This is an optimization exercise on Yosys and OpenROAD, whose aim is small area and a short achievable clock period, not a production implementation.
The RTL was checked by simulation tests, not by an equivalence proof against the original design.
Not every run is shown, and edits may drop behaviour that the tests do not exercise.
Power is estimated from default activity; no workload was simulated.

run_1/layout.png
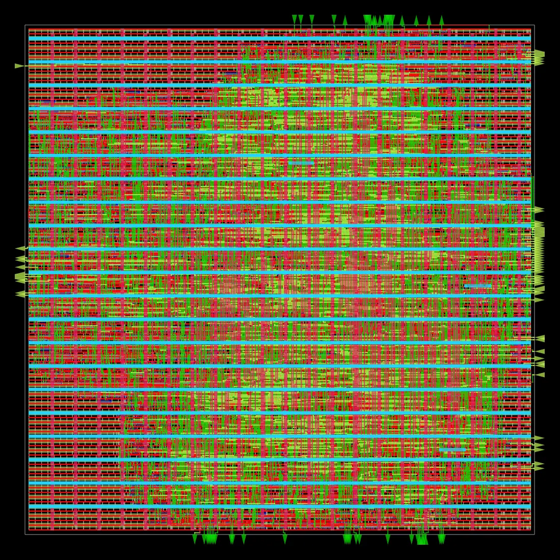
run_1/layer_met1.png
Supply wires on this layer in grey.
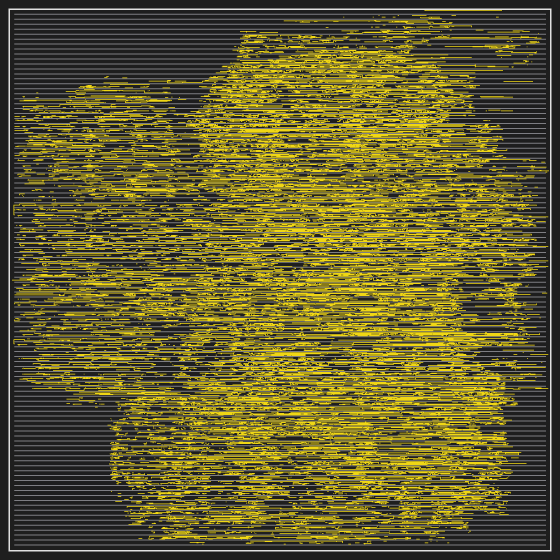
run_1/clock_tree.png
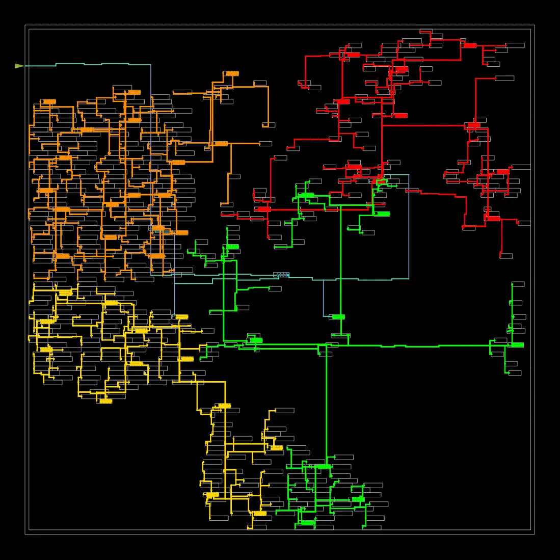
run_1/layer_met4.png
Scale bar: 100 um. Supply wires on this layer in grey.
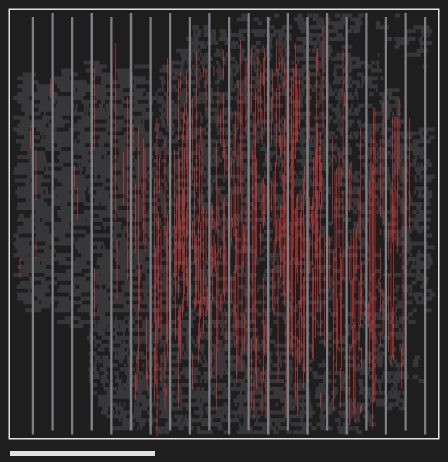
[flow/run.sh]
#!/bin/bash
# synth_recipe.tcl (not shown) runs the flow's synth.tcl, then flattens the netlist and writes it again
# the make line also repeats each setting of config.mk as NAME=value (left out here)
make -C /OpenROAD-flow-scripts/flow DESIGN_CONFIG=/design/flow/config.mk WORK_HOME=/design/flow/orfs CLKGATE_MAP_FILE= SYNTH_SCRIPT=/design/flow/synth_recipe.tcl finish
[flow/config.mk]
export PLATFORM = sky130hd
export DESIGN_NAME = as2650
export DESIGN_NICKNAME = as2650
export VERILOG_FILES = /design/flow/design.v
export SDC_FILE = /design/flow/constraint.sdc
export NUM_CORES = 4
export LEC_CHECK = 0
export CAP_MARGIN = 20
export CORE_MARGIN = 2
export CORE_UTILIZATION = 40
export SLEW_MARGIN = 20
[flow/constraint.sdc]
create_clock -name core_clock -period 16.0 [get_ports {clk}]
set_input_delay 3.2000 -clock core_clock [delete_from_list [all_inputs] [get_ports {clk}]]
set_output_delay 3.2000 -clock core_clock [all_outputs]
set_load 0.01 [all_outputs]
[flow/design.v]
`default_nettype none
module as2650(
	input clk,
	input rst,
	input [7:0] bus_in,
	output [7:0] bus_out,
	output le_lo,
	output le_hi,
	output OEb,
	output WEb,
	output bus_dir,
	output IOC,
	output IOD,
	input [6:0] irqs,
	output flag,
	input sense,
	output reg [7:0] ext_io_addr,
	output reg io_bus_cyc,
	output reg io_bus_we,
	output reg [7:0] io_bus_out,
	input [7:0] io_bus_in,
	output [7:0] debug_psl,
	output [7:0] debug_psu,
	output [32:0] la_data_out,
	input wb_hidden_rom_enable,
	output reg cpu_hidden_rom_enable,
	output WE_ram
);
reg trap;
reg [7:0] irqs_latch;
wire [2:0] irq_num = irqs_latch[7] ? 3'h7 : (irqs_latch[6] ? 3'h6 : (irqs_latch[5] ? 3'h5 : (irqs_latch[4] ? 3'h4 : (irqs_latch[3] ? 3'h3 : (irqs_latch[2] ? 3'h2 : (irqs_latch[1] ? 3'h1 : 3'h0))))));
reg [7:0] regs [7:0];
reg [7:0] psu;
assign debug_psu = psu;
assign flag = psu[6];
reg [7:0] psl;
assign debug_psl = psl;
reg [15:0] stack [15:0];
wire [15:0] TOS = stack[psu[3:0] - 1];
reg [12:0] PC;
reg [2:0] page_reg; 
reg [11:0] ivectors_base;
reg [15:0] last_addr;
reg [3:0] cycle;
reg [7:0] insin;
reg [15:0] instruction_args_latch;
reg extend;
reg [1:0] warmup;
reg halted;
wire reset = rst || warmup;
reg indirect_cyc;
reg [1:0] indexed_cyc;
reg [15:0] indirect_target;
reg relative_cyc;
wire [7:0] instruction = cycle == FETCH ? bus_in : insin;
localparam FETCH = 0;
localparam PARAM1 = 1;
localparam PARAM2 = 2;
localparam DATA1 = 3;
localparam IO1 = 4;
localparam IO2 = 5;
localparam INVALID = 6;
localparam HALT = 7;
localparam EXT_IO1 = 8;
localparam EXT_IO2 = 9;
localparam EXT_IO3 = 10;
localparam EXT_IO4 = 11;
localparam INTERRUPT_ACTION1 = 12;
wire [7:0] reg_plus_1 = instr_reg_v + 1;
wire [7:0] reg_minus_1 = instr_reg_v - 1;
wire [1:0] index_control = extend ? 2'b11 : indexed_cyc;
wire [7:0] index = instr_reg_v;
wire is_data_fetch_cycle = relative_cyc || indirect_cyc || cycle == DATA1 || is_interrupt_cycle;
wire is_interrupt_cycle = cycle == INTERRUPT_ACTION1;
wire is_instr_fetch_cycle = (cycle == FETCH || cycle == PARAM1 || cycle == PARAM2) && !is_data_fetch_cycle;
wire le_lo_act = (is_instr_fetch_cycle || is_data_fetch_cycle) && (requested_addr[7:0] != last_addr[7:0] && requested_addr[15:8] == last_addr[15:8]) && !IO_cyc;
assign le_lo = le_lo_act && !reset;
wire le_hi_act = (is_instr_fetch_cycle || is_data_fetch_cycle) && (requested_addr[15:8] != last_addr[15:8]) && !IO_cyc;
assign le_hi = le_hi_act && !reset;
wire [15:0] requested_addr = (cycle == DATA1
								? (indirect_cyc || extend ? instruction_args_latch : {page_reg, instruction_args_latch[12:0]})
								: (is_instr_fetch_cycle ? {page_reg, PC} : (indirect_cyc || relative_cyc ? indirect_target : 0))
									+ (!is_instr_fetch_cycle && cycle == PARAM2 ? 1 : 0))
								+ (indexed_data1 ? index : 0);
wire write_cyc = cycle == DATA1 && is_store || (cycle == PARAM1 && relative_cyc && is_store);
assign OEb = !(((is_instr_fetch_cycle || is_data_fetch_cycle) && last_addr == requested_addr) || (IO_cyc && is_IO_READ)) || reset || write_cyc;
assign WE_ram = write_cyc && !reset && (last_addr == requested_addr);
assign WEb = !(write_cyc || (is_IO_WRITE && cycle == IO1)) || reset || (last_addr != requested_addr && !IO_cyc);
assign bus_out = is_IO_WRITE && IO_cyc ? instr_reg_v : (le_lo_act ? requested_addr[7:0] : (le_hi_act ? requested_addr[15:8] : alu_instr_reg));
assign bus_dir = !(!WEb || le_lo_act || le_hi_act || (is_IO_WRITE && IO_cyc)) || reset;
wire IO_cyc = cycle == IO1 || cycle == IO2;
assign IOC = IO_cyc && !insin[6];
assign IOD = IO_cyc && insin[6];
wire is_RETURN = (instruction[7:2] == 6'b000101 || instruction[7:2] == 6'b001101) && !extend;
wire is_DAR = instruction[7:2] == 6'b100101 && !extend;
wire is_CLR = instruction[7:2] == 6'h31 && !extend;
wire is_EXT = instruction == 8'hB7 && !extend;
wire is_HALT = instruction == 8'h40 && !extend;
wire is_NOP = instruction == 8'hC0 && !extend;
wire is_XCHG = instruction == 8'h91 && !extend;
wire is_MUL = instruction == 8'h90 && !extend;
wire is_ZBR = (instruction == 8'h9B || instruction == 8'hBB) && !extend;
wire is_BXA = (instruction == 8'h9F || instruction == 8'hBF) && !extend;
wire is_LPS = instruction[7:1] == 7'h49 && !extend;
wire is_SPS = instruction[7:1] == 7'h09 && !extend;
wire is_BRANCH = instruction[4:3] == 2'b11;
wire needs_param = (instruction[3:2] == 2'b01 || instruction[3:2] == 2'b10) && !is_RETURN && !is_DAR && !is_CLR && !is_EXT && !extend;
wire needs_2_param = instruction[3:2] == 2'b11 || (extend && instruction[3:2] == 2'b10);
wire is_indexed = ((instruction[3:2] == 2'b11 && instruction_args_latch[14:13] != 2'b00) && !is_BRANCH && !indirect_cyc && !extend) || (extend && (instruction[7:2] == 6'h03 || instruction[7:2] == 6'h33));
wire is_indirect_pre = (instruction[3:2] == 2'b10 || instruction[3:2] == 2'b11) && !indirect_cyc && !extend;
wire is_indirect_p1 = bus_in[7] && is_indirect_pre;
wire is_indirect_p2 = instruction_args_latch[15] && is_indirect_pre;
wire is_store = (instruction[7:4] == 4'hC && !is_NOP && !extend) || (instruction[7:3] == 5'h19 && extend);
wire is_COM = instruction[7:4] == 4'hE && !extend;
wire is_ALU_op = !instruction[4] && !is_store && !is_HALT && !is_COM && (!extend || instruction[3] == 1);
wire is_immediate = instruction[3:2] == 2'b01;
wire is_zero_reg = instruction[3:2] == 2'b00;
wire is_add_sub = instruction[7:5] == 3'h4 || instruction[7:5] == 3'h5;
wire is_relative = instruction[3:2] == 2'b10;
wire is_PUSH = instruction == 8'h10 && !extend;
wire is_POP = instruction == 8'h11 && !extend;
wire is_TPS = instruction[7:1] == 7'h5A && !extend;
wire is_CPS = instruction[7:1] == 7'h3A && !extend;
wire is_PPS = instruction[7:1] == 7'h3B && !extend;
wire is_RRR = instruction[7:2] == 6'h14 && !extend;
wire is_RRL = instruction[7:2] == 6'h34 && !extend;
wire is_TMI = instruction[7:2] == 6'h3D && !extend;
wire is_IO_READ = (instruction[7:2] == 6'h0C || instruction[7:2] == 6'h1C) && !extend;
wire is_IO_WRITE = (instruction[7:2] == 6'h2C || instruction[7:2] == 6'h3C) && !extend;
wire is_CPL = instruction[7:2] == 6'h38 && extend;
wire is_PSHS = instruction == 8'h10 && extend;
wire is_POPS = instruction == 8'h11 && extend;
wire is_SVB = instruction == 8'h12 && extend;
wire is_CHRP = instruction == 8'h13 && extend;
wire is_EXT_IO = (instruction[7:2] == 6'h15 || instruction[7:2] == 6'h35) && !extend;
wire is_TRAP = instruction == 8'h90 && extend;
wire is_CLRT = instruction == 8'h91 && extend;
wire is_LIR = instruction == 8'h92 && extend;
wire is_SIR = instruction == 8'h93 && extend;
wire [2:0] instr_reg_a = {psl[4], instruction[1:0]};
wire [7:0] instr_reg_v = regs[instr_reg_a];
wire [12:0] relative_eff_address_pre = PC + 1 + {bus_in[6], bus_in[6], bus_in[6], bus_in[6], bus_in[6], bus_in[6], bus_in[6:0]};
wire [15:0] relative_eff_address = {page_reg, relative_eff_address_pre};
wire is_CC_BRANCH = instruction[7:4] == 4'h1 || instruction[7:4] == 4'h3 || instruction[7:4] == 4'h9 || instruction[7:4] == 4'hB;
wire is_REG_BRANCH = !is_CC_BRANCH;
wire is_BRANCH_SUB = instruction[7:4] != 4'hF && instruction[5:4] == 2'b11;
wire [7:0] branch_compare_reg = instruction[7:4] == 4'hD ? reg_plus_1 : (instruction[7:4] == 4'hF ? reg_minus_1 : instr_reg_v);
wire should_branch = (is_CC_BRANCH && instruction[7] && psl[7:6] != instruction[1:0]) || (is_CC_BRANCH && !instruction[7] && instruction[1:0] == 2'b11) || (is_CC_BRANCH && !instruction[7] && psl[7:6] == instruction[1:0] || (is_REG_BRANCH && branch_compare_reg != 8'h00)) || is_ZBR || is_BXA;
wire [15:0] zbr_target = {(bus_in[6] ? 10'b0000000111 : 10'h000), bus_in[5:0]};
wire [2:0] r0_a = {psl[4], 2'b00};
wire [2:0] r1_a = {psl[4], 2'b01};
wire [2:0] r2_a = {psl[4], 2'b10};
wire [2:0] r3_a = {psl[4], 2'b11};
assign la_data_out = {halted, regs[r3_a], regs[r2_a], regs[r1_a], regs[r0_a]};
wire [15:0] mul_res = regs[r0_a] * regs[r1_a];
wire [7:0] rrr = psl[3] ? {psl[0], instr_reg_v[7:1]} : {instr_reg_v[0], instr_reg_v[7:1]};
wire [7:0] rrl = psl[3] ? {instr_reg_v[6:0], psl[0]} : {instr_reg_v[6:0], instr_reg_v[7]};
wire indexed_data1 = indexed_cyc && cycle == DATA1;
wire [7:0] alu_instr_reg = indexed_data1 ? regs[r0_a] : instr_reg_v;
wire [7:0] alu_input1 = is_zero_reg ? regs[r0_a] : alu_instr_reg;
wire [7:0] alu_input2 = is_zero_reg ? instr_reg_v : bus_in;
wire [2:0] alu_op = instruction[7:5];
reg [8:0] alu_next;
always @(*) begin
	case(alu_op)
		1: alu_next = {psl[0], alu_input1 ^ alu_input2};
		2: alu_next = {psl[0], alu_input1 & alu_input2};
		3: alu_next = {psl[0], alu_input1 | alu_input2};
		4: alu_next = {1'b0, alu_input1} + {1'b0, alu_input2} + {8'h00, (psl[3] && psl[0])};
		5: alu_next = {1'b0, alu_input1} + {1'b0, ~alu_input2} + {8'h00, (!psl[3] || psl[0])};
		default: alu_next = {psl[0], alu_input2};
	endcase
end
wire next_idc = alu_next[4] != alu_input1[4] ^ (instruction[7:5] == 5 ? ~alu_input2[4] : alu_input2[4]);
wire next_ovf = alu_input1[7] == alu_input2[7] && alu_next[7] != alu_input1[7];
always @(posedge clk) begin
	if(rst || (warmup != 0)) begin
		psl <= 8'h00;
		psu <= 8'h20;  
		cycle <= 4'h0;
		last_addr <= 16'hAAAA;
		insin <= 8'h00;
		instruction_args_latch <= 16'h0000;
		PC <= 13'h0000;
		extend <= 1'b0;
		warmup <= rst ? 2'b11 : warmup - 1;
		halted <= 1'b0;
		indirect_cyc <= 1'b0;
		indirect_target <= 16'h0000;
		relative_cyc <= 1'b0;
		regs[0] <= 8'h00;
		regs[1] <= 8'h00;
		regs[2] <= 8'h00;
		regs[3] <= 8'h00;
		regs[4] <= 8'h00;
		regs[5] <= 8'h00;
		regs[6] <= 8'h00;
		regs[7] <= 8'h00;
		indexed_cyc <= 2'b00;
		page_reg <= 3'b000;
		ivectors_base <= 12'h000;
		chirp_ptr <= 3'b000;
		ext_io_addr <= 8'h00;
		io_bus_cyc <= 1'b0;
		io_bus_we <= 1'b0;
		io_bus_out <= 8'h00;
		trap <= 1'b0;
		cpu_hidden_rom_enable <= wb_hidden_rom_enable;
	end else begin
		psu[7] <= sense;
		if(psl[4]) regs[3'b000] <= regs[3'b100];
		else regs[3'b100] <= regs[3'b000];
		if(le_lo_act) last_addr[7:0] <= requested_addr[7:0];
		if(le_hi_act) last_addr[15:8] <= requested_addr[15:8];
		if(cycle == FETCH) begin
			indirect_cyc <= 1'b0;
			relative_cyc <= 1'b0;
			indexed_cyc <= 2'b00;
			instruction_args_latch <= 16'h0000;
			if(last_addr == requested_addr) begin
				PC <= PC + 1;
				insin <= bus_in;
				if(is_LIR) begin
					instruction_args_latch <= {regs[r3_a], regs[r2_a]};
					cycle <= DATA1;
					extend <= 1'b0;
					insin <= 8'h0C;
				end else if(is_SIR) begin
					instruction_args_latch <= {regs[r3_a], regs[r2_a]};
					cycle <= DATA1;
					extend <= 1'b0;
					insin <= 8'hCC;
				end else if(needs_param || needs_2_param) begin
					if(is_BRANCH && !should_branch) begin
						PC <= PC + (needs_2_param ? 3 : 2);
						cycle <= FETCH;
						if(is_REG_BRANCH) regs[instr_reg_a] <= branch_compare_reg;
					end else cycle <= PARAM1;
				end else begin
					if(is_HALT) halted <= 1'b1;
					extend <= is_EXT;
					if(is_CPL) begin
						regs[instr_reg_a] <= ~instr_reg_v;
					end
					if(is_TRAP) begin
						trap <= 1'b1;
					end
					if(is_CLRT) begin
						trap <= 1'b0;
					end
					if(is_XCHG) begin
						regs[r0_a] <= regs[r1_a];
						regs[r1_a] <= regs[r0_a];
					end
					if(is_PUSH) begin
						stack[psu[3:0]] <= {regs[r1_a], regs[r0_a]};
						psu[3:0] <= psu[3:0] + 1;
					end
					if(is_POP) begin
						regs[r0_a] <= TOS[7:0];
						regs[r1_a] <= TOS[15:8];
						psu[3:0] <= psu[3:0] - 1;
					end
					if(is_PSHS) begin
						stack[psu[3:0]] <= {psu, psl};
						psu[3:0] <= psu[3:0] + 1;
					end
					if(is_POPS) begin
						psl <= TOS[7:0];
						psu <= {TOS[15:12], psu[3:0] - 4'b0001};
					end
					if(is_SVB) begin
						ivectors_base <= {regs[r1_a], regs[r0_a][7:4]};
					end
					if(is_CHRP) begin
						regs[r0_a] <= {1'b0, chirpchar};
						chirp_ptr <= chirp_ptr + 1;
						psl[7:6] <= 2'b01;
					end
					if(is_CLR) begin
						regs[instr_reg_a] <= 8'h00;
					end
					if(is_RETURN) begin
						if(instruction[1:0] == 2'b11 || instruction[1:0] == psl[7:6]) begin
							PC <= TOS[12:0];
							page_reg <= TOS[15:13];
							psu[3:0] <= psu[3:0] - 1;
							if(instruction[5]) psu[5] <= 1'b0;
						end
					end
					if(is_MUL) begin
						regs[r0_a] <= mul_res[7:0];
						regs[r1_a] <= mul_res[15:8];
						psl[7:6] <= mul_res > 32767 ? 'b10 : (mul_res != 0 ? 'b01 : 'b00);
					end
					if(is_COM && is_zero_reg) begin
						perform_compare(regs[r0_a], regs[instr_reg_a]);
					end else if(is_ALU_op && is_zero_reg) begin
						perform_alu_op(r0_a);
					end else if(is_store && !is_NOP && is_zero_reg) begin
						regs[instr_reg_a] <= regs[r0_a];
						set_cc_for(regs[r0_a]);
					end 
					if(is_DAR) begin
						regs[instr_reg_a] <= {regs[instr_reg_a][7:4] + (psl[0] ? 4'h0 : 4'hA), regs[instr_reg_a][3:0] + (psl[5] ? 4'h0 : 4'hA)};
					end 
					if(is_RRR) begin
						if(psl[3]) begin
							psl[0] <= instr_reg_v[0];
							psl[5] <= instr_reg_v[6];
						end
						set_cc_for(rrr);
						regs[instr_reg_a] <= rrr;
					end 
					if(is_RRL) begin
						if(psl[3]) begin
							psl[0] <= instr_reg_v[7];
							psl[5] <= instr_reg_v[4];
						end
						set_cc_for(rrl);
						regs[instr_reg_a] <= rrl;
					end
					if(is_LPS) begin
						if(instruction[0]) psl <= regs[r0_a];
						else psu <= regs[r0_a];
					end
					if(is_SPS) begin
						if(instruction[0]) begin
							regs[r0_a] <= psl;
							set_cc_for(psl);
						end else begin
							regs[r0_a] <= psu;
							set_cc_for(psu);
						end
					end
					cycle <= is_HALT ? HALT : (is_IO_READ || is_IO_WRITE ? IO1 : FETCH);
				end
			end
		end
		if(cycle == PARAM1) begin
			if(last_addr == requested_addr) begin
				if(is_instr_fetch_cycle) PC <= PC + 1;
				if(is_immediate || relative_cyc) begin
					if(is_store) begin
					end else if(is_ALU_op) begin
						perform_alu_op(instr_reg_a);
					end else begin
						if(is_TPS) begin
							if(((instruction[0] ? psl : psu) & bus_in) == bus_in) psl[7:6] <= 2'b00;
							else psl[7:6] <= 2'b01;
						end
						if(is_CPS) begin
							if(instruction[0]) psl <= psl & ~bus_in;
							else psu <= psu & ~bus_in;
						end
						if(is_PPS) begin
							if(instruction[0]) psl <= psl | bus_in;
							else psu <= psu | bus_in;
						end
						if(is_EXT_IO) begin
							ext_io_addr <= bus_in;
						end
						if(is_COM) begin
							perform_compare(alu_instr_reg, bus_in);
						end
						if(is_TMI) begin
							if((instr_reg_v & bus_in) == instr_reg_v) psl[7:6] <= 2'b00;
							else psl[7:6] <= 2'b01;
						end
					end
					cycle <= is_EXT_IO ? EXT_IO1 : FETCH;
					extend <= 1'b0;
					relative_cyc <= 1'b0;
				end else if(needs_2_param || indirect_cyc) begin
					cycle <= PARAM2;
				end else if(is_relative && is_indirect_p1) begin
					indirect_target <= is_ZBR ? zbr_target : relative_eff_address;
					indirect_cyc <= 1'b1;
				end else if(is_relative && !is_indirect_p1) begin
					if(is_BRANCH) begin
						if(is_ZBR) perform_branch(zbr_target);
						else perform_branch(relative_eff_address);
						extend <= 1'b0;
						cycle <= FETCH;
					end else begin
						relative_cyc <= 1'b1;
						indirect_target <= relative_eff_address;
					end
				end
				instruction_args_latch[15:8] <= bus_in;
			end
		end
		if(cycle == PARAM2) begin
			if(last_addr == requested_addr) begin
				if(is_instr_fetch_cycle) PC <= PC + 1;
				if(!indirect_cyc && instruction_args_latch[14:13] != 2'b00 && !is_BRANCH) begin
					indexed_cyc <= is_indexed ? instruction_args_latch[14:13] : 2'b00;
					regs[instr_reg_a] <= !is_indexed || instruction_args_latch[14:13] == 2'b11 || extend ? regs[instr_reg_a] : (instruction_args_latch[14:13] == 2'b01 ? reg_plus_1 : reg_minus_1);
				end
				if(is_indirect_p2 && !indirect_cyc) begin
					indirect_cyc <= 1'b1;
					indirect_target <= is_BRANCH ? {page_reg[2], instruction_args_latch[14:8], bus_in} : {page_reg, instruction_args_latch[12:8], bus_in};
					cycle <= PARAM1;
				end else if(is_BRANCH) begin
					if(instruction == 8'h1F) begin
						cpu_hidden_rom_enable <= 1'b0;
					end
					perform_branch((indirect_cyc || extend ? {instruction_args_latch[15:8], bus_in} : {page_reg[2], instruction_args_latch[14:8], bus_in}) + (is_BXA ? {8'h00, regs[r3_a]} : 16'h0000));
					cycle <= FETCH;
					extend <= 1'b0;
				end else cycle <= DATA1;
				instruction_args_latch[7:0] <= bus_in;
			end
		end
		if(cycle == DATA1) begin
			if(last_addr == requested_addr) begin
				indirect_cyc <= 1'b0;
				indexed_cyc <= 2'b00;
				instruction_args_latch <= 16'h0000;
				if(is_store) begin
				end else if(is_COM) begin
					perform_compare(alu_instr_reg, bus_in);
				end else if(is_ALU_op) begin
					perform_alu_op(indexed_data1 ? r0_a : instr_reg_a);
				end
				cycle <= FETCH;
				extend <= 1'b0;
			end
		end
		if(cycle == IO1) begin
			cycle <= IO2;
		end
		if(cycle == IO2) begin
			if(is_IO_READ) begin
				regs[instr_reg_a] <= bus_in;
				psl[7:6] <= bus_in > 127 ? 2'b10 : (bus_in == 0 ? 2'b00 : 2'b01);
			end
			cycle <= FETCH;
		end
		if(cycle == EXT_IO1) begin
			io_bus_cyc <= 1'b0;
			io_bus_out <= instr_reg_v;
			io_bus_we <= instruction[7];
			cycle <= EXT_IO2;
		end
		if(cycle == EXT_IO2) begin
			io_bus_cyc <= 1'b1;
			cycle <= EXT_IO3;
		end
		if(cycle == EXT_IO3) begin
			cycle <= EXT_IO4;
		end
		if(cycle == EXT_IO4) begin
			io_bus_cyc <= 1'b0;
			if(!instruction[7]) begin
				regs[instr_reg_a] <= io_bus_in;
				set_cc_for(io_bus_in);
			end
			io_bus_we <= 1'b0;
			cycle <= FETCH;
		end
		if(cycle == INTERRUPT_ACTION1) begin
			insin <= 8'h3F;
			indirect_cyc <= 1'b1;
			indirect_target <= {ivectors_base, irq_num, 1'b0};
			psu[5] <= 1'b1;
			cycle <= PARAM1;
		end
		if(cycle == HALT || (cycle == FETCH && last_addr != requested_addr)) begin
			if(irqs != 0 && !psu[5]) begin
				irqs_latch <= {irqs[6], irqs[5], irqs[4], trap, irqs[3], irqs[2], irqs[1], irqs[0]};
				cycle <= INTERRUPT_ACTION1;
			end
		end
	end
end
task set_cc_for(input [7:0] val);
	begin
		psl[7:6] <= val > 127 ? 'b10 : (val != 0 ? 'b01 : 'b00);
	end
endtask
task perform_alu_op(input [2:0] targ_reg);
	begin
		regs[targ_reg] <= alu_next[7:0];
		psl[0] <= alu_next[8];
		set_cc_for(alu_next[7:0]);
		if(is_add_sub) begin
			psl[5] <= next_idc;
			psl[2] <= next_ovf;
		end
	end
endtask
task perform_compare(input [7:0] in1, input [7:0] in2);
	begin
		if(in1 == in2) psl[7:6] <= 2'b00;
		else if(psl[1] || in1[7] == in2[7]) begin
			if(in1 > in2) psl[7:6] <= 2'b01;
			else if(in1 < in2) psl[7:6] <= 2'b10;
		end else psl[7:6] <= in1[7] ? 2'b10 : 2'b01;
	end
endtask
task perform_branch(input [15:0] target);
	begin
			if(is_BRANCH_SUB) begin
				stack[psu[3:0]] <= {page_reg, indirect_cyc || is_interrupt_cycle ? PC : PC + 13'h0001};
				psu[3:0] <= psu[3:0] + 1;
			end
			PC <= target[12:0];
			page_reg <= target[15:13];
			if(is_REG_BRANCH) regs[instr_reg_a] <= branch_compare_reg;
	end
endtask
reg [2:0] chirp_ptr;
reg [6:0] chirpchar;
always @(*) begin
	case(chirp_ptr)
		0: chirpchar = 7'h43;
		1: chirpchar = 7'h68;
		2: chirpchar = 7'h69;
		3: chirpchar = 7'h72;
		4: chirpchar = 7'h70;
		5: chirpchar = 7'h21;
		6: chirpchar = 13;
		7: chirpchar = 10;
	endcase
end
endmodule
==> run notes, run 1 <==
----------------------------------------------------
[Run status]
  Result of the run ... timing/DRC/antenna clean

[Synthesis]
  Library cell occupying the most area in the post-synthesis netlist ... sky130_fd_sc_hd__edfxtp_1
  Post-synth EDFFs ... 330
  Ranking of synthesized cells by area ... sky130_fd_sc_hd__edfxtp_1, sky130_fd_sc_hd__dfxtp_1, sky130_fd_sc_hd__mux4_2
  Synth top area share ... 29.0%
  Post-Syn Nets ... 4026
  Main flop type after synthesis ... sky130_fd_sc_hd__edfxtp_1
  Synth warn ... 1
  Average cell area after synthesis ... 8.92 um2
  Most frequently used cell type in the post-synthesis netlist ... sky130_fd_sc_hd__nand2_1
  Unique masters post-synth ... 110
  Synthesized instance count ... 3828
  Post-synth design cell area ... 34100 um2
  Proportion of synthesized chip area in sequential cells ... 37.2%
  Share of flip-flops with an asynchronous set or reset ... 0%
  Flip-flop and latch count after synthesis ... 469
  Ranking of synthesized cells by instance count ... sky130_fd_sc_hd__nand2_1, sky130_fd_sc_hd__nor2_1, sky130_fd_sc_hd__edfxtp_1, sky130_fd_sc_hd__o21ai_0, sky130_fd_sc_hd__a21oi_1

[Power]
  Power per Cell Area ... 74.5 nW/um2
  Leakage ... 0.0134 uW
  IR drop worst, VDD ... 0.0994 mV

[Worst setup path]
  R2R Path Start ... cycle[2]
  Type of origin of the critical path ... input pin
  WP data arrival ... 11.00 ns
  Kind of critical path ... input pin to output port
  Setup slack of the most critical reg-to-reg path ... 5.29 ns
  Count of cells along the worst register-to-register path ... 23
  Maximum net fanout on the critical path ... 27
  CP Launch Point ... bus_in[0]
  Crit Reg-Reg Endpoint ... stack[5][7]
  Capture point of the critical path ... bus_out[4]
  Setup crit end kind ... output port
  Critical path data required time ... 12.80 ns

[Global route]
  Pin count of the biggest net entering global routing ... 43
  Total global routing track utilization ... 35.9%
  First-pass GRT wire length ... 227000 um
  Overflow left after global routing ... 0
  Vias in the first global route ... 31000
  Initial antenna violation count ... 10

[Layout]
  Fill count ... 8308
  Post-synthesis to final-layout area growth ... 13.3%
  Layout Nets ... 4076
  Sequential standard cell area ... 12700 um2
  Post-layout utilization of the core ... 45.6%
  Most frequent standard cell in the layout excluding fill and tap cells ... sky130_fd_sc_hd__nand2_1
  Multi-input gate area in the final layout ... 19900 um2
  Flip-flop count of the largest register, all copies and words added ... 256
  Commonest cells after routing, fill and taps aside ... sky130_fd_sc_hd__nand2_1, sky130_fd_sc_hd__nor2_1, sky130_fd_sc_hd__edfxtp_1
  Share of cells above drive strength 1 ... 10.6%
  Non-Filler Instances ... 5074

[Clocking]
  Postcts setup bufs ... 0
  CTS tree ... built
  Register clock-pin slew on the reported worst setup and hold paths ... 0.07 ns
  Skew-Pair Late Insertion Delay ... 0.66 ns
  Buffer levels on the longest clock path ... 3
  Num CTS Buffers ... 52
  Post-cts gate resize count ... 0
  Post-CTS Hold Fix Bufs ... 0
  Number of sinks driven by the clock tree ... 469
  Root buffer cell ... sky130_fd_sc_hd__clkbuf_16

[Drt]
  Via density per instance ... 6.59
  Number of optimization iterations in the first detailed-route pass ... 8
  Number of DRC markers after the initial detailed-route iteration ... 4829
  DRT antenna net count ... 0
  Wire per inst ... 31.6 um
  Post-route DRC ... 0

[Floorplan]
  Area of the core ... 84900 um2
  Effective utilization at floorplan ... 40.2%
  I/O pin count ... 112
  Count of standard-cell rows ... 107
  Die ar. ... 87700 um2

[Timing]
  Unrepaired setup endpoints after global routing ... no
  Final hold vios ... 0
  Setup violators final ... 0
  Sum of negative setup slack ... 0 ns
  Final Critical Period ... 14.20 ns
  Pin slew with the least headroom to its limit ... 1.38 ns
  Final Cycle Share ... 88.7%
  Relative slew slack ... 7.70%
  Worst clock skew on the final layout ... 0.0208 ns
  Final setup slack of the worst path ... 1.80 ns
  Max-slew violations ... 0
  Max Freq ... 70.4 MHz

[Placement]
  Place WS ... 2.05 ns
  Inst Count DP ... 4967
  Estimated wirelength of the detail-placed design ... 117000 um
  Final estimated routing congestion in global placement ... 1.10
  Number of buffer cells added on primary ports ... 111

[Hold path]
  Type of the tightest min-delay check ... register to register

[Job]
  Max-cap violations ... 0

----------------------------------------------------
Notes on layout.png above:
Die Width: 296 um
Die Ht: 296 um

Notes on layer_met1.png above:
The layer carries 60.8 mm of wire. 3829 nets have wire on it. The wires run mostly horizontal. The layer holds 38% of the routed length.
total wirelength of the detailed-routed design: 160000 um
DR vias: 33500

Notes on clock_tree.png above:
number of H-tree levels: 2
final sequential cell count: 469

Notes on layer_met4.png above:
The longest straight run is 203 um. 217 nets have wire on it. The layer holds 9.2% of the routed length. The layer carries 14800 um of wire. The wires run mostly vertical.

run 1: critical path: stages:
cell and delay (ns):
sky130_fd_sc_hd__clkdlybuf4s50_1 0.59, sky130_fd_sc_hd__clkinv_1 0.50, sky130_fd_sc_hd__o21ai_4 0.66, sky130_fd_sc_hd__mux2i_1 0.21, sky130_fd_sc_hd__a21oi_2 0.20, sky130_fd_sc_hd__buf_4 0.23
sky130_fd_sc_hd__nor2_1 0.08, sky130_fd_sc_hd__ha_1 0.27, sky130_fd_sc_hd__inv_1 0.07, sky130_fd_sc_hd__fa_1 0.21, sky130_fd_sc_hd__nor2b_1 0.08, sky130_fd_sc_hd__o2111ai_1 0.17
sky130_fd_sc_hd__nand3_1 0.13, sky130_fd_sc_hd__o41ai_1 0.75, sky130_fd_sc_hd__nor2_1 0.22, sky130_fd_sc_hd__xnor2_1 0.20, sky130_fd_sc_hd__o31ai_1 0.53, sky130_fd_sc_hd__and4bb_1 0.97
sky130_fd_sc_hd__nand2_1 0.20, sky130_fd_sc_hd__nand2_1 0.45, sky130_fd_sc_hd__nor2_1 0.14, sky130_fd_sc_hd__a21oi_1 0.18, sky130_fd_sc_hd__nand2_1 0.08, sky130_fd_sc_hd__nand2_1 0.09
sky130_fd_sc_hd__clkdlybuf4s50_1 0.53
run 1: worst min path at each step:
stage / start / endpoint / cells past startpoint
after floorplan: trap / irqs_latch[4] / 0
after global placement: ext_io_addr[7] / ext_io_addr[7] / 2
after detailed placement: last_addr[11] / last_addr[11] / 2
after CTS: ivectors_base[7] / indirect_target[11] / 2
after global routing: io_bus_out[0] / io_bus_out[0] / 2
final: ivectors_base[7] / indirect_target[11] / 2
run 1: cell type report:
| type | instances | share of cell area [%] |
|---|---|---|
| Multi-Input combinational cell | 2929 | 51.5 |
| Sequential cell | 469 | 32.8 |
| Timing Repair Buffer | 252 | 5.62 |
| Tap cell | 1144 | 3.70 |
| Clock buffer | 56 | 3.40 |
| Inverter | 174 | 1.69 |
| Clock inverter | 42 | 1.17 |
| Antenna cell | 8 | 0.0517 |
run 1: report_power, final:
part | internal (uW) | total, uW | leakage, uW | switching, uW
sequential | 1300 | 1300 | 0.00401 | 3.53
combinational | 88.6 | 318 | 0.00857 | 229
clock | 691 | 1260 | 0.000844 | 571
total | 2080 | 2880 | 0.0134 | 804
run 1: per-stage QoR:
stage | hold slack, ns | cell area, um2 | power, uW
2_1_floorplan | 0.408 | 34100 | 1490
3_3_place_gp | 0.476 | 36800 | 1630
3_5_place_dp | 0.485 | 36900 | 1630
4_1_cts | 0.481 | 38600 | 2870
5_1_grt | 0.515 | 38700 | 2940
6_report | 0.493 | 38700 | 2880
run 1: cell families (layout without fill, tap and decap cells):
family,after synthesis,after routing,share of synthesized area (%)
AOI/OAI and AO/OA,1093,1093,20.6
xor gates and xnor gates,139,139,3.65
adders and majority gates,171,171,7.21
buffers and inverters,430,524,4.98
DFF,469,469,37.2
muxes,183,183,8.21
other,0,8,0
and+or+nand+nor,1343,1343,18.2
run 1: routing by layer:
| metal | track usage (%) | vias to the layer above | wire [um] |
|---|---|---|---|
| li1 | - | 14300 | - |
| met1 | 45.7 | 16200 | 60800 |
| met2 | 51.8 | 2311 | 66400 |
| met3 | 9.67 | 676 | 18400 |
| met4 | 27.1 | 6 | 14800 |
| met5 | 0 | - | 40 |
run_1/layer_met3.png
Scale bar: 100 um.
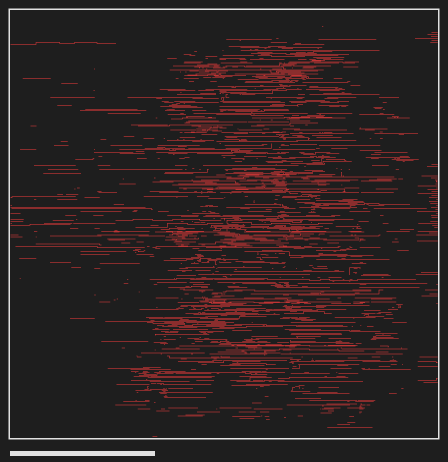

==> run 2: a larger rewrite; changed files in full <==
==> flow/design.v <==
`default_nettype none
module as2650(
	input clk,
	input rst,
	input [7:0] bus_in,
	output [7:0] bus_out,
	output le_lo,
	output le_hi,
	output OEb,
	output WEb,
	output bus_dir,
	output IOC,
	output IOD,
	input [6:0] irqs,
	output flag,
	input sense,
	output reg [7:0] ext_io_addr,
	output reg io_bus_cyc,
	output reg io_bus_we,
	output reg [7:0] io_bus_out,
	input [7:0] io_bus_in,
	output [7:0] debug_psl,
	output [7:0] debug_psu,
	output [32:0] la_data_out,
	input wb_hidden_rom_enable,
	output reg cpu_hidden_rom_enable,
	output WE_ram
);
localparam FETCH = 0;
localparam PARAM1 = 1;
localparam PARAM2 = 2;
localparam DATA1 = 3;
localparam IO1 = 4;
localparam IO2 = 5;
localparam INVALID = 6;
localparam HALT = 7;
localparam EXT_IO1 = 8;
localparam EXT_IO2 = 9;
localparam EXT_IO3 = 10;
localparam EXT_IO4 = 11;
localparam INTERRUPT_ACTION1 = 12;
reg trap;
reg [2:0] irq_num;
reg [7:0] r0, r1, r2, r3, r5, r6, r7;
reg [7:0] psu;
reg [7:0] psl;
assign debug_psu = psu;
assign debug_psl = psl;
assign flag = psu[6];
reg [15:0] stack [15:0];
reg [12:0] PC;
reg [2:0] page_reg;
reg [11:0] ivectors_base;
reg [15:0] last_addr;
reg [3:0] cycle;
reg [7:0] insin;
reg [15:0] instruction_args_latch;
reg extend;
reg [1:0] warmup;
reg halted;
wire reset = rst || warmup != 2'b00;
reg indirect_cyc;
reg [1:0] indexed_cyc;
reg [15:0] indirect_target;
reg relative_cyc;
reg [2:0] chirp_ptr;
wire [3:0] sp = psu[3:0];
wire [3:0] sp_m1 = sp - 4'd1;
wire [3:0] sp_p1 = sp + 4'd1;
wire [15:0] TOS = stack[sp_m1];
function [7:0] rd;
	input [2:0] a;
	begin
		case(a)
			3'd1: rd = r1;
			3'd2: rd = r2;
			3'd3: rd = r3;
			3'd5: rd = r5;
			3'd6: rd = r6;
			3'd7: rd = r7;
			default: rd = r0;
		endcase
	end
endfunction
wire [7:0] r1_v = psl[4] ? r5 : r1;
wire [7:0] r2_v = psl[4] ? r6 : r2;
wire [7:0] r3_v = psl[4] ? r7 : r3;
assign la_data_out = {halted, r3_v, r2_v, r1_v, r0};
wire [7:0] instruction = cycle == FETCH ? bus_in : insin;
wire is_RETURN = (instruction[7:2] == 6'b000101 || instruction[7:2] == 6'b001101) && !extend;
wire is_DAR = instruction[7:2] == 6'b100101 && !extend;
wire is_CLR = instruction[7:2] == 6'h31 && !extend;
wire is_EXT = instruction == 8'hB7 && !extend;
wire is_HALT = instruction == 8'h40 && !extend;
wire is_NOP = instruction == 8'hC0 && !extend;
wire is_XCHG = instruction == 8'h91 && !extend;
wire is_MUL = instruction == 8'h90 && !extend;
wire is_ZBR = (instruction == 8'h9B || instruction == 8'hBB) && !extend;
wire is_BXA = (instruction == 8'h9F || instruction == 8'hBF) && !extend;
wire is_LPS = instruction[7:1] == 7'h49 && !extend;
wire is_SPS = instruction[7:1] == 7'h09 && !extend;
wire is_BRANCH = instruction[4:3] == 2'b11;
wire needs_param = (instruction[3:2] == 2'b01 || instruction[3:2] == 2'b10) && !is_RETURN && !is_DAR && !is_CLR && !is_EXT && !extend;
wire needs_2_param = instruction[3:2] == 2'b11 || (extend && instruction[3:2] == 2'b10);
wire is_indexed = ((instruction[3:2] == 2'b11 && instruction_args_latch[14:13] != 2'b00) && !is_BRANCH && !indirect_cyc && !extend) || (extend && (instruction[7:2] == 6'h03 || instruction[7:2] == 6'h33));
wire is_indirect_pre = (instruction[3:2] == 2'b10 || instruction[3:2] == 2'b11) && !indirect_cyc && !extend;
wire is_indirect_p1 = bus_in[7] && is_indirect_pre;
wire is_indirect_p2 = instruction_args_latch[15] && is_indirect_pre;
wire is_store = (instruction[7:4] == 4'hC && !is_NOP && !extend) || (instruction[7:3] == 5'h19 && extend);
wire is_COM = instruction[7:4] == 4'hE && !extend;
wire is_ALU_op = !instruction[4] && !is_store && !is_HALT && !is_COM && (!extend || instruction[3] == 1);
wire is_immediate = instruction[3:2] == 2'b01;
wire is_zero_reg = instruction[3:2] == 2'b00;
wire is_add_sub = instruction[7:5] == 3'h4 || instruction[7:5] == 3'h5;
wire is_relative = instruction[3:2] == 2'b10;
wire is_PUSH = instruction == 8'h10 && !extend;
wire is_POP = instruction == 8'h11 && !extend;
wire is_TPS = instruction[7:1] == 7'h5A && !extend;
wire is_CPS = instruction[7:1] == 7'h3A && !extend;
wire is_PPS = instruction[7:1] == 7'h3B && !extend;
wire is_RRR = instruction[7:2] == 6'h14 && !extend;
wire is_RRL = instruction[7:2] == 6'h34 && !extend;
wire is_TMI = instruction[7:2] == 6'h3D && !extend;
wire is_IO_READ = (instruction[7:2] == 6'h0C || instruction[7:2] == 6'h1C) && !extend;
wire is_IO_WRITE = (instruction[7:2] == 6'h2C || instruction[7:2] == 6'h3C) && !extend;
wire is_CPL = instruction[7:2] == 6'h38 && extend;
wire is_PSHS = instruction == 8'h10 && extend;
wire is_POPS = instruction == 8'h11 && extend;
wire is_SVB = instruction == 8'h12 && extend;
wire is_CHRP = instruction == 8'h13 && extend;
wire is_EXT_IO = (instruction[7:2] == 6'h15 || instruction[7:2] == 6'h35) && !extend;
wire is_TRAP = instruction == 8'h90 && extend;
wire is_CLRT = instruction == 8'h91 && extend;
wire is_LIR = instruction == 8'h92 && extend;
wire is_SIR = instruction == 8'h93 && extend;
wire [2:0] instr_reg_a = {psl[4], instruction[1:0]};
wire [7:0] instr_reg_v = rd(instr_reg_a);
wire is_store_q = (insin[7:4] == 4'hC && insin != 8'hC0 && !extend) || (insin[7:3] == 5'h19 && extend);
wire is_IO_READ_q = (insin[7:2] == 6'h0C || insin[7:2] == 6'h1C) && !extend;
wire is_IO_WRITE_q = (insin[7:2] == 6'h2C || insin[7:2] == 6'h3C) && !extend;
wire [7:0] instr_reg_v_q = rd({psl[4], insin[1:0]});
wire [12:0] PC_p1 = PC + 13'd1;
wire [12:0] PC_p23 = PC + (needs_2_param ? 13'd3 : 13'd2);
wire [12:0] relative_eff_address_pre = PC_p1 + {{6{bus_in[6]}}, bus_in[6:0]};
wire [15:0] relative_eff_address = {page_reg, relative_eff_address_pre};
wire is_CC_BRANCH = instruction[7:4] == 4'h1 || instruction[7:4] == 4'h3 || instruction[7:4] == 4'h9 || instruction[7:4] == 4'hB;
wire is_REG_BRANCH = !is_CC_BRANCH;
wire is_BRANCH_SUB = instruction[7:4] != 4'hF && instruction[5:4] == 2'b11;
wire [7:0] reg_plus_1 = instr_reg_v + 8'd1;
wire [7:0] reg_minus_1 = instr_reg_v - 8'd1;
wire [7:0] branch_compare_reg = instruction[7:4] == 4'hD ? reg_plus_1 : (instruction[7:4] == 4'hF ? reg_minus_1 : instr_reg_v);
wire bcr_nonzero = instruction[7:4] == 4'hD ? instr_reg_v != 8'hFF : (instruction[7:4] == 4'hF ? instr_reg_v != 8'h01 : instr_reg_v != 8'h00);
wire should_branch = (is_CC_BRANCH && instruction[7] && psl[7:6] != instruction[1:0]) || (is_CC_BRANCH && !instruction[7] && instruction[1:0] == 2'b11) || (is_CC_BRANCH && !instruction[7] && psl[7:6] == instruction[1:0] || (is_REG_BRANCH && bcr_nonzero)) || is_ZBR || is_BXA;
wire [15:0] zbr_target = {(bus_in[6] ? 10'b0000000111 : 10'h000), bus_in[5:0]};
wire is_interrupt_cycle = cycle == INTERRUPT_ACTION1;
wire is_data_fetch_cycle = relative_cyc || indirect_cyc || cycle == DATA1 || is_interrupt_cycle;
wire is_instr_fetch_cycle = (cycle == FETCH || cycle == PARAM1 || cycle == PARAM2) && !is_data_fetch_cycle;
wire indexed_data1 = indexed_cyc != 2'b00 && cycle == DATA1;
wire IO_cyc = cycle == IO1 || cycle == IO2;
wire [15:0] requested_addr = (cycle == DATA1
								? (indirect_cyc || extend ? instruction_args_latch : {page_reg, instruction_args_latch[12:0]})
								: (is_instr_fetch_cycle ? {page_reg, PC} : (indirect_cyc || relative_cyc ? indirect_target : 16'h0000))
									+ (!is_instr_fetch_cycle && cycle == PARAM2 ? 16'd1 : 16'd0))
								+ (indexed_data1 ? {8'h00, instr_reg_v_q} : 16'h0000);
wire hit = last_addr == requested_addr;
wire hi_eq = requested_addr[15:8] == last_addr[15:8];
wire lo_eq = requested_addr[7:0] == last_addr[7:0];
wire mem_cyc = (is_instr_fetch_cycle || is_data_fetch_cycle) && !IO_cyc;
wire le_lo_act = mem_cyc && !lo_eq && hi_eq;
wire le_hi_act = mem_cyc && !hi_eq;
assign le_lo = le_lo_act && !reset;
assign le_hi = le_hi_act && !reset;
wire write_cyc = (cycle == DATA1 || (cycle == PARAM1 && relative_cyc)) && is_store_q;
wire [7:0] alu_instr_reg_q = indexed_data1 ? r0 : instr_reg_v_q;
assign OEb = !(((is_instr_fetch_cycle || is_data_fetch_cycle) && hit) || (IO_cyc && is_IO_READ_q)) || reset || write_cyc;
assign WE_ram = write_cyc && !reset && hit;
assign WEb = !(write_cyc || (is_IO_WRITE_q && cycle == IO1)) || reset || (!hit && !IO_cyc);
assign bus_out = is_IO_WRITE_q && IO_cyc ? instr_reg_v_q : (le_lo_act ? requested_addr[7:0] : (le_hi_act ? requested_addr[15:8] : alu_instr_reg_q));
assign bus_dir = !(!WEb || le_lo_act || le_hi_act || (is_IO_WRITE_q && IO_cyc)) || reset;
assign IOC = IO_cyc && !insin[6];
assign IOD = IO_cyc && insin[6];
wire [15:0] mul_res = r0 * r1_v;
wire [7:0] rrr = psl[3] ? {psl[0], instr_reg_v[7:1]} : {instr_reg_v[0], instr_reg_v[7:1]};
wire [7:0] rrl = psl[3] ? {instr_reg_v[6:0], psl[0]} : {instr_reg_v[6:0], instr_reg_v[7]};
wire [7:0] alu_instr_reg = indexed_data1 ? r0 : instr_reg_v;
wire [7:0] alu_input1 = is_zero_reg ? r0 : alu_instr_reg;
wire [7:0] alu_input2 = is_zero_reg ? instr_reg_v : bus_in;
wire [2:0] alu_op = instruction[7:5];
wire alu_inv = alu_op != 3'd4;
wire alu_cin = alu_op == 3'd4 ? (psl[3] && psl[0]) : (alu_op == 3'd5 ? (!psl[3] || psl[0]) : 1'b0);
wire [8:0] alu_sum = {1'b0, alu_input1} + {1'b0, alu_inv ? ~alu_input2 : alu_input2} + {8'h00, alu_cin};
reg [8:0] alu_next;
always @(*) begin
	case(alu_op)
		1: alu_next = {psl[0], alu_input1 ^ alu_input2};
		2: alu_next = {psl[0], alu_input1 & alu_input2};
		3: alu_next = {psl[0], alu_input1 | alu_input2};
		4: alu_next = alu_sum;
		5: alu_next = alu_sum;
		default: alu_next = {psl[0], alu_input2};
	endcase
end
wire next_idc = alu_next[4] != alu_input1[4] ^ (alu_op == 5 ? ~alu_input2[4] : alu_input2[4]);
wire next_ovf = alu_input1[7] == alu_input2[7] && alu_next[7] != alu_input1[7];
wire cmp_eq = alu_input1 == alu_input2;
wire cmp_gt = alu_sum[8];
wire [1:0] cmp_cc = cmp_eq ? 2'b00 : ((psl[1] || alu_input1[7] == alu_input2[7]) ? (cmp_gt ? 2'b01 : 2'b10) : (alu_input1[7] ? 2'b10 : 2'b01));
function [1:0] cc_of;
	input [7:0] v;
	begin
		cc_of = v[7] ? 2'b10 : (v != 8'h00 ? 2'b01 : 2'b00);
	end
endfunction
reg [6:0] chirpchar;
always @(*) begin
	case(chirp_ptr)
		0: chirpchar = 7'h43;
		1: chirpchar = 7'h68;
		2: chirpchar = 7'h69;
		3: chirpchar = 7'h72;
		4: chirpchar = 7'h70;
		5: chirpchar = 7'h21;
		6: chirpchar = 7'd13;
		7: chirpchar = 7'd10;
	endcase
end
wire [7:0] irqs_all = {irqs[6], irqs[5], irqs[4], trap, irqs[3], irqs[2], irqs[1], irqs[0]};
wire [2:0] irq_enc = irqs_all[7] ? 3'h7 : (irqs_all[6] ? 3'h6 : (irqs_all[5] ? 3'h5 : (irqs_all[4] ? 3'h4 : (irqs_all[3] ? 3'h3 : (irqs_all[2] ? 3'h2 : (irqs_all[1] ? 3'h1 : 3'h0))))));
reg trap_n;
reg [2:0] irq_num_n;
reg [7:0] psu_n, psl_n;
reg [12:0] PC_n;
reg [2:0] page_n;
reg [11:0] ivb_n;
reg [15:0] last_n;
reg [3:0] cycle_n;
reg [7:0] insin_n;
reg [15:0] args_n;
reg extend_n, halted_n, ind_n, rel_n;
reg [1:0] idx_n;
reg [15:0] it_n;
reg [2:0] chirp_n;
reg [7:0] eio_addr_n, ioout_n;
reg iocyc_n, iowe_n, chre_n;
reg wb_en;
reg [2:0] wb_a;
reg [7:0] wb_d;
reg pr_en;
reg [15:0] pr_d;
reg st_en;
reg [15:0] st_d;
always @(*) begin
	trap_n = trap;
	irq_num_n = irq_num;
	psu_n = psu;
	psl_n = psl;
	PC_n = PC;
	page_n = page_reg;
	ivb_n = ivectors_base;
	last_n = last_addr;
	cycle_n = cycle;
	insin_n = insin;
	args_n = instruction_args_latch;
	extend_n = extend;
	halted_n = halted;
	ind_n = indirect_cyc;
	rel_n = relative_cyc;
	idx_n = indexed_cyc;
	it_n = indirect_target;
	chirp_n = chirp_ptr;
	eio_addr_n = ext_io_addr;
	ioout_n = io_bus_out;
	iocyc_n = io_bus_cyc;
	iowe_n = io_bus_we;
	chre_n = cpu_hidden_rom_enable;
	wb_en = 1'b0;
	wb_a = instr_reg_a;
	wb_d = alu_next[7:0];
	pr_en = 1'b0;
	pr_d = mul_res;
	st_en = 1'b0;
	st_d = {page_reg, indirect_cyc ? PC : PC_p1};
	psu_n[7] = sense;
	if(le_lo_act) last_n[7:0] = requested_addr[7:0];
	if(le_hi_act) last_n[15:8] = requested_addr[15:8];
	case(cycle)
	FETCH: begin
		ind_n = 1'b0;
		rel_n = 1'b0;
		idx_n = 2'b00;
		args_n = 16'h0000;
		if(hit) begin
			PC_n = PC_p1;
			insin_n = bus_in;
			if(is_LIR) begin
				args_n = {r3_v, r2_v};
				cycle_n = DATA1;
				extend_n = 1'b0;
				insin_n = 8'h0C;
			end else if(is_SIR) begin
				args_n = {r3_v, r2_v};
				cycle_n = DATA1;
				extend_n = 1'b0;
				insin_n = 8'hCC;
			end else if(needs_param || needs_2_param) begin
				if(is_BRANCH && !should_branch) begin
					PC_n = PC_p23;
					cycle_n = FETCH;
					if(is_REG_BRANCH) begin
						wb_en = 1'b1;
						wb_d = branch_compare_reg;
					end
				end else cycle_n = PARAM1;
			end else begin
				if(is_HALT) halted_n = 1'b1;
				extend_n = is_EXT;
				if(is_CPL) begin
					wb_en = 1'b1;
					wb_d = ~instr_reg_v;
				end
				if(is_TRAP) trap_n = 1'b1;
				if(is_CLRT) trap_n = 1'b0;
				if(is_XCHG) begin
					pr_en = 1'b1;
					pr_d = {r0, r1_v};
				end
				if(is_PUSH) begin
					st_en = 1'b1;
					st_d = {r1_v, r0};
					psu_n[3:0] = sp_p1;
				end
				if(is_POP) begin
					pr_en = 1'b1;
					pr_d = TOS;
					psu_n[3:0] = sp_m1;
				end
				if(is_PSHS) begin
					st_en = 1'b1;
					st_d = {psu, psl};
					psu_n[3:0] = sp_p1;
				end
				if(is_POPS) begin
					psl_n = TOS[7:0];
					psu_n = {TOS[15:12], sp_m1};
				end
				if(is_SVB) ivb_n = {r1_v, r0[7:4]};
				if(is_CHRP) begin
					wb_en = 1'b1;
					wb_a = 3'b000;
					wb_d = {1'b0, chirpchar};
					chirp_n = chirp_ptr + 3'd1;
					psl_n[7:6] = 2'b01;
				end
				if(is_CLR) begin
					wb_en = 1'b1;
					wb_d = 8'h00;
				end
				if(is_RETURN) begin
					if(instruction[1:0] == 2'b11 || instruction[1:0] == psl[7:6]) begin
						PC_n = TOS[12:0];
						page_n = TOS[15:13];
						psu_n[3:0] = sp_m1;
						if(instruction[5]) psu_n[5] = 1'b0;
					end
				end
				if(is_MUL) begin
					pr_en = 1'b1;
					pr_d = mul_res;
					psl_n[7:6] = mul_res[15] ? 2'b10 : (mul_res != 16'h0000 ? 2'b01 : 2'b00);
				end
				if(is_COM && is_zero_reg) begin
					psl_n[7:6] = cmp_cc;
				end else if(is_ALU_op && is_zero_reg) begin
					wb_en = 1'b1;
					wb_a = 3'b000;
					wb_d = alu_next[7:0];
					psl_n[0] = alu_next[8];
					psl_n[7:6] = cc_of(alu_next[7:0]);
					if(is_add_sub) begin
						psl_n[5] = next_idc;
						psl_n[2] = next_ovf;
					end
				end else if(is_store && !is_NOP && is_zero_reg) begin
					wb_en = 1'b1;
					wb_d = r0;
					psl_n[7:6] = cc_of(r0);
				end
				if(is_DAR) begin
					wb_en = 1'b1;
					wb_d = {instr_reg_v[7:4] + (psl[0] ? 4'h0 : 4'hA), instr_reg_v[3:0] + (psl[5] ? 4'h0 : 4'hA)};
				end
				if(is_RRR) begin
					if(psl[3]) begin
						psl_n[0] = instr_reg_v[0];
						psl_n[5] = instr_reg_v[6];
					end
					psl_n[7:6] = cc_of(rrr);
					wb_en = 1'b1;
					wb_d = rrr;
				end
				if(is_RRL) begin
					if(psl[3]) begin
						psl_n[0] = instr_reg_v[7];
						psl_n[5] = instr_reg_v[4];
					end
					psl_n[7:6] = cc_of(rrl);
					wb_en = 1'b1;
					wb_d = rrl;
				end
				if(is_LPS) begin
					if(instruction[0]) psl_n = r0;
					else psu_n = r0;
				end
				if(is_SPS) begin
					wb_en = 1'b1;
					wb_a = 3'b000;
					if(instruction[0]) begin
						wb_d = psl;
						psl_n[7:6] = cc_of(psl);
					end else begin
						wb_d = psu;
						psl_n[7:6] = cc_of(psu);
					end
				end
				cycle_n = is_HALT ? HALT : (is_IO_READ || is_IO_WRITE ? IO1 : FETCH);
			end
		end
	end
	PARAM1: begin
		if(hit) begin
			if(is_instr_fetch_cycle) PC_n = PC_p1;
			if(is_immediate || relative_cyc) begin
				if(is_store) begin
				end else if(is_ALU_op) begin
					wb_en = 1'b1;
					wb_d = alu_next[7:0];
					psl_n[0] = alu_next[8];
					psl_n[7:6] = cc_of(alu_next[7:0]);
					if(is_add_sub) begin
						psl_n[5] = next_idc;
						psl_n[2] = next_ovf;
					end
				end else begin
					if(is_TPS) begin
						if(((instruction[0] ? psl : psu) & bus_in) == bus_in) psl_n[7:6] = 2'b00;
						else psl_n[7:6] = 2'b01;
					end
					if(is_CPS) begin
						if(instruction[0]) psl_n = psl & ~bus_in;
						else psu_n = psu & ~bus_in;
					end
					if(is_PPS) begin
						if(instruction[0]) psl_n = psl | bus_in;
						else psu_n = psu | bus_in;
					end
					if(is_EXT_IO) begin
						eio_addr_n = bus_in;
					end
					if(is_COM) begin
						psl_n[7:6] = cmp_cc;
					end
					if(is_TMI) begin
						if((instr_reg_v & bus_in) == instr_reg_v) psl_n[7:6] = 2'b00;
						else psl_n[7:6] = 2'b01;
					end
				end
				cycle_n = is_EXT_IO ? EXT_IO1 : FETCH;
				extend_n = 1'b0;
				rel_n = 1'b0;
			end else if(needs_2_param || indirect_cyc) begin
				cycle_n = PARAM2;
			end else if(is_relative && is_indirect_p1) begin
				it_n = is_ZBR ? zbr_target : relative_eff_address;
				ind_n = 1'b1;
			end else if(is_relative && !is_indirect_p1) begin
				if(is_BRANCH) begin
					if(is_BRANCH_SUB) begin
						st_en = 1'b1;
						psu_n[3:0] = sp_p1;
					end
					PC_n = is_ZBR ? zbr_target[12:0] : relative_eff_address[12:0];
					page_n = is_ZBR ? zbr_target[15:13] : relative_eff_address[15:13];
					if(is_REG_BRANCH) begin
						wb_en = 1'b1;
						wb_d = branch_compare_reg;
					end
					extend_n = 1'b0;
					cycle_n = FETCH;
				end else begin
					rel_n = 1'b1;
					it_n = relative_eff_address;
				end
			end
			args_n[15:8] = bus_in;
		end
	end
	PARAM2: begin
		if(hit) begin
			if(is_instr_fetch_cycle) PC_n = PC_p1;
			if(!indirect_cyc && instruction_args_latch[14:13] != 2'b00 && !is_BRANCH) begin
				idx_n = is_indexed ? instruction_args_latch[14:13] : 2'b00;
				if(is_indexed && instruction_args_latch[14:13] != 2'b11 && !extend) begin
					wb_en = 1'b1;
					wb_d = instruction_args_latch[14:13] == 2'b01 ? reg_plus_1 : reg_minus_1;
				end
			end
			if(is_indirect_p2 && !indirect_cyc) begin
				ind_n = 1'b1;
				it_n = is_BRANCH ? {page_reg[2], instruction_args_latch[14:8], bus_in} : {page_reg, instruction_args_latch[12:8], bus_in};
				cycle_n = PARAM1;
			end else if(is_BRANCH) begin
				if(instruction == 8'h1F) chre_n = 1'b0;
				if(is_BRANCH_SUB) begin
					st_en = 1'b1;
					psu_n[3:0] = sp_p1;
				end
				{page_n, PC_n} = (indirect_cyc || extend ? {instruction_args_latch[15:8], bus_in} : {page_reg[2], instruction_args_latch[14:8], bus_in}) + (is_BXA ? {8'h00, r3_v} : 16'h0000);
				if(is_REG_BRANCH) begin
					wb_en = 1'b1;
					wb_d = branch_compare_reg;
				end
				cycle_n = FETCH;
				extend_n = 1'b0;
			end else cycle_n = DATA1;
			args_n[7:0] = bus_in;
		end
	end
	DATA1: begin
		if(hit) begin
			ind_n = 1'b0;
			idx_n = 2'b00;
			args_n = 16'h0000;
			if(is_store) begin
			end else if(is_COM) begin
				psl_n[7:6] = cmp_cc;
			end else if(is_ALU_op) begin
				wb_en = 1'b1;
				wb_a = indexed_data1 ? 3'b000 : instr_reg_a;
				wb_d = alu_next[7:0];
				psl_n[0] = alu_next[8];
				psl_n[7:6] = cc_of(alu_next[7:0]);
				if(is_add_sub) begin
					psl_n[5] = next_idc;
					psl_n[2] = next_ovf;
				end
			end
			cycle_n = FETCH;
			extend_n = 1'b0;
		end
	end
	IO1: begin
		cycle_n = IO2;
	end
	IO2: begin
		if(is_IO_READ) begin
			wb_en = 1'b1;
			wb_d = bus_in;
			psl_n[7:6] = cc_of(bus_in);
		end
		cycle_n = FETCH;
	end
	EXT_IO1: begin
		iocyc_n = 1'b0;
		ioout_n = instr_reg_v;
		iowe_n = instruction[7];
		cycle_n = EXT_IO2;
	end
	EXT_IO2: begin
		iocyc_n = 1'b1;
		cycle_n = EXT_IO3;
	end
	EXT_IO3: begin
		cycle_n = EXT_IO4;
	end
	EXT_IO4: begin
		iocyc_n = 1'b0;
		if(!instruction[7]) begin
			wb_en = 1'b1;
			wb_d = io_bus_in;
			psl_n[7:6] = cc_of(io_bus_in);
		end
		iowe_n = 1'b0;
		cycle_n = FETCH;
	end
	INTERRUPT_ACTION1: begin
		insin_n = 8'h3F;
		ind_n = 1'b1;
		it_n = {ivectors_base, irq_num, 1'b0};
		psu_n[5] = 1'b1;
		cycle_n = PARAM1;
	end
	default: begin
	end
	endcase
	if(cycle == HALT || (cycle == FETCH && !hit)) begin
		if(irqs != 7'h00 && !psu[5]) begin
			irq_num_n = irq_enc;
			cycle_n = INTERRUPT_ACTION1;
		end
	end
end
always @(posedge clk) begin
	if(reset) begin
		psl <= 8'h00;
		psu <= 8'h20;  
		cycle <= 4'h0;
		last_addr <= 16'hAAAA;
		insin <= 8'h00;
		instruction_args_latch <= 16'h0000;
		PC <= 13'h0000;
		extend <= 1'b0;
		warmup <= rst ? 2'b11 : warmup - 2'd1;
		halted <= 1'b0;
		indirect_cyc <= 1'b0;
		indirect_target <= 16'h0000;
		relative_cyc <= 1'b0;
		r0 <= 8'h00;
		r1 <= 8'h00;
		r2 <= 8'h00;
		r3 <= 8'h00;
		r5 <= 8'h00;
		r6 <= 8'h00;
		r7 <= 8'h00;
		indexed_cyc <= 2'b00;
		page_reg <= 3'b000;
		ivectors_base <= 12'h000;
		chirp_ptr <= 3'b000;
		ext_io_addr <= 8'h00;
		io_bus_cyc <= 1'b0;
		io_bus_we <= 1'b0;
		io_bus_out <= 8'h00;
		trap <= 1'b0;
		cpu_hidden_rom_enable <= wb_hidden_rom_enable;
	end else begin
		trap <= trap_n;
		irq_num <= irq_num_n;
		psu <= psu_n;
		psl <= psl_n;
		PC <= PC_n;
		page_reg <= page_n;
		ivectors_base <= ivb_n;
		last_addr <= last_n;
		cycle <= cycle_n;
		insin <= insin_n;
		instruction_args_latch <= args_n;
		extend <= extend_n;
		halted <= halted_n;
		indirect_cyc <= ind_n;
		relative_cyc <= rel_n;
		indexed_cyc <= idx_n;
		indirect_target <= it_n;
		chirp_ptr <= chirp_n;
		ext_io_addr <= eio_addr_n;
		io_bus_out <= ioout_n;
		io_bus_cyc <= iocyc_n;
		io_bus_we <= iowe_n;
		cpu_hidden_rom_enable <= chre_n;
		if(pr_en) begin
			r0 <= pr_d[7:0];
			if(psl[4]) r5 <= pr_d[15:8];
			else r1 <= pr_d[15:8];
		end
		if(wb_en) begin
			case(wb_a)
				3'd1: r1 <= wb_d;
				3'd2: r2 <= wb_d;
				3'd3: r3 <= wb_d;
				3'd5: r5 <= wb_d;
				3'd6: r6 <= wb_d;
				3'd7: r7 <= wb_d;
				default: r0 <= wb_d;
			endcase
		end
	end
end
always @(posedge clk) begin
	if(!reset && st_en) stack[sp] <= st_d;
end
endmodule
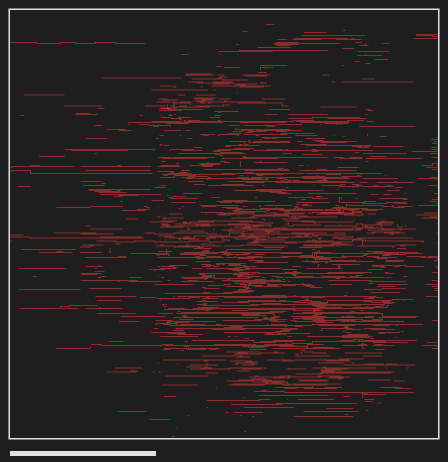
run_2/layer_met3.png
Scale bar: 100 um.
The layer carries 16800 um of wire. 582 nets have wire on it. The layer holds 11% of the routed length. The wires run mostly horizontal. The longest straight run is 136 um.
met3 usage in global routing: 8.97%
DR vias: 32200
total wirelength of the detailed-routed design: 152000 um

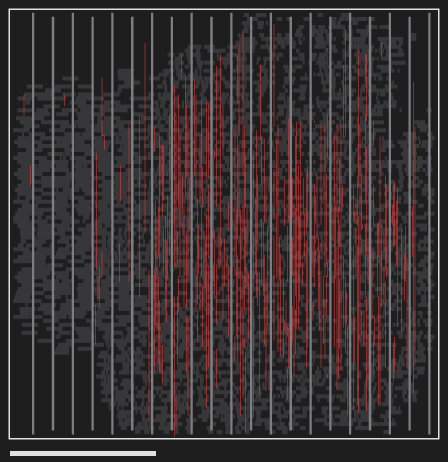
run_2/layer_met4.png
Scale bar: 100 um. Supply wires on this layer in grey.
The longest straight run is 213 um. The wires run mostly vertical. 176 nets have wire on it. The layer holds 8.7% of the routed length. The layer carries 13200 um of wire.

==> run 2 against run 1 <==
Sequential power shrank 5%. Worst setup slack gained 2.1 ns. Critical path depth shrank 2. Sequential cell count shrank 12. Die area shrank 2.0%. Largest cell class unchanged.
==> run notes, run 2 <==
----------------------------------------------------
[Worst setup path]
  Critical path data required time ... 12.80 ns (about the same)
  Setup crit end kind ... output port
  Type of origin of the critical path ... register
  Kind of critical path ... register to output port
  Maximum net fanout on the critical path ... 18 (-33%)

[Clocking]
  Skew-Pair Late Insertion Delay ... 0.67 ns (about the same)
  Num CTS Buffers ... 53 (+1.9%)
  Number of H-tree levels ... 2 (unchanged)
  Register clock-pin slew on the reported worst setup and hold paths ... 0.06 ns (about the same)
  Post-cts gate resize count ... 0 (unchanged)
  Number of sinks driven by the clock tree ... 457 (-2.6%)
  Postcts setup bufs ... 0 (unchanged)
  Root buffer cell ... sky130_fd_sc_hd__clkbuf_16
  CTS tree ... built

[Floorplan]
  Die Ht ... 293 um (-1.0%)
  Count of standard-cell rows ... 106 (-0.93%)
  Die ar. ... 85900 um2 (-2.0%)
  I/O pin count ... 112 (unchanged)

[Synthesis]
  Share of flip-flops with an asynchronous set or reset ... 0% (unchanged)
  Ranking of synthesized cells by area ... sky130_fd_sc_hd__edfxtp_1, sky130_fd_sc_hd__dfxtp_1, sky130_fd_sc_hd__mux4_2
  Most frequently used cell type in the post-synthesis netlist ... sky130_fd_sc_hd__nor2_1
  Synth top area share ... 23.5% (-5.5 points)
  Post-Syn Nets ... 3926 (-2.5%)
  Synth warn ... 1 (unchanged)
  Proportion of synthesized chip area in sequential cells ... 35.2% (-2.0 points)
  Synthesized instance count ... 3750 (-2.0%)
  Ranking of synthesized cells by instance count ... sky130_fd_sc_hd__nor2_1, sky130_fd_sc_hd__nand2_1, sky130_fd_sc_hd__a21oi_1, sky130_fd_sc_hd__edfxtp_1, sky130_fd_sc_hd__clkbuf_1
  Library cell occupying the most area in the post-synthesis netlist ... sky130_fd_sc_hd__edfxtp_1
  Post-synth design cell area ... 33400 um2 (-2.1%)
  Flip-flop and latch count after synthesis ... 457 (-2.6%)

[Global route]
  Vias in the first global route ... 30300 (-2.4%)
  First-pass GRT wire length ... 218000 um (-4.0%)
  Total global routing track utilization ... 34.7% (-1.2 points)
  Pin count of the biggest net entering global routing ... 66 (+53%)

[Timing]
  Worst clock skew on the final layout ... 0.0408 ns (+0.0200 ns)
  Max-slew violations ... 0 (unchanged)
  Pin slew with the least headroom to its limit ... 1.27 ns (-0.118 ns)
  Minimum hold slack ... 0.473 ns (-0.0200 ns)
  Unrepaired setup endpoints after global routing ... no
  Final hold vios ... 0 (unchanged)
  Final Critical Period ... 12.05 ns (-2.14 ns)
  Final Cycle Share ... 75.3% (-13 points)
  Max Freq ... 83.0 MHz (+18%)
  Relative slew slack ... 15.6% (+7.9 points)

[Power]
  Power per Cell Area ... 72.5 nW/um2 (-2.6%)
  Leakage ... 0.0129 uW (-4.0%)
  IR drop worst, VDD ... 0.0926 mV (-6.9%)

[Layout]
  Post-layout utilization of the core ... 45.6% (+0.048 points)
  Most frequent standard cell in the layout excluding fill and tap cells ... sky130_fd_sc_hd__nor2_1
  Share of cells above drive strength 1 ... 11.6% (+0.95 points)
  Flip-flop count of the largest register, all copies and words added ... 256 (unchanged)
  Fill count ... 8085 (-2.7%)

[Hold path]
  Type of the tightest min-delay check ... register to register

[Drt]
  Post-route DRC ... 0 (unchanged)
  Number of optimization iterations in the first detailed-route pass ... 7 (-1)
  DRT antenna net count ... 0 (unchanged)
  Number of DRC markers after the initial detailed-route iteration ... 4238 (-12%)

[Placement]
  Number of buffer cells added on primary ports ... 111 (unchanged)
  Final estimated routing congestion in global placement ... 1.09 (-0.69%)

[Run status]
  Result of the run ... timing/DRC/antenna clean

----------------------------------------------------
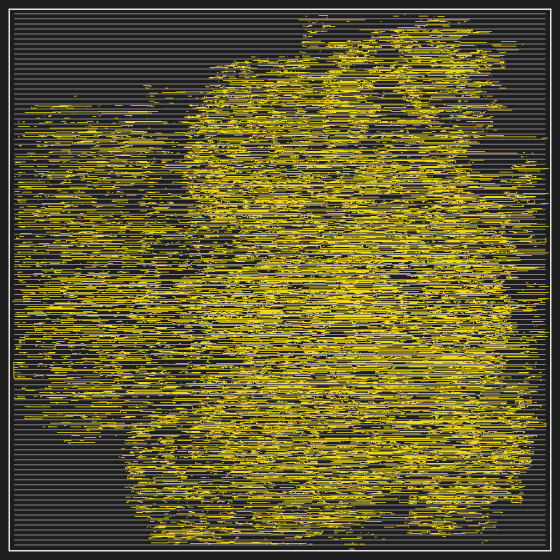
run_2/layer_met1.png
Supply wires on this layer in grey.
The layer carries 57.9 mm of wire. The layer holds 38% of the routed length. The wires run mostly horizontal.
met1 track demand over resource: 43.7%

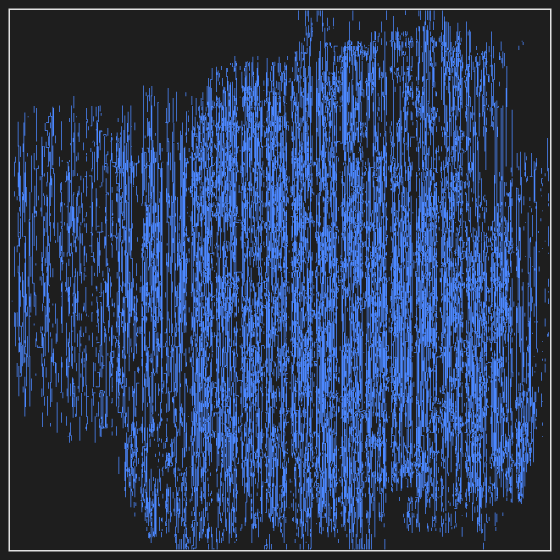
run_2/layer_met2.png
The wires run mostly vertical. The longest straight run is 103 um. The layer carries 64.2 mm of wire. 3205 nets have wire on it.
met2 track demand over resource in global routing: 51.6%

-- run 2: critical path: stages (launching register included) --
cell                              delay (ns)
sky130_fd_sc_hd__dfxtp_1                0.52
sky130_fd_sc_hd__nor4_4                 0.97
sky130_fd_sc_hd__nand2_1                0.47
sky130_fd_sc_hd__o21ai_0                0.35
sky130_fd_sc_hd__ha_1                   0.24
sky130_fd_sc_hd__o211a_1                0.15
sky130_fd_sc_hd__a41oi_1                0.06
sky130_fd_sc_hd__nor2_1                 0.59
sky130_fd_sc_hd__nand2_1                0.17
sky130_fd_sc_hd__nor3_1                 0.26
sky130_fd_sc_hd__xor2_1                 0.17
sky130_fd_sc_hd__o21ai_0                0.09
sky130_fd_sc_hd__ha_1                   0.24
sky130_fd_sc_hd__or3_1                  0.33
sky130_fd_sc_hd__o31ai_1                0.59
sky130_fd_sc_hd__nor4_1                 0.12
sky130_fd_sc_hd__a2111oi_0              0.40
sky130_fd_sc_hd__a21boi_0               0.21
sky130_fd_sc_hd__a211oi_2               0.33
sky130_fd_sc_hd__and3_1                 0.42
sky130_fd_sc_hd__nand2b_1               0.50
sky130_fd_sc_hd__o211ai_1               0.17
sky130_fd_sc_hd__a31oi_1                0.27
sky130_fd_sc_hd__clkdlybuf4s50_1        0.59
-- run 2: cell type report --
cell class	instances	share of cell area, %
inverters	153	1.52
repair buffers	258	5.84
flip-flops and latches	457	31.0
diodes	1	0.00660
clock inverters	34	0.930
multi-input cells	2861	53.4
well taps	1080	3.56
clock buffers	63	3.73
-- run 2: metrics by stage --
stage / power [uW] / cells / worst slack, ns / cell area [um2]
detailed placement: 1520 / 4808 / 4.88 / 36100
global placement: 1520 / 4807 / 4.90 / 36100
finish: 2750 / 4907 / 3.95 / 37900
global route: 2820 / 4907 / 3.14 / 37900
CTS: 2760 / 4905 / 4.14 / 37900
floorplan: 1410 / 3750 / 6.37 / 33400
-- run 2: worst paths after layout --
check / startpoint / end / depth (start not counted)
worst max-delay path: relative_cyc / bus_out[6] / 23
worst min-delay path: indexed_cyc[0] / indexed_cyc[0] / 2
worst max register to register: relative_cyc / stack[6][6] / 24
worst min register to register: indexed_cyc[0] / indexed_cyc[0] / 2
-- run 2: cell families (layout without fill, tap and decap cells) --
group                    count (synthesis)  in the layout  share of synthesized area (%)
XOR/XNOR                               150            150                           4.09
AO/OA/AOI/OAI                         1085           1085                           21.2
AND/OR/NAND/NOR                       1209           1209                           17.0
adder cells (fa/ha/maj)                150            150                           6.53
buffers and inverters                  432            508                           4.96
multiplexers                           267            267                           11.1
flip-flops                             457            457                           35.2
other                                    0              1                              0
-- run 2: where the power goes --
part           internal, uW  switching (uW)
clock network           702             539
registers              1230           0.844
logic                  84.3             196
total                  2020             736
-- run 2: routing by layer --
layer | track usage (%) | routed length, um
met4 | 24.8 | 13200
met1 | 43.7 | 57900
met5 | 0 | 37
met2 | 51.6 | 64200
met3 | 8.97 | 16800
==> inputs of run 3 (changes only) <==
--- a/flow/design.v
+++ b/flow/design.v
@@ -158,9 +158,5 @@
 wire indexed_data1 = indexed_cyc != 2'b00 && cycle == DATA1;
 wire IO_cyc = cycle == IO1 || cycle == IO2;
-wire [15:0] requested_addr = (cycle == DATA1
-								? (indirect_cyc || extend ? instruction_args_latch : {page_reg, instruction_args_latch[12:0]})
-								: (is_instr_fetch_cycle ? {page_reg, PC} : (indirect_cyc || relative_cyc ? indirect_target : 16'h0000))
-									+ (!is_instr_fetch_cycle && cycle == PARAM2 ? 16'd1 : 16'd0))
-								+ (indexed_data1 ? {8'h00, instr_reg_v_q} : 16'h0000);
+reg [15:0] requested_addr;
 wire hit = last_addr == requested_addr;
 wire hi_eq = requested_addr[15:8] == last_addr[15:8];
@@ -600,6 +596,13 @@
 	end
 end
+wire fetch_n = (cycle_n == FETCH || cycle_n == PARAM1 || cycle_n == PARAM2) && !(rel_n || ind_n);
+wire [7:0] index_n = (cycle == PARAM2 && !indirect_cyc && !extend && instruction_args_latch[14:13] == 2'b01) ? instr_reg_v_q + 8'd1 :
+					((cycle == PARAM2 && !indirect_cyc && !extend && instruction_args_latch[14:13] == 2'b10) ? instr_reg_v_q - 8'd1 : instr_reg_v_q);
+wire [15:0] req_n = cycle_n == DATA1
+		? ((ind_n || extend_n) ? args_n : {page_n, args_n[12:0]}) + (idx_n != 2'b00 ? {8'h00, index_n} : 16'h0000)
+		: (fetch_n ? {page_n, PC_n} : ((ind_n || rel_n) ? it_n : 16'h0000) + (cycle_n == PARAM2 ? 16'd1 : 16'd0));
 always @(posedge clk) begin
 	if(reset) begin
+		requested_addr <= 16'h0000;
 		psl <= 8'h00;
 		psu <= 8'h20;  
@@ -634,4 +637,5 @@
 	end else begin
 		trap <= trap_n;
+		requested_addr <= req_n;
 		irq_num <= irq_num_n;
 		psu <= psu_n;
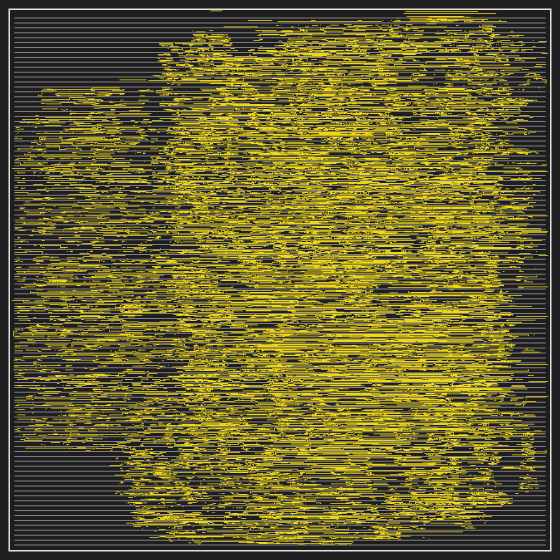
run_3/layer_met1.png
Supply wires on this layer in grey.
The layer holds 38% of the routed length. The wires run mostly horizontal. The longest straight run is 91.5 um.

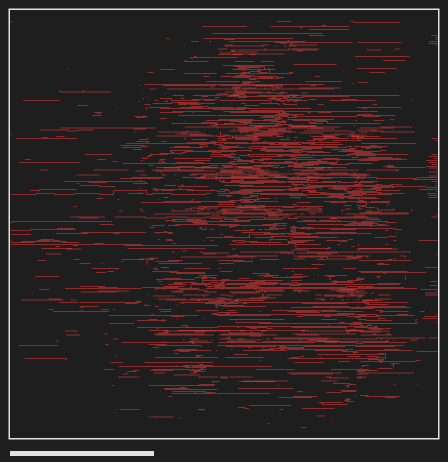
run_3/layer_met3.png
Scale bar: 100 um.
The wires run mostly horizontal. The layer carries 20.6 mm of wire. The longest straight run is 147 um. The layer holds 12% of the routed length.
DR vias: 34400
met3 usage in global routing: 10.5%

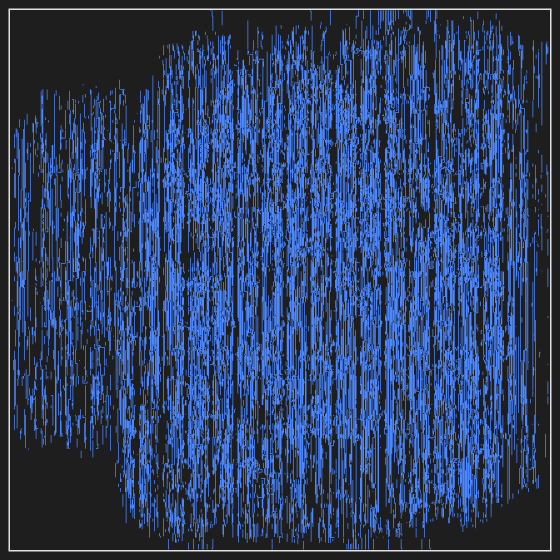
run_3/layer_met2.png
The layer carries 71.1 mm of wire. The longest straight run is 126 um. 3384 nets have wire on it. The wires run mostly vertical. The layer holds 41% of the routed length.

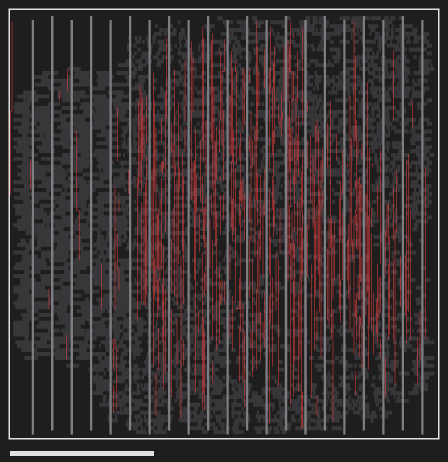
run_3/layer_met4.png
Scale bar: 100 um. Supply wires on this layer in grey.
The wires run mostly vertical. The layer holds 8.5% of the routed length. The longest straight run is 183 um.
total wirelength of the detailed-routed design: 172000 um

==> run 3 against run 2 <==
Combinational power rose by 3%. Sequential cell count rose by 16. Sequential share of layout area fell by 0.17 points. Critical endpoint is now requested_addr[12]. Clock power barely moved. Via count rose by 6.8%. Worst setup slack improved by 2.1 ns. Register-to-register slack improved by 1.8 ns. Critical path type is now input pin to register. Die area rose by 3.5%. Area after synthesis rose by 3.5%. Still clean.
==> run notes, run 3 <==
----------------------------------------------------
[Synthesis]
  Ranking of synthesized cells by area ... sky130_fd_sc_hd__edfxtp_1, sky130_fd_sc_hd__dfxtp_1, sky130_fd_sc_hd__mux4_2
  Flip-flop and latch count after synthesis ... 473 (+3.5%)
  Synth warn ... 1 (unchanged)
  Post-Synth XOR/XNOR Area ... 4.00% (-0.095 points)
  Simple-Gate Fraction of Synth Area ... 18.6% (+1.7 points)
  Post-Syn Nets ... 4050 (+3.2%)
  Ranking of synthesized cells by instance count ... sky130_fd_sc_hd__nor2_1, sky130_fd_sc_hd__nand2_1, sky130_fd_sc_hd__edfxtp_1, sky130_fd_sc_hd__a21oi_1, sky130_fd_sc_hd__o21ai_0
  Share of flip-flops with an asynchronous set or reset ... 0% (unchanged)
  Library cell occupying the most area in the post-synthesis netlist ... sky130_fd_sc_hd__edfxtp_1
  Adder-cell share of the synthesized area ... 6.40% (-0.13 points)
  Synthesized instance count ... 3870 (+3.2%)
  Synth top area share ... 22.7% (-0.80 points)
  Post-synth EDFFs ... 262
  Post-synth design cell area ... 34600 um2 (+3.5%)
  Multiplexer fraction of the synthesized cell area ... 10.3% (-0.78 points)
  Most frequently used cell type in the post-synthesis netlist ... sky130_fd_sc_hd__nor2_1
  Main flop type after synthesis ... sky130_fd_sc_hd__edfxtp_1
  Complex-gate fraction of the synthesized area ... 21.0% (-0.18 points)
  Main combinational cell family by area after synthesis ... compound AO/OA/AOI/OAI gates
  Proportion of synthesized chip area in sequential cells ... 34.9% (-0.27 points)

[Worst setup path]
  Setup crit end kind ... register
  CP peak stage delay ... 0.59 ns (-0.38 ns)
  Critical path cell sequence ... clkdlybuf4s50_1 -> buf_4 -> inv_1 -> o21ai_2 -> a21oi_1 -> o211a_1 -> inv_1 -> ha_1 -> o21ai_0 -> nor4_2 -> nand2_2 -> a31oi_1 -> a31oi_1 -> nor4_1 -> ha_1 -> ha_1 -> inv_1 -> a221oi_1 -> nand2_1 -> nor4_2 -> a211oi_1 -> a31o_2 -> a21oi_1 -> o22ai_1
  R2R Path Start ... cycle[1]
  Kind of critical path ... input pin to register
  Maximum net fanout on the critical path ... 29 (+11)
  CP Launch Point ... bus_in[0]
  Worst Path Buf+Inv ... 5 (+4)
  Worst-path cell with the longest stage delay ... sky130_fd_sc_hd__o21ai_2
  Critical path data required time ... 16.52 ns (+3.72 ns)
  Dominant delay contributor by cell family on the critical path ... compound AO/OA/AOI/OAI gates

[Clocking]
  Number of H-tree levels ... 2 (unchanged)
  CTS tree ... built
  Root buffer cell ... sky130_fd_sc_hd__clkbuf_16
  Post-cts gate resize count ... 0 (unchanged)
  Postcts setup bufs ... 0 (unchanged)
  Num CTS Buffers ... 53 (unchanged)
  Skew-Pair Late Insertion Delay ... 0.67 ns (about the same)
  Number of sinks driven by the clock tree ... 473 (+3.5%)
  Buffer levels on the longest clock path ... 3
  Register clock-pin slew on the reported worst setup and hold paths ... 0.06 ns (about the same)

[Drt]
  Max Used Layer ... met5
  Amount of wire on met2 after detailed routing ... 71100 um (+11%)
  Routed length on met1 ... 65600 um (+13%)
  Post-route DRC ... 0 (unchanged)
  Met3 WL ... 20600 um (+23%)
  DRT antenna net count ... 0 (unchanged)
  Number of DRC markers after the initial detailed-route iteration ... 4964 (+17%)
  Number of optimization iterations in the first detailed-route pass ... 8 (+1)

[Power]
  IR drop worst, VDD ... 0.121 mV (+31%)
  Power per Cell Area ... 71.2 nW/um2 (-1.8%)
  Leakage ... 0.0128 uW (-0.61%)
  Overall Power ... 2790 uW (+1.4%)

[Timing]
  Relative slew slack ... 18.2% (+2.6 points)
  Max-slew violations ... 0 (unchanged)
  Unrepaired setup endpoints after global routing ... no
  Max Freq ... 101 MHz (+21%)
  Pin slew with the least headroom to its limit ... 1.22 ns (-0.0485 ns)
  Final Cycle Share ... 62.1% (-13 points)
  Worst clock skew on the final layout ... 0.0458 ns (+0.00501 ns)
  Final hold vios ... 0 (unchanged)
  Final Critical Period ... 9.93 ns (-2.12 ns)

[Placement]
  Final estimated routing congestion in global placement ... 1.09 (about the same)
  Number of buffer cells added on primary ports ... 111 (unchanged)

[Layout]
  Flip-flop count of the largest register, all copies and words added ... 256 (unchanged)
  Most frequent standard cell in the layout excluding fill and tap cells ... sky130_fd_sc_hd__nor2_1
  Share of cells above drive strength 1 ... 12.4% (+0.80 points)
  Fill count ... 8373 (+3.6%)
  Post-layout utilization of the core ... 45.9% (+0.27 points)

[Global route]
  Initial antenna violation count ... 12
  Pin count of the biggest net entering global routing ... 65 (-1.5%)
  First-pass GRT wire length ... 241000 um (+11%)
  Vias in the first global route ... 32300 (+6.8%)
  Total global routing track utilization ... 37.6% (+2.9 points)

[Hold path]
  HP Start ... io_bus_out[3]
  Type of the tightest min-delay check ... register to register

[Floorplan]
  I/O pin count ... 112 (unchanged)
  Die ar. ... 88900 um2 (+3.5%)
  Die Width ... 298 um
  Count of standard-cell rows ... 107 (+0.94%)
  Die Ht ... 298 um (+1.7%)

[Run status]
  Result of the run ... timing/DRC/antenna clean

----------------------------------------------------
run 3: path summary, 6_finish.rpt:
check | to | slack (ns) | cells after the start
worst max-delay path | requested_addr[12] | 6.07 | 24
worst min-delay path | io_bus_out[3] | 0.45 | 2
worst max register to register | r5[6] | 7.69 | 29
worst min register to register | io_bus_out[3] | 0.45 | 2
run 3: cells by family after synthesis:
kind of cell	after synthesis
buffers and inverters	414
flip-flops	473
multiplexers	240
AND/OR/NAND/NOR	1347
adder cells (fa/ha/maj)	153
AO/OA/AOI/OAI	1085
XOR/XNOR	158
run 3: area by class of cell:
cell class	instances	area [um2]	area share [%]
multi-input combinational	2983	21100	53.8
sequential	473	12100	30.9
timing repair buffer	270	2300	5.86
tap	1144	1430	3.65
clock buffer	68	1400	3.58
inverter	141	534	1.36
clock inverter	31	309	0.788
antenna	8	20.0	0.0511
run 3: per-stage QoR:
step	cells	hold slack, ns	instance area (um2)	setup WS, ns
6_report	5118	0.451	39200	6.07
2_1_floorplan	3870	0.438	34600	7.96
5_1_grt	5112	0.482	39200	5.72
3_5_place_dp	5009	0.447	37400	5.80
4_1_cts	5108	0.455	39100	6.42
3_3_place_gp	5009	0.442	37400	5.91
run 3: where the power goes:
part           switching (uW)  internal, uW
clock                     545           687
combinational             206          82.3
sequential              0.588          1270
run 3: routing by layer:
layer / up-vias / track usage, %
li1: 14600 / -
met1: 16700 / 48.4
met2: 2430 / 54.5
met3: 674 / 10.5
met4: 12 / 26.0
met5: - / 0.487
run 3: worst min-delay path, cell delays in order, from the launching register on:
cell and delay, ns:
sky130_fd_sc_hd__dfxtp_1 0.30, sky130_fd_sc_hd__nand2_1 0.05, sky130_fd_sc_hd__a21oi_1 0.05
run_3/clock_tree.png
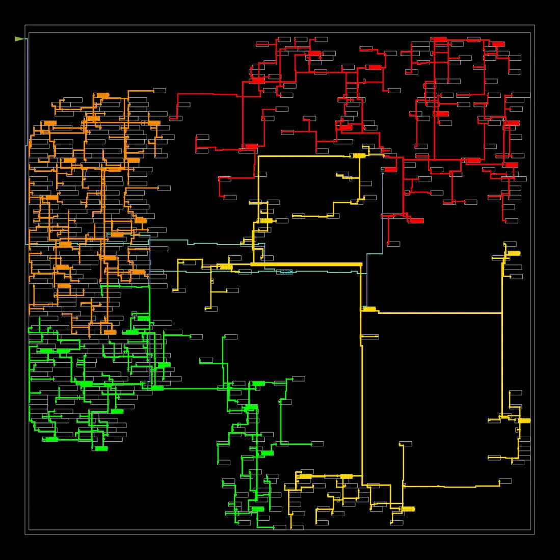

==> inputs of run 4 (changes only) <==
--- a/flow/design.v
+++ b/flow/design.v
@@ -15,8 +15,8 @@
 	output flag,
 	input sense,
-	output reg [7:0] ext_io_addr,
-	output reg io_bus_cyc,
-	output reg io_bus_we,
-	output reg [7:0] io_bus_out,
+	output [7:0] ext_io_addr,
+	output io_bus_cyc,
+	output io_bus_we,
+	output [7:0] io_bus_out,
 	input [7:0] io_bus_in,
 	output [7:0] debug_psl,
@@ -69,22 +69,19 @@
 wire [3:0] sp_p1 = sp + 4'd1;
 wire [15:0] TOS = stack[sp_m1];
+wire [7:0] r1_v = psl[4] ? r5 : r1;
+wire [7:0] r2_v = psl[4] ? r6 : r2;
+wire [7:0] r3_v = psl[4] ? r7 : r3;
+assign la_data_out = {halted, r3_v, r2_v, r1_v, r0};
 function [7:0] rd;
-	input [2:0] a;
+	input [1:0] a;
 	begin
 		case(a)
-			3'd1: rd = r1;
-			3'd2: rd = r2;
-			3'd3: rd = r3;
-			3'd5: rd = r5;
-			3'd6: rd = r6;
-			3'd7: rd = r7;
+			2'd1: rd = r1_v;
+			2'd2: rd = r2_v;
+			2'd3: rd = r3_v;
 			default: rd = r0;
 		endcase
 	end
 endfunction
-wire [7:0] r1_v = psl[4] ? r5 : r1;
-wire [7:0] r2_v = psl[4] ? r6 : r2;
-wire [7:0] r3_v = psl[4] ? r7 : r3;
-assign la_data_out = {halted, r3_v, r2_v, r1_v, r0};
 wire [7:0] instruction = cycle == FETCH ? bus_in : insin;
 wire is_RETURN = (instruction[7:2] == 6'b000101 || instruction[7:2] == 6'b001101) && !extend;
@@ -135,9 +132,9 @@
 wire is_SIR = instruction == 8'h93 && extend;
 wire [2:0] instr_reg_a = {psl[4], instruction[1:0]};
-wire [7:0] instr_reg_v = rd(instr_reg_a);
+wire [7:0] instr_reg_v = rd(instruction[1:0]);
 wire is_store_q = (insin[7:4] == 4'hC && insin != 8'hC0 && !extend) || (insin[7:3] == 5'h19 && extend);
 wire is_IO_READ_q = (insin[7:2] == 6'h0C || insin[7:2] == 6'h1C) && !extend;
 wire is_IO_WRITE_q = (insin[7:2] == 6'h2C || insin[7:2] == 6'h3C) && !extend;
-wire [7:0] instr_reg_v_q = rd({psl[4], insin[1:0]});
+wire [7:0] instr_reg_v_q = rd(insin[1:0]);
 wire [12:0] PC_p1 = PC + 13'd1;
 wire [12:0] PC_p23 = PC + (needs_2_param ? 13'd3 : 13'd2);
@@ -175,6 +172,40 @@
 assign bus_dir = !(!WEb || le_lo_act || le_hi_act || (is_IO_WRITE_q && IO_cyc)) || reset;
 assign IOC = IO_cyc && !insin[6];
+assign io_bus_cyc = cycle == EXT_IO3 || cycle == EXT_IO4;
+assign io_bus_we = insin[7];
+assign io_bus_out = instr_reg_v_q;
+assign ext_io_addr = instruction_args_latch[15:8];
 assign IOD = IO_cyc && insin[6];
-wire [15:0] mul_res = r0 * r1_v;
+reg [15:0] mul_res;
+function [1:0] fadd;
+	input x, y, z;
+	begin
+		fadd = {(x & y) | (x & z) | (y & z), x ^ y ^ z};
+	end
+endfunction
+integer mi, mj;
+reg [7:0] ms, mc;
+reg [1:0] mt;
+always @(*) begin
+	for(mj = 0; mj < 8; mj = mj + 1) begin
+		ms[mj] = r0[mj] & r1_v[0];
+		mc[mj] = 1'b0;
+	end
+	mul_res[0] = ms[0];
+	for(mi = 1; mi < 8; mi = mi + 1) begin
+		for(mj = 0; mj < 8; mj = mj + 1) begin
+			mt = fadd(r0[mj] & r1_v[mi], mj < 7 ? ms[mj + 1] : 1'b0, mc[mj]);
+			ms[mj] = mt[0];
+			mc[mj] = mt[1];
+		end
+		mul_res[mi] = ms[0];
+	end
+	mt = 2'b00;
+	for(mj = 0; mj < 7; mj = mj + 1) begin
+		mt = fadd(ms[mj + 1], mc[mj], mt[1]);
+		mul_res[8 + mj] = mt[0];
+	end
+	mul_res[15] = mc[7] ^ mt[1];
+end
 wire [7:0] rrr = psl[3] ? {psl[0], instr_reg_v[7:1]} : {instr_reg_v[0], instr_reg_v[7:1]};
 wire [7:0] rrl = psl[3] ? {instr_reg_v[6:0], psl[0]} : {instr_reg_v[6:0], instr_reg_v[7]};
@@ -208,17 +239,6 @@
 	end
 endfunction
-reg [6:0] chirpchar;
-always @(*) begin
-	case(chirp_ptr)
-		0: chirpchar = 7'h43;
-		1: chirpchar = 7'h68;
-		2: chirpchar = 7'h69;
-		3: chirpchar = 7'h72;
-		4: chirpchar = 7'h70;
-		5: chirpchar = 7'h21;
-		6: chirpchar = 7'd13;
-		7: chirpchar = 7'd10;
-	endcase
-end
+wire [55:0] chirp_tab = {7'd10, 7'd13, 7'h21, 7'h70, 7'h72, 7'h69, 7'h68, 7'h43};
+wire [6:0] chirpchar = chirp_tab[{chirp_ptr, 3'b000} - {3'b000, chirp_ptr} +: 7];
 wire [7:0] irqs_all = {irqs[6], irqs[5], irqs[4], trap, irqs[3], irqs[2], irqs[1], irqs[0]};
 wire [2:0] irq_enc = irqs_all[7] ? 3'h7 : (irqs_all[6] ? 3'h6 : (irqs_all[5] ? 3'h5 : (irqs_all[4] ? 3'h4 : (irqs_all[3] ? 3'h3 : (irqs_all[2] ? 3'h2 : (irqs_all[1] ? 3'h1 : 3'h0))))));
@@ -237,7 +257,7 @@
 reg [15:0] it_n;
 reg [2:0] chirp_n;
-reg [7:0] eio_addr_n, ioout_n;
-reg iocyc_n, iowe_n, chre_n;
+reg chre_n;
 reg wb_en;
+reg cc_wb;
 reg [2:0] wb_a;
 reg [7:0] wb_d;
@@ -265,9 +285,6 @@
 	it_n = indirect_target;
 	chirp_n = chirp_ptr;
-	eio_addr_n = ext_io_addr;
-	ioout_n = io_bus_out;
-	iocyc_n = io_bus_cyc;
-	iowe_n = io_bus_we;
 	chre_n = cpu_hidden_rom_enable;
+	cc_wb = 1'b0;
 	wb_en = 1'b0;
 	wb_a = instr_reg_a;
@@ -285,5 +302,4 @@
 		rel_n = 1'b0;
 		idx_n = 2'b00;
-		args_n = 16'h0000;
 		if(hit) begin
 			PC_n = PC_p1;
@@ -372,5 +388,5 @@
 					wb_d = alu_next[7:0];
 					psl_n[0] = alu_next[8];
-					psl_n[7:6] = cc_of(alu_next[7:0]);
+					cc_wb = 1'b1;
 					if(is_add_sub) begin
 						psl_n[5] = next_idc;
@@ -380,5 +396,5 @@
 					wb_en = 1'b1;
 					wb_d = r0;
-					psl_n[7:6] = cc_of(r0);
+					cc_wb = 1'b1;
 				end
 				if(is_DAR) begin
@@ -391,5 +407,5 @@
 						psl_n[5] = instr_reg_v[6];
 					end
-					psl_n[7:6] = cc_of(rrr);
+					cc_wb = 1'b1;
 					wb_en = 1'b1;
 					wb_d = rrr;
@@ -400,5 +416,5 @@
 						psl_n[5] = instr_reg_v[4];
 					end
-					psl_n[7:6] = cc_of(rrl);
+					cc_wb = 1'b1;
 					wb_en = 1'b1;
 					wb_d = rrl;
@@ -413,8 +429,8 @@
 					if(instruction[0]) begin
 						wb_d = psl;
-						psl_n[7:6] = cc_of(psl);
+						cc_wb = 1'b1;
 					end else begin
 						wb_d = psu;
-						psl_n[7:6] = cc_of(psu);
+						cc_wb = 1'b1;
 					end
 				end
@@ -432,5 +448,5 @@
 					wb_d = alu_next[7:0];
 					psl_n[0] = alu_next[8];
-					psl_n[7:6] = cc_of(alu_next[7:0]);
+					cc_wb = 1'b1;
 					if(is_add_sub) begin
 						psl_n[5] = next_idc;
@@ -450,7 +466,4 @@
 						else psu_n = psu | bus_in;
 					end
-					if(is_EXT_IO) begin
-						eio_addr_n = bus_in;
-					end
 					if(is_COM) begin
 						psl_n[7:6] = cmp_cc;
@@ -526,5 +539,4 @@
 			ind_n = 1'b0;
 			idx_n = 2'b00;
-			args_n = 16'h0000;
 			if(is_store) begin
 			end else if(is_COM) begin
@@ -535,5 +547,5 @@
 				wb_d = alu_next[7:0];
 				psl_n[0] = alu_next[8];
-				psl_n[7:6] = cc_of(alu_next[7:0]);
+				cc_wb = 1'b1;
 				if(is_add_sub) begin
 					psl_n[5] = next_idc;
@@ -552,16 +564,12 @@
 			wb_en = 1'b1;
 			wb_d = bus_in;
-			psl_n[7:6] = cc_of(bus_in);
+			cc_wb = 1'b1;
 		end
 		cycle_n = FETCH;
 	end
 	EXT_IO1: begin
-		iocyc_n = 1'b0;
-		ioout_n = instr_reg_v;
-		iowe_n = instruction[7];
 		cycle_n = EXT_IO2;
 	end
 	EXT_IO2: begin
-		iocyc_n = 1'b1;
 		cycle_n = EXT_IO3;
 	end
@@ -570,11 +578,9 @@
 	end
 	EXT_IO4: begin
-		iocyc_n = 1'b0;
 		if(!instruction[7]) begin
 			wb_en = 1'b1;
 			wb_d = io_bus_in;
-			psl_n[7:6] = cc_of(io_bus_in);
+			cc_wb = 1'b1;
 		end
-		iowe_n = 1'b0;
 		cycle_n = FETCH;
 	end
@@ -589,4 +595,5 @@
 	end
 	endcase
+	if(cc_wb) psl_n[7:6] = cc_of(wb_d);
 	if(cycle == HALT || (cycle == FETCH && !hit)) begin
 		if(irqs != 7'h00 && !psu[5]) begin
@@ -610,5 +617,4 @@
 		last_addr <= 16'hAAAA;
 		insin <= 8'h00;
-		instruction_args_latch <= 16'h0000;
 		PC <= 13'h0000;
 		extend <= 1'b0;
@@ -616,5 +622,4 @@
 		halted <= 1'b0;
 		indirect_cyc <= 1'b0;
-		indirect_target <= 16'h0000;
 		relative_cyc <= 1'b0;
 		r0 <= 8'h00;
@@ -629,8 +634,4 @@
 		ivectors_base <= 12'h000;
 		chirp_ptr <= 3'b000;
-		ext_io_addr <= 8'h00;
-		io_bus_cyc <= 1'b0;
-		io_bus_we <= 1'b0;
-		io_bus_out <= 8'h00;
 		trap <= 1'b0;
 		cpu_hidden_rom_enable <= wb_hidden_rom_enable;
@@ -647,5 +648,4 @@
 		cycle <= cycle_n;
 		insin <= insin_n;
-		instruction_args_latch <= args_n;
 		extend <= extend_n;
 		halted <= halted_n;
@@ -653,10 +653,5 @@
 		relative_cyc <= rel_n;
 		indexed_cyc <= idx_n;
-		indirect_target <= it_n;
 		chirp_ptr <= chirp_n;
-		ext_io_addr <= eio_addr_n;
-		io_bus_out <= ioout_n;
-		io_bus_cyc <= iocyc_n;
-		io_bus_we <= iowe_n;
 		cpu_hidden_rom_enable <= chre_n;
 		if(pr_en) begin
@@ -681,3 +676,7 @@
 	if(!reset && st_en) stack[sp] <= st_d;
 end
+always @(posedge clk) begin
+	instruction_args_latch <= args_n;
+	indirect_target <= it_n;
+end
 endmodule
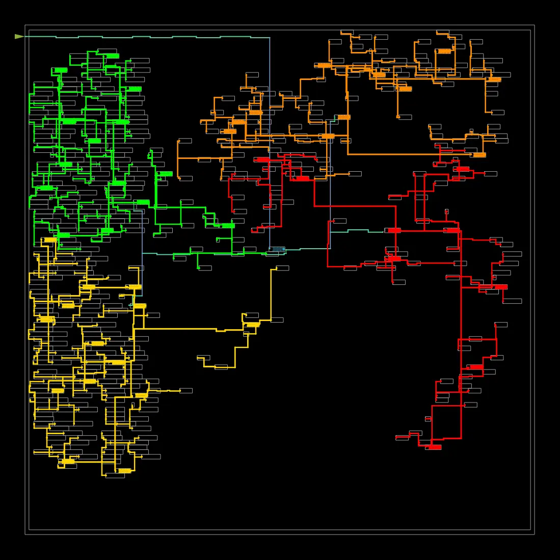
run_4/clock_tree.png
number of sinks driven by the clock tree: 448
final sequential cell count: 448
Num CTS Buffers: 49

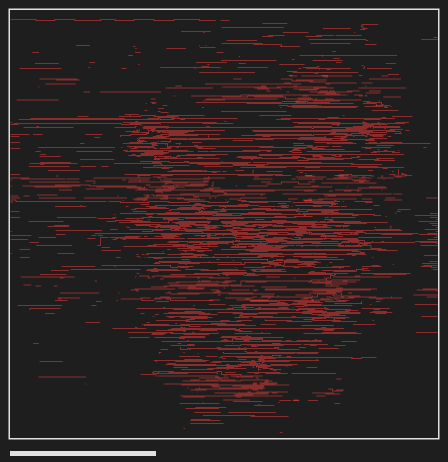
run_4/layer_met3.png
Scale bar: 100 um.
The longest straight run is 126 um. The layer holds 13% of the routed length. The layer carries 21.4 mm of wire. The wires run mostly horizontal.

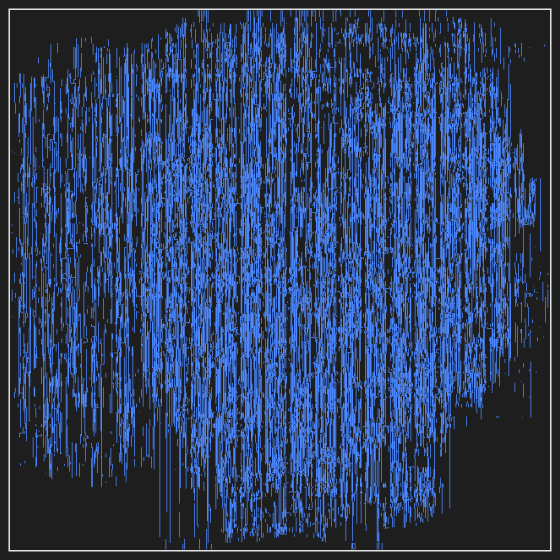
run_4/layer_met2.png
The longest straight run is 97.9 um. The layer carries 67.7 mm of wire.
total wirelength of the detailed-routed design: 164000 um
DR vias: 33600
met2 track demand over resource in global routing: 53.4%

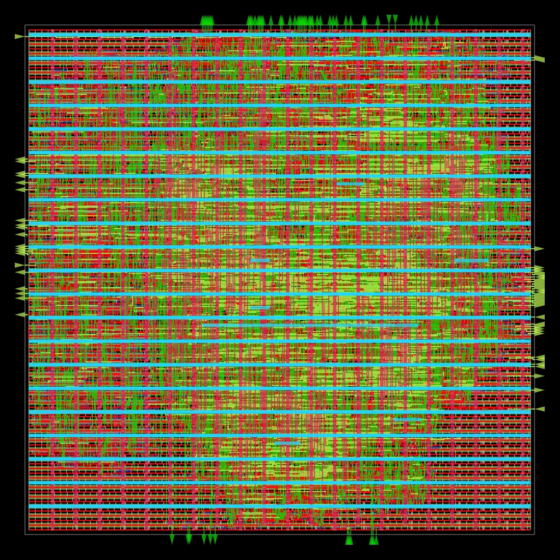
run_4/layout.png
count of standard-cell rows: 106
Non-Filler Instances: 4906
I/O pin count: 112
cell area after layout: 37700 um2

==> run 4 against run 3 <==
Still clean. Maximum frequency shrank 1.8%. Worst hold slack gained 0.010 ns. Routed wire length shrank 4.6%. Final cell count shrank 4.1%. Global-route usage shrank 0.56 points. Synthesized cell count shrank 2.9%. Cell area shrank 3.7%. Sequential share of layout area shrank 0.13 points. Largest power group unchanged. Highest routed layer unchanged.
==> run notes, run 4 <==
----------------------------------------------------
[Clocking]
  Postcts setup bufs ... 0 (unchanged)
  Register clock-pin slew on the reported worst setup and hold paths ... 0.07 ns (about the same)
  Root buffer cell ... sky130_fd_sc_hd__clkbuf_16
  Buffer levels on the longest clock path ... 3 (unchanged)
  Number of H-tree levels ... 2 (unchanged)
  Skew-Pair Late Insertion Delay ... 0.63 ns (-0.04 ns)
  Post-cts gate resize count ... 0 (unchanged)
  CTS tree ... built

[Timing]
  Final hold vios ... 0 (unchanged)
  Unrepaired setup endpoints after global routing ... no
  Max Freq ... 98.9 MHz (-1.8%)
  Sum of negative setup slack ... 0 ns
  Final Critical Period ... 10.11 ns (+0.181 ns)
  Max-slew violations ... 0 (unchanged)
  Relative slew slack ... 17.2% (-0.96 points)
  Final Cycle Share ... 63.2% (+1.1 points)
  Pin slew with the least headroom to its limit ... 1.21 ns (-0.0107 ns)
  Worst clock skew on the final layout ... 0.0360 ns (-0.00976 ns)

[Power]
  Share of power burned in the clock network ... 42.9% (-1.3 points)
  Sequential fraction of design power ... 46.4% (+0.9 points)
  Overall Power ... 2610 uW (-6.4%)
  Combinational group share of total power ... 10.8% (+0.5 points)
  Power per Cell Area ... 69.2 nW/um2 (-2.8%)
  Switching power as a share of total power ... 26.8% (-0.13 points)
  Switching power summed over all nets ... 700 uW (-6.9%)
  Internal Power ... 1910 uW (-6.3%)
  IR drop worst, VDD ... 0.0895 mV (-26%)
  Leakage ... 0.0122 uW (-4.8%)

[Job]
  Max-cap violations ... 0

[Global route]
  First-pass GRT wire length ... 231000 um (-4.4%)
  Pin count of the biggest net entering global routing ... 81 (+25%)
  Initial antenna violation count ... 12 (unchanged)
  Total global routing track utilization ... 37.0% (-0.56 points)
  Vias in the first global route ... 30900 (-4.3%)

[Worst setup path]
  Crit. path cell count ... 31 (+29%)
  Kind of critical path ... register to register
  Setup slack of the most critical reg-to-reg path ... 5.89 ns (-1.80 ns)
  Dominant delay contributor by cell family on the critical path ... adder cells
  Count of cells along the worst register-to-register path ... 31 (+6.9%)
  Critical path data required time ... 16.46 ns (-0.06 ns)
  Worst Path Buf+Inv ... 5 (unchanged)
  Setup crit end kind ... register
  R2R Path Start ... psl[4]
  Capture point of the critical path ... psl[6]
  Maximum net fanout on the critical path ... 21 (-28%)
  CP Launch Point ... psl[4]
  CP peak stage delay ... 0.76 ns (+0.17 ns)
  Crit Reg-Reg Endpoint ... psl[6]

[Placement]
  Final estimated routing congestion in global placement ... 1.05 (-3.2%)
  Number of buffer cells added on primary ports ... 111 (unchanged)

[Layout]
  Most frequent standard cell in the layout excluding fill and tap cells ... sky130_fd_sc_hd__nor2_1
  Multi-input gate area in the final layout ... 20400 um2 (-3.3%)
  Sequential standard cell area ... 11600 um2 (-4.1%)
  Commonest cells after routing, fill and taps aside ... sky130_fd_sc_hd__nor2_1, sky130_fd_sc_hd__nand2_1, sky130_fd_sc_hd__edfxtp_1
  Share of cells above drive strength 1 ... 11.7% (-0.68 points)
  Fill count ... 8083 (-3.5%)
  Flip-flop count of the largest register, all copies and words added ... 256 (unchanged)

[Synthesis]
  Library cell occupying the most area in the post-synthesis netlist ... sky130_fd_sc_hd__edfxtp_1
  Adder-cell share of the synthesized area ... 6.60% (+0.20 points)
  Multiplexer fraction of the synthesized cell area ... 10.5% (+0.22 points)
  Synth warn ... 1 (unchanged)
  Flip-flop and latch count after synthesis ... 448 (-5.3%)
  Proportion of synthesized chip area in sequential cells ... 34.5% (-0.47 points)
  Synth top area share ... 23.4% (+0.66 points)
  Post-Syn Nets ... 3930 (-3.0%)
  Ranking of synthesized cells by instance count ... sky130_fd_sc_hd__nor2_1, sky130_fd_sc_hd__nand2_1, sky130_fd_sc_hd__edfxtp_1, sky130_fd_sc_hd__o21ai_0, sky130_fd_sc_hd__a21oi_1
  Main combinational cell family by area after synthesis ... compound AO/OA/AOI/OAI gates
  Post-synth design cell area ... 33600 um2 (-2.8%)
  Main flop type after synthesis ... sky130_fd_sc_hd__edfxtp_1
  Share of flip-flops with an asynchronous set or reset ... 0% (unchanged)
  Most frequently used cell type in the post-synthesis netlist ... sky130_fd_sc_hd__nor2_1
  Ranking of synthesized cells by area ... sky130_fd_sc_hd__edfxtp_1, sky130_fd_sc_hd__dfxtp_1, sky130_fd_sc_hd__mux4_2
  Complex-gate fraction of the synthesized area ... 21.3% (+0.29 points)
  Post-Synth XOR/XNOR Area ... 3.93% (-0.066 points)
  Simple-Gate Fraction of Synth Area ... 17.9% (-0.71 points)

[Drt]
  Number of optimization iterations in the first detailed-route pass ... 7 (-1)
  Via density per instance ... 6.84
  Post-route DRC ... 0 (unchanged)
  Number of DRC markers after the initial detailed-route iteration ... 5261 (+6.0%)
  DRT antenna net count ... 0 (unchanged)

[Run status]
  Result of the run ... timing/DRC/antenna clean

[Floorplan]
  Die ar. ... 86400 um2 (-2.8%)
  Die Ht ... 294 um (-1.4%)

[Hold path]
  Type of the tightest min-delay check ... register to register

----------------------------------------------------
## run 4: cell types whose count changed after synthesis, moves of 13 or more
| cell | delta |
|---|---|
| sky130_fd_sc_hd__nor3_1 | -21 |
| sky130_fd_sc_hd__nor2_1 | -28 |
| sky130_fd_sc_hd__fa_1 | +13 |
| sky130_fd_sc_hd__a211oi_1 | +27 |
| sky130_fd_sc_hd__and3_1 | -20 |
| sky130_fd_sc_hd__ha_1 | -22 |
| sky130_fd_sc_hd__clkbuf_1 | -15 |
| sky130_fd_sc_hd__nor2b_1 | -14 |
| sky130_fd_sc_hd__xnor2_1 | -18 |
| sky130_fd_sc_hd__o22ai_1 | +13 |
| sky130_fd_sc_hd__dfxtp_1 | -25 |
| sky130_fd_sc_hd__a21oi_1 | -34 |
## run 4: cell type report
cell class	instances	area share (%)
clock buffer	61	3.50
tap	1080	3.58
inverter	154	1.54
timing repair buffer	262	5.92
multi-input combinational	2871	54.1
sequential	448	30.7
antenna	7	0.0464
clock inverter	23	0.577
## run 4: kinds of logic after synthesis
logic type                 after synthesis
xor gates and xnor gates               151
DFF                                    448
buffers and inverters                  440
and+or+nand+nor                       1268
muxes                                  238
adders and majority gates              146
AOI/OAI and AO/OA                     1068
## run 4: per-stage QoR
stage	hold slack (ns)	util (%)	worst slack, ns	cells	cell area (um2)
floorplan	0.427	-	7.26	3759	33600
global placement	0.439	43.3	6.10	4814	36100
detailed placement	0.449	43.3	5.96	4814	36100
CTS	0.460	45.2	5.96	4898	37700
global route	0.490	45.2	5.69	4901	37700
finish	0.461	45.2	5.89	4906	37700
## run 4: tightest hold or removal path, stage by stage (launching register included)
cell,delay [ns]
sky130_fd_sc_hd__dfxtp_1,0.31
sky130_fd_sc_hd__nand2_1,0.05
sky130_fd_sc_hd__a21oi_1,0.05
## run 4: layer usage
metal  up-vias  GRT usage [%]  wire, um
met5         -              0       198
met1     16400           49.1     63400
li1      14100              -         -
met3       633           11.4     21400
met4        14           20.8     11500
met2      2457           53.4     67700
## run 4: worst min-delay path by stage
stage / startpoint / endpoint / slack [ns] / depth (start not counted)
5_1_grt: r6[0] / r6[0] / 0.49 / 2
3_5_place_dp: indexed_cyc[0] / indexed_cyc[0] / 0.45 / 2
4_1_cts: indexed_cyc[0] / indexed_cyc[0] / 0.46 / 2
6_report: indexed_cyc[0] / indexed_cyc[0] / 0.46 / 2
2_1_floorplan: indexed_cyc[0] / indexed_cyc[0] / 0.43 / 2
3_3_place_gp: indexed_cyc[0] / indexed_cyc[0] / 0.44 / 2
## run 4: power by group through the flow
stage          combinational, uW  sequential, uW  clock [uW]
2_1_floorplan                156            1240           0
3_3_place_gp                 265            1240           0
3_5_place_dp                 262            1240           0
4_1_cts                      264            1210        1130
5_1_grt                      287            1210        1170
6_report                     281            1210        1120
run_4/layer_met1.png
Supply wires on this layer in grey.
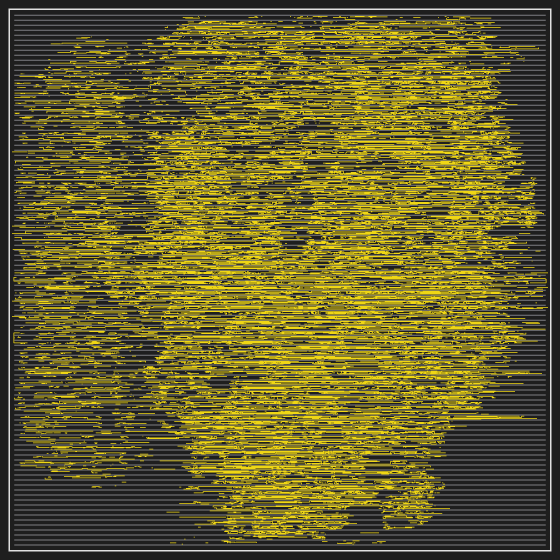

## Run 5: large edit since run 4, in outline
flow/design.v: 682 -> 800 lines; modules unchanged: 0
  as2650: edited, 681 -> 799 lines
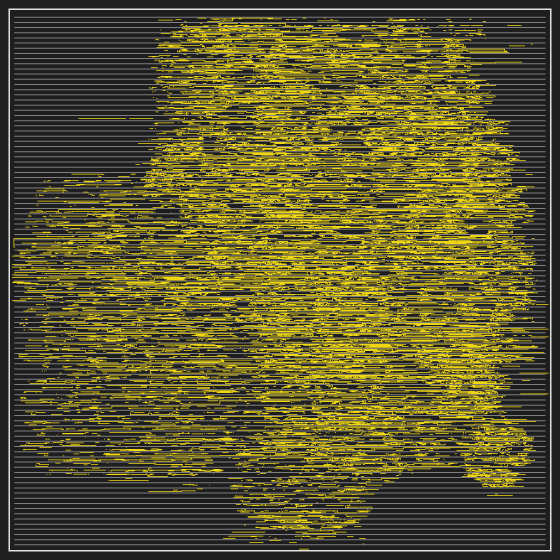
run_5/layer_met1.png
Supply wires on this layer in grey.
The layer holds 40% of the routed length. The wires run mostly horizontal. The layer carries 50.5 mm of wire. The longest straight run is 74.5 um. 3343 nets have wire on it.

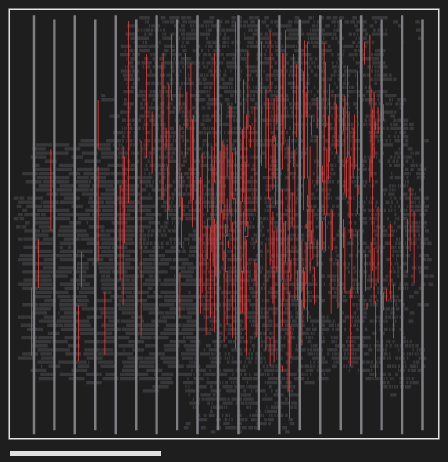
run_5/layer_met4.png
Scale bar: 100 um. Supply wires on this layer in grey.
The layer holds 6.8% of the routed length. The wires run mostly vertical. The longest straight run is 129 um.

==> run 5 against run 4 <==
Final cell count decreased by 9.3%. Synthesized cell count decreased by 11%. Sequential share of layout area up 2.2 points. Non-clock buffer count decreased by 59. Utilization is 0.16 points higher. Clock power barely moved. Via count fell by 16%. Clock skew grew 0.0094 ns. Combinational power decreased by 34%. Largest power group unchanged.
==> run notes, run 5 <==
----------------------------------------------------
[Power]
  Share of power burned in the clock network ... 44.5% (+1.6 points)
  Power per Cell Area ... 71.4 nW/um2 (+3.2%)
  Sequential fraction of design power ... 48.1% (+1.7 points)
  Internal Power ... 1880 uW (-1.8%)
  Switching power summed over all nets ... 633 uW (-9.6%)
  Leakage ... 0.0117 uW (-4.0%)
  Combinational group share of total power ... 7.4% (-3.4 points)
  IR drop worst, VDD ... 0.0911 mV (+1.8%)
  Switching power as a share of total power ... 25.2% (-1.6 points)

[Worst setup path]
  Dominant delay contributor by cell family on the critical path ... compound AO/OA/AOI/OAI gates
  WP data arrival ... 9.62 ns
  Kind of critical path ... input pin to register
  Critical path cell sequence ... clkdlybuf4s50_1 -> buf_4 -> mux2i_1 -> ha_1 -> buf_4 -> nor2b_1 -> nand4_1 -> o21ai_1 -> nor4b_2 -> o21bai_1 -> a21oi_1 -> nor4b_1 -> a2111oi_0 -> o21ai_0 -> o21ai_0 -> o31a_1 -> mux2i_1 -> nor2_1
  Maximum net fanout on the critical path ... 30 (+43%)
  Type of origin of the critical path ... input pin
  CP peak stage delay ... 0.87 ns (+0.11 ns)
  Worst Path Buf+Inv ... 3 (-2)
  Setup crit end kind ... register
  Critical path data required time ... 16.54 ns (+0.08 ns)
  Worst-path cell with the longest stage delay ... sky130_fd_sc_hd__a2111oi_0

[Timing]
  Setup violators final ... 0
  Final Critical Period ... 9.09 ns (-1.03 ns)
  Final hold vios ... 0 (unchanged)
  Final Cycle Share ... 56.8% (-6.4 points)
  Relative slew slack ... 20.2% (+3.0 points)
  Pin slew with the least headroom to its limit ... 1.19 ns (-0.0150 ns)
  Minimum hold slack ... 0.468 ns (+0.00657 ns)
  Max-slew violations ... 0 (unchanged)
  Unrepaired setup endpoints after global routing ... no
  Worst clock skew on the final layout ... 0.0454 ns (+0.00940 ns)
  Max Freq ... 110 MHz (+11%)
  Sum of negative setup slack ... 0 ns (unchanged)

[Clocking]
  Post-CTS Hold Fix Bufs ... 0
  Postcts setup bufs ... 0 (unchanged)
  Root buffer cell ... sky130_fd_sc_hd__clkbuf_16
  Number of sinks driven by the clock tree ... 448 (unchanged)
  CTS tree ... built
  Post-cts gate resize count ... 0 (unchanged)
  Buffer levels on the longest clock path ... 3 (unchanged)
  Number of H-tree levels ... 2 (unchanged)
  Skew-Pair Late Insertion Delay ... 0.64 ns (about the same)
  Num CTS Buffers ... 50 (+2.0%)
  Register clock-pin slew on the reported worst setup and hold paths ... 0.06 ns (about the same)

[Drt]
  Number of DRC markers after the initial detailed-route iteration ... 3931 (-25%)
  DRT antenna net count ... 0 (unchanged)
  Wire per inst ... 28.4 um
  Post-route DRC ... 0 (unchanged)
  Number of optimization iterations in the first detailed-route pass ... 9 (+2)
  Via density per instance ... 6.37 (-6.8%)

[Layout]
  Fill count ... 7529 (-6.9%)
  Commonest cells after routing, fill and taps aside ... sky130_fd_sc_hd__nand2_1, sky130_fd_sc_hd__nor2_1, sky130_fd_sc_hd__edfxtp_1
  Flip-flop count of the largest register, all copies and words added ... 256 (unchanged)
  Most frequent standard cell in the layout excluding fill and tap cells ... sky130_fd_sc_hd__nand2_1
  Share of cells above drive strength 1 ... 11.1% (-0.56 points)
  Count of inserted antenna diode cells ... 0 (-7)
  Post-synthesis to final-layout area growth ... 12.2%
  Layout Nets ... 3553
  Cell area after layout ... 35200 um2 (-6.8%)

[Synthesis]
  Unique masters post-synth ... 101
  Flip-flop and latch count after synthesis ... 448 (unchanged)
  Synth warn ... 1 (unchanged)
  Share of flip-flops with an asynchronous set or reset ... 0% (unchanged)
  Post-synth design cell area ... 31300 um2 (-6.8%)
  Ranking of synthesized cells by instance count ... sky130_fd_sc_hd__nand2_1, sky130_fd_sc_hd__nor2_1, sky130_fd_sc_hd__edfxtp_1, sky130_fd_sc_hd__a21oi_1, sky130_fd_sc_hd__o21ai_0
  Library cell occupying the most area in the post-synthesis netlist ... sky130_fd_sc_hd__edfxtp_1
  Average cell area after synthesis ... 9.33 um2
  Most frequently used cell type in the post-synthesis netlist ... sky130_fd_sc_hd__nand2_1
  Proportion of synthesized chip area in sequential cells ... 37.0% (+2.5 points)
  Synthesized instance count ... 3359
  Post-Syn Nets ... 3545 (-9.8%)
  Main flop type after synthesis ... sky130_fd_sc_hd__edfxtp_1
  Post-synth EDFFs ... 262
  Ranking of synthesized cells by area ... sky130_fd_sc_hd__edfxtp_1, sky130_fd_sc_hd__dfxtp_1, sky130_fd_sc_hd__mux4_2
  Synth top area share ... 25.1% (+1.7 points)

[Global route]
  First-pass GRT wire length ... 183000 um (-21%)
  Vias in the first global route ... 26300 (-15%)
  Pin count of the biggest net entering global routing ... 87 (+7.4%)
  Total global routing track utilization ... 30.4% (-6.6 points)
  Initial antenna violation count ... 1 (-11)
  Overflow left after global routing ... 0

[Floorplan]
  Effective utilization at floorplan ... 40.5%
  Area of the core ... 77500 um2
  I/O pin count ... 112 (unchanged)
  Die ar. ... 80600 um2 (-6.7%)

[Placement]
  Number of buffer cells added on primary ports ... 111 (unchanged)
  Final estimated routing congestion in global placement ... 1.03 (-2.2%)
  Estimated wirelength of the detail-placed design ... 89100 um
  Post-placement cell area ... 33500 um2 (-7.2%)

[Hold path]
  Type of the tightest min-delay check ... register to register

[Job]
  Max-cap violations ... 0 (unchanged)

[Run status]
  Result of the run ... timing/DRC/antenna clean

----------------------------------------------------
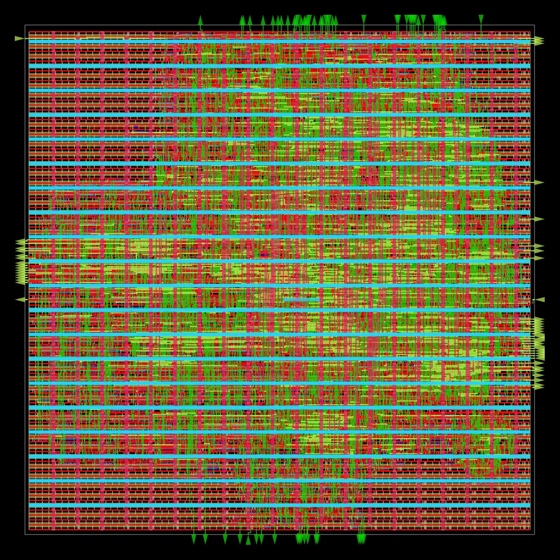
run_5/layout.png
Die Width: 284 um
post-layout utilization of the core: 45.4%
Die Ht: 284 um
Non-Filler Instances: 4449
count of standard-cell rows: 102

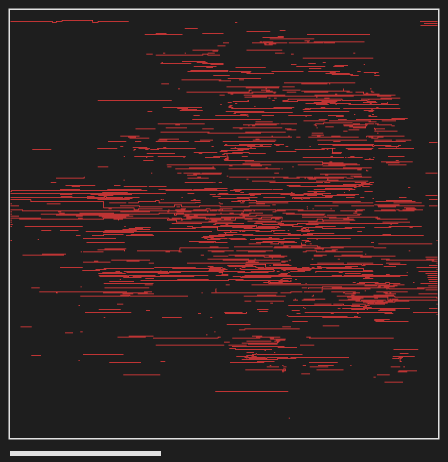
run_5/layer_met3.png
Scale bar: 100 um.
535 nets have wire on it. The layer holds 11% of the routed length. The layer carries 13900 um of wire. The longest straight run is 124 um. The wires run mostly horizontal.
DR vias: 28400
total wirelength of the detailed-routed design: 126000 um
met3 usage in global routing: 6.45%

[run 5: cell types whose count changed in the layout (fill, tap and decap cells not counted), moves of 24 or more]
cell / change
sky130_fd_sc_hd__and2_1: +24
sky130_fd_sc_hd__buf_4: -61
sky130_fd_sc_hd__nor2_1: -74
sky130_fd_sc_hd__o21ai_0: -34
sky130_fd_sc_hd__a31oi_1: -28
sky130_fd_sc_hd__o22ai_1: -39
sky130_fd_sc_hd__a211oi_1: -48
sky130_fd_sc_hd__nand3_1: -67
sky130_fd_sc_hd__o21a_1: -24
sky130_fd_sc_hd__nand2b_1: -30
[run 5: final timing paths]
check / endpoint / cells past startpoint / start / slack (ns)
worst max-delay path: r0[5] / 18 / bus_in[3] / 6.91
worst min-delay path: last_addr[6] / 2 / last_addr[6] / 0.47
worst max register to register: psl[6] / 29 / psl[4] / 7.16
worst min register to register: last_addr[6] / 2 / last_addr[6] / 0.47
[run 5: cell families (layout without fill, tap and decap cells)]
family / count (synthesis) / in the layout / share of synthesized area [%]
muxes: 254 / 254 / 11.8
AOI/OAI and AO/OA: 830 / 830 / 17.4
and+or+nand+nor: 1125 / 1125 / 17.2
buffers and inverters: 405 / 455 / 5.14
DFF: 448 / 448 / 37.0
xor gates and xnor gates: 137 / 137 / 3.83
adders and majority gates: 160 / 160 / 7.65
[run 5: cell type report]
class | instances | area, um2 | share of cell area [%]
Multi-Input combinational cell | 2506 | 18300 | 52.0
Inverter | 158 | 596 | 1.69
Tap cell | 1040 | 1300 | 3.70
Sequential cell | 448 | 11600 | 33.0
Clock buffer | 70 | 1390 | 3.95
Timing Repair Buffer | 203 | 1800 | 5.12
Clock inverter | 24 | 188 | 0.534
[run 5: through the flow]
stage / cells / power [uW] / setup slack [ns]
6_report: 4449 / 2510 / 6.91
5_1_grt: 4449 / 2580 / 6.73
4_1_cts: 4447 / 2520 / 7.07
3_5_place_dp: 4353 / 1410 / 6.42
3_3_place_gp: 4353 / 1410 / 6.63
2_1_floorplan: 3359 / 1340 / 6.75
[run 5: worst reg2reg max path, delay by kind of cell (launching register included)]
| kind | cells | cell delay [ns] |
|---|---|---|
| buffers and inverters | 6 | 0.74 |
| adders and majority gates | 14 | 5.68 |
| DFF | 1 | 0.64 |
| and+or+nand+nor | 4 | 0.74 |
| AOI/OAI and AO/OA | 5 | 0.94 |
[run 5: power by group through the flow]
stage	clock network (uW)	logic, uW	registers [uW]
6_report	1120	186	1210
5_1_grt	1170	195	1210
4_1_cts	1130	178	1210
3_5_place_dp	0	177	1230
3_3_place_gp	0	179	1230
2_1_floorplan	0	110	1230
[run 5: metal layers]
metal  vias up  wire length (um)  global-route usage [%]
li1      12300                 -                       -
met1     13800             50500                    41.4
met2      1834             53500                    44.7
met3       395             13900                    6.45
met4         2              8530                    17.4
met5         -                18                       0

==> what the ideal ports hide <==
In the flow no input, the clock included, has a driving cell. The finished layouts below were timed again as built, in two steps.
Step 1, drivers: a clkbuf_16 drives clk and a buf_2 each remaining input, both assumed.
Step 2 also shifts input and output timing later by t, the mid clock arrival at the registers, as if the neighbouring blocks saw the same clock.
Three values: ideal ports, drivers, drivers and shift; two values: the first two.
run | t, ns | setup WS [ns] | pins driven straight from the clock port
run 1 | 0.724 | 1.803 / 1.771 / 1.771 | 1
run 2 | 0.718 | 3.946 / 3.879 / 4.596 | 1
run 3 | 0.714 | 6.068 / 6.109 / 5.395 | 1
run 4 | 0.679 | 5.888 / 5.888 / 5.888 | 1
run 5 | 0.681 | 6.915 / 6.955 / 6.274 | 1
After both steps setup and hold are still met in every run listed. The setup slack of run 3, which loses most, moves by +0.041 ns with the drivers and by -0.673 ns with both steps.
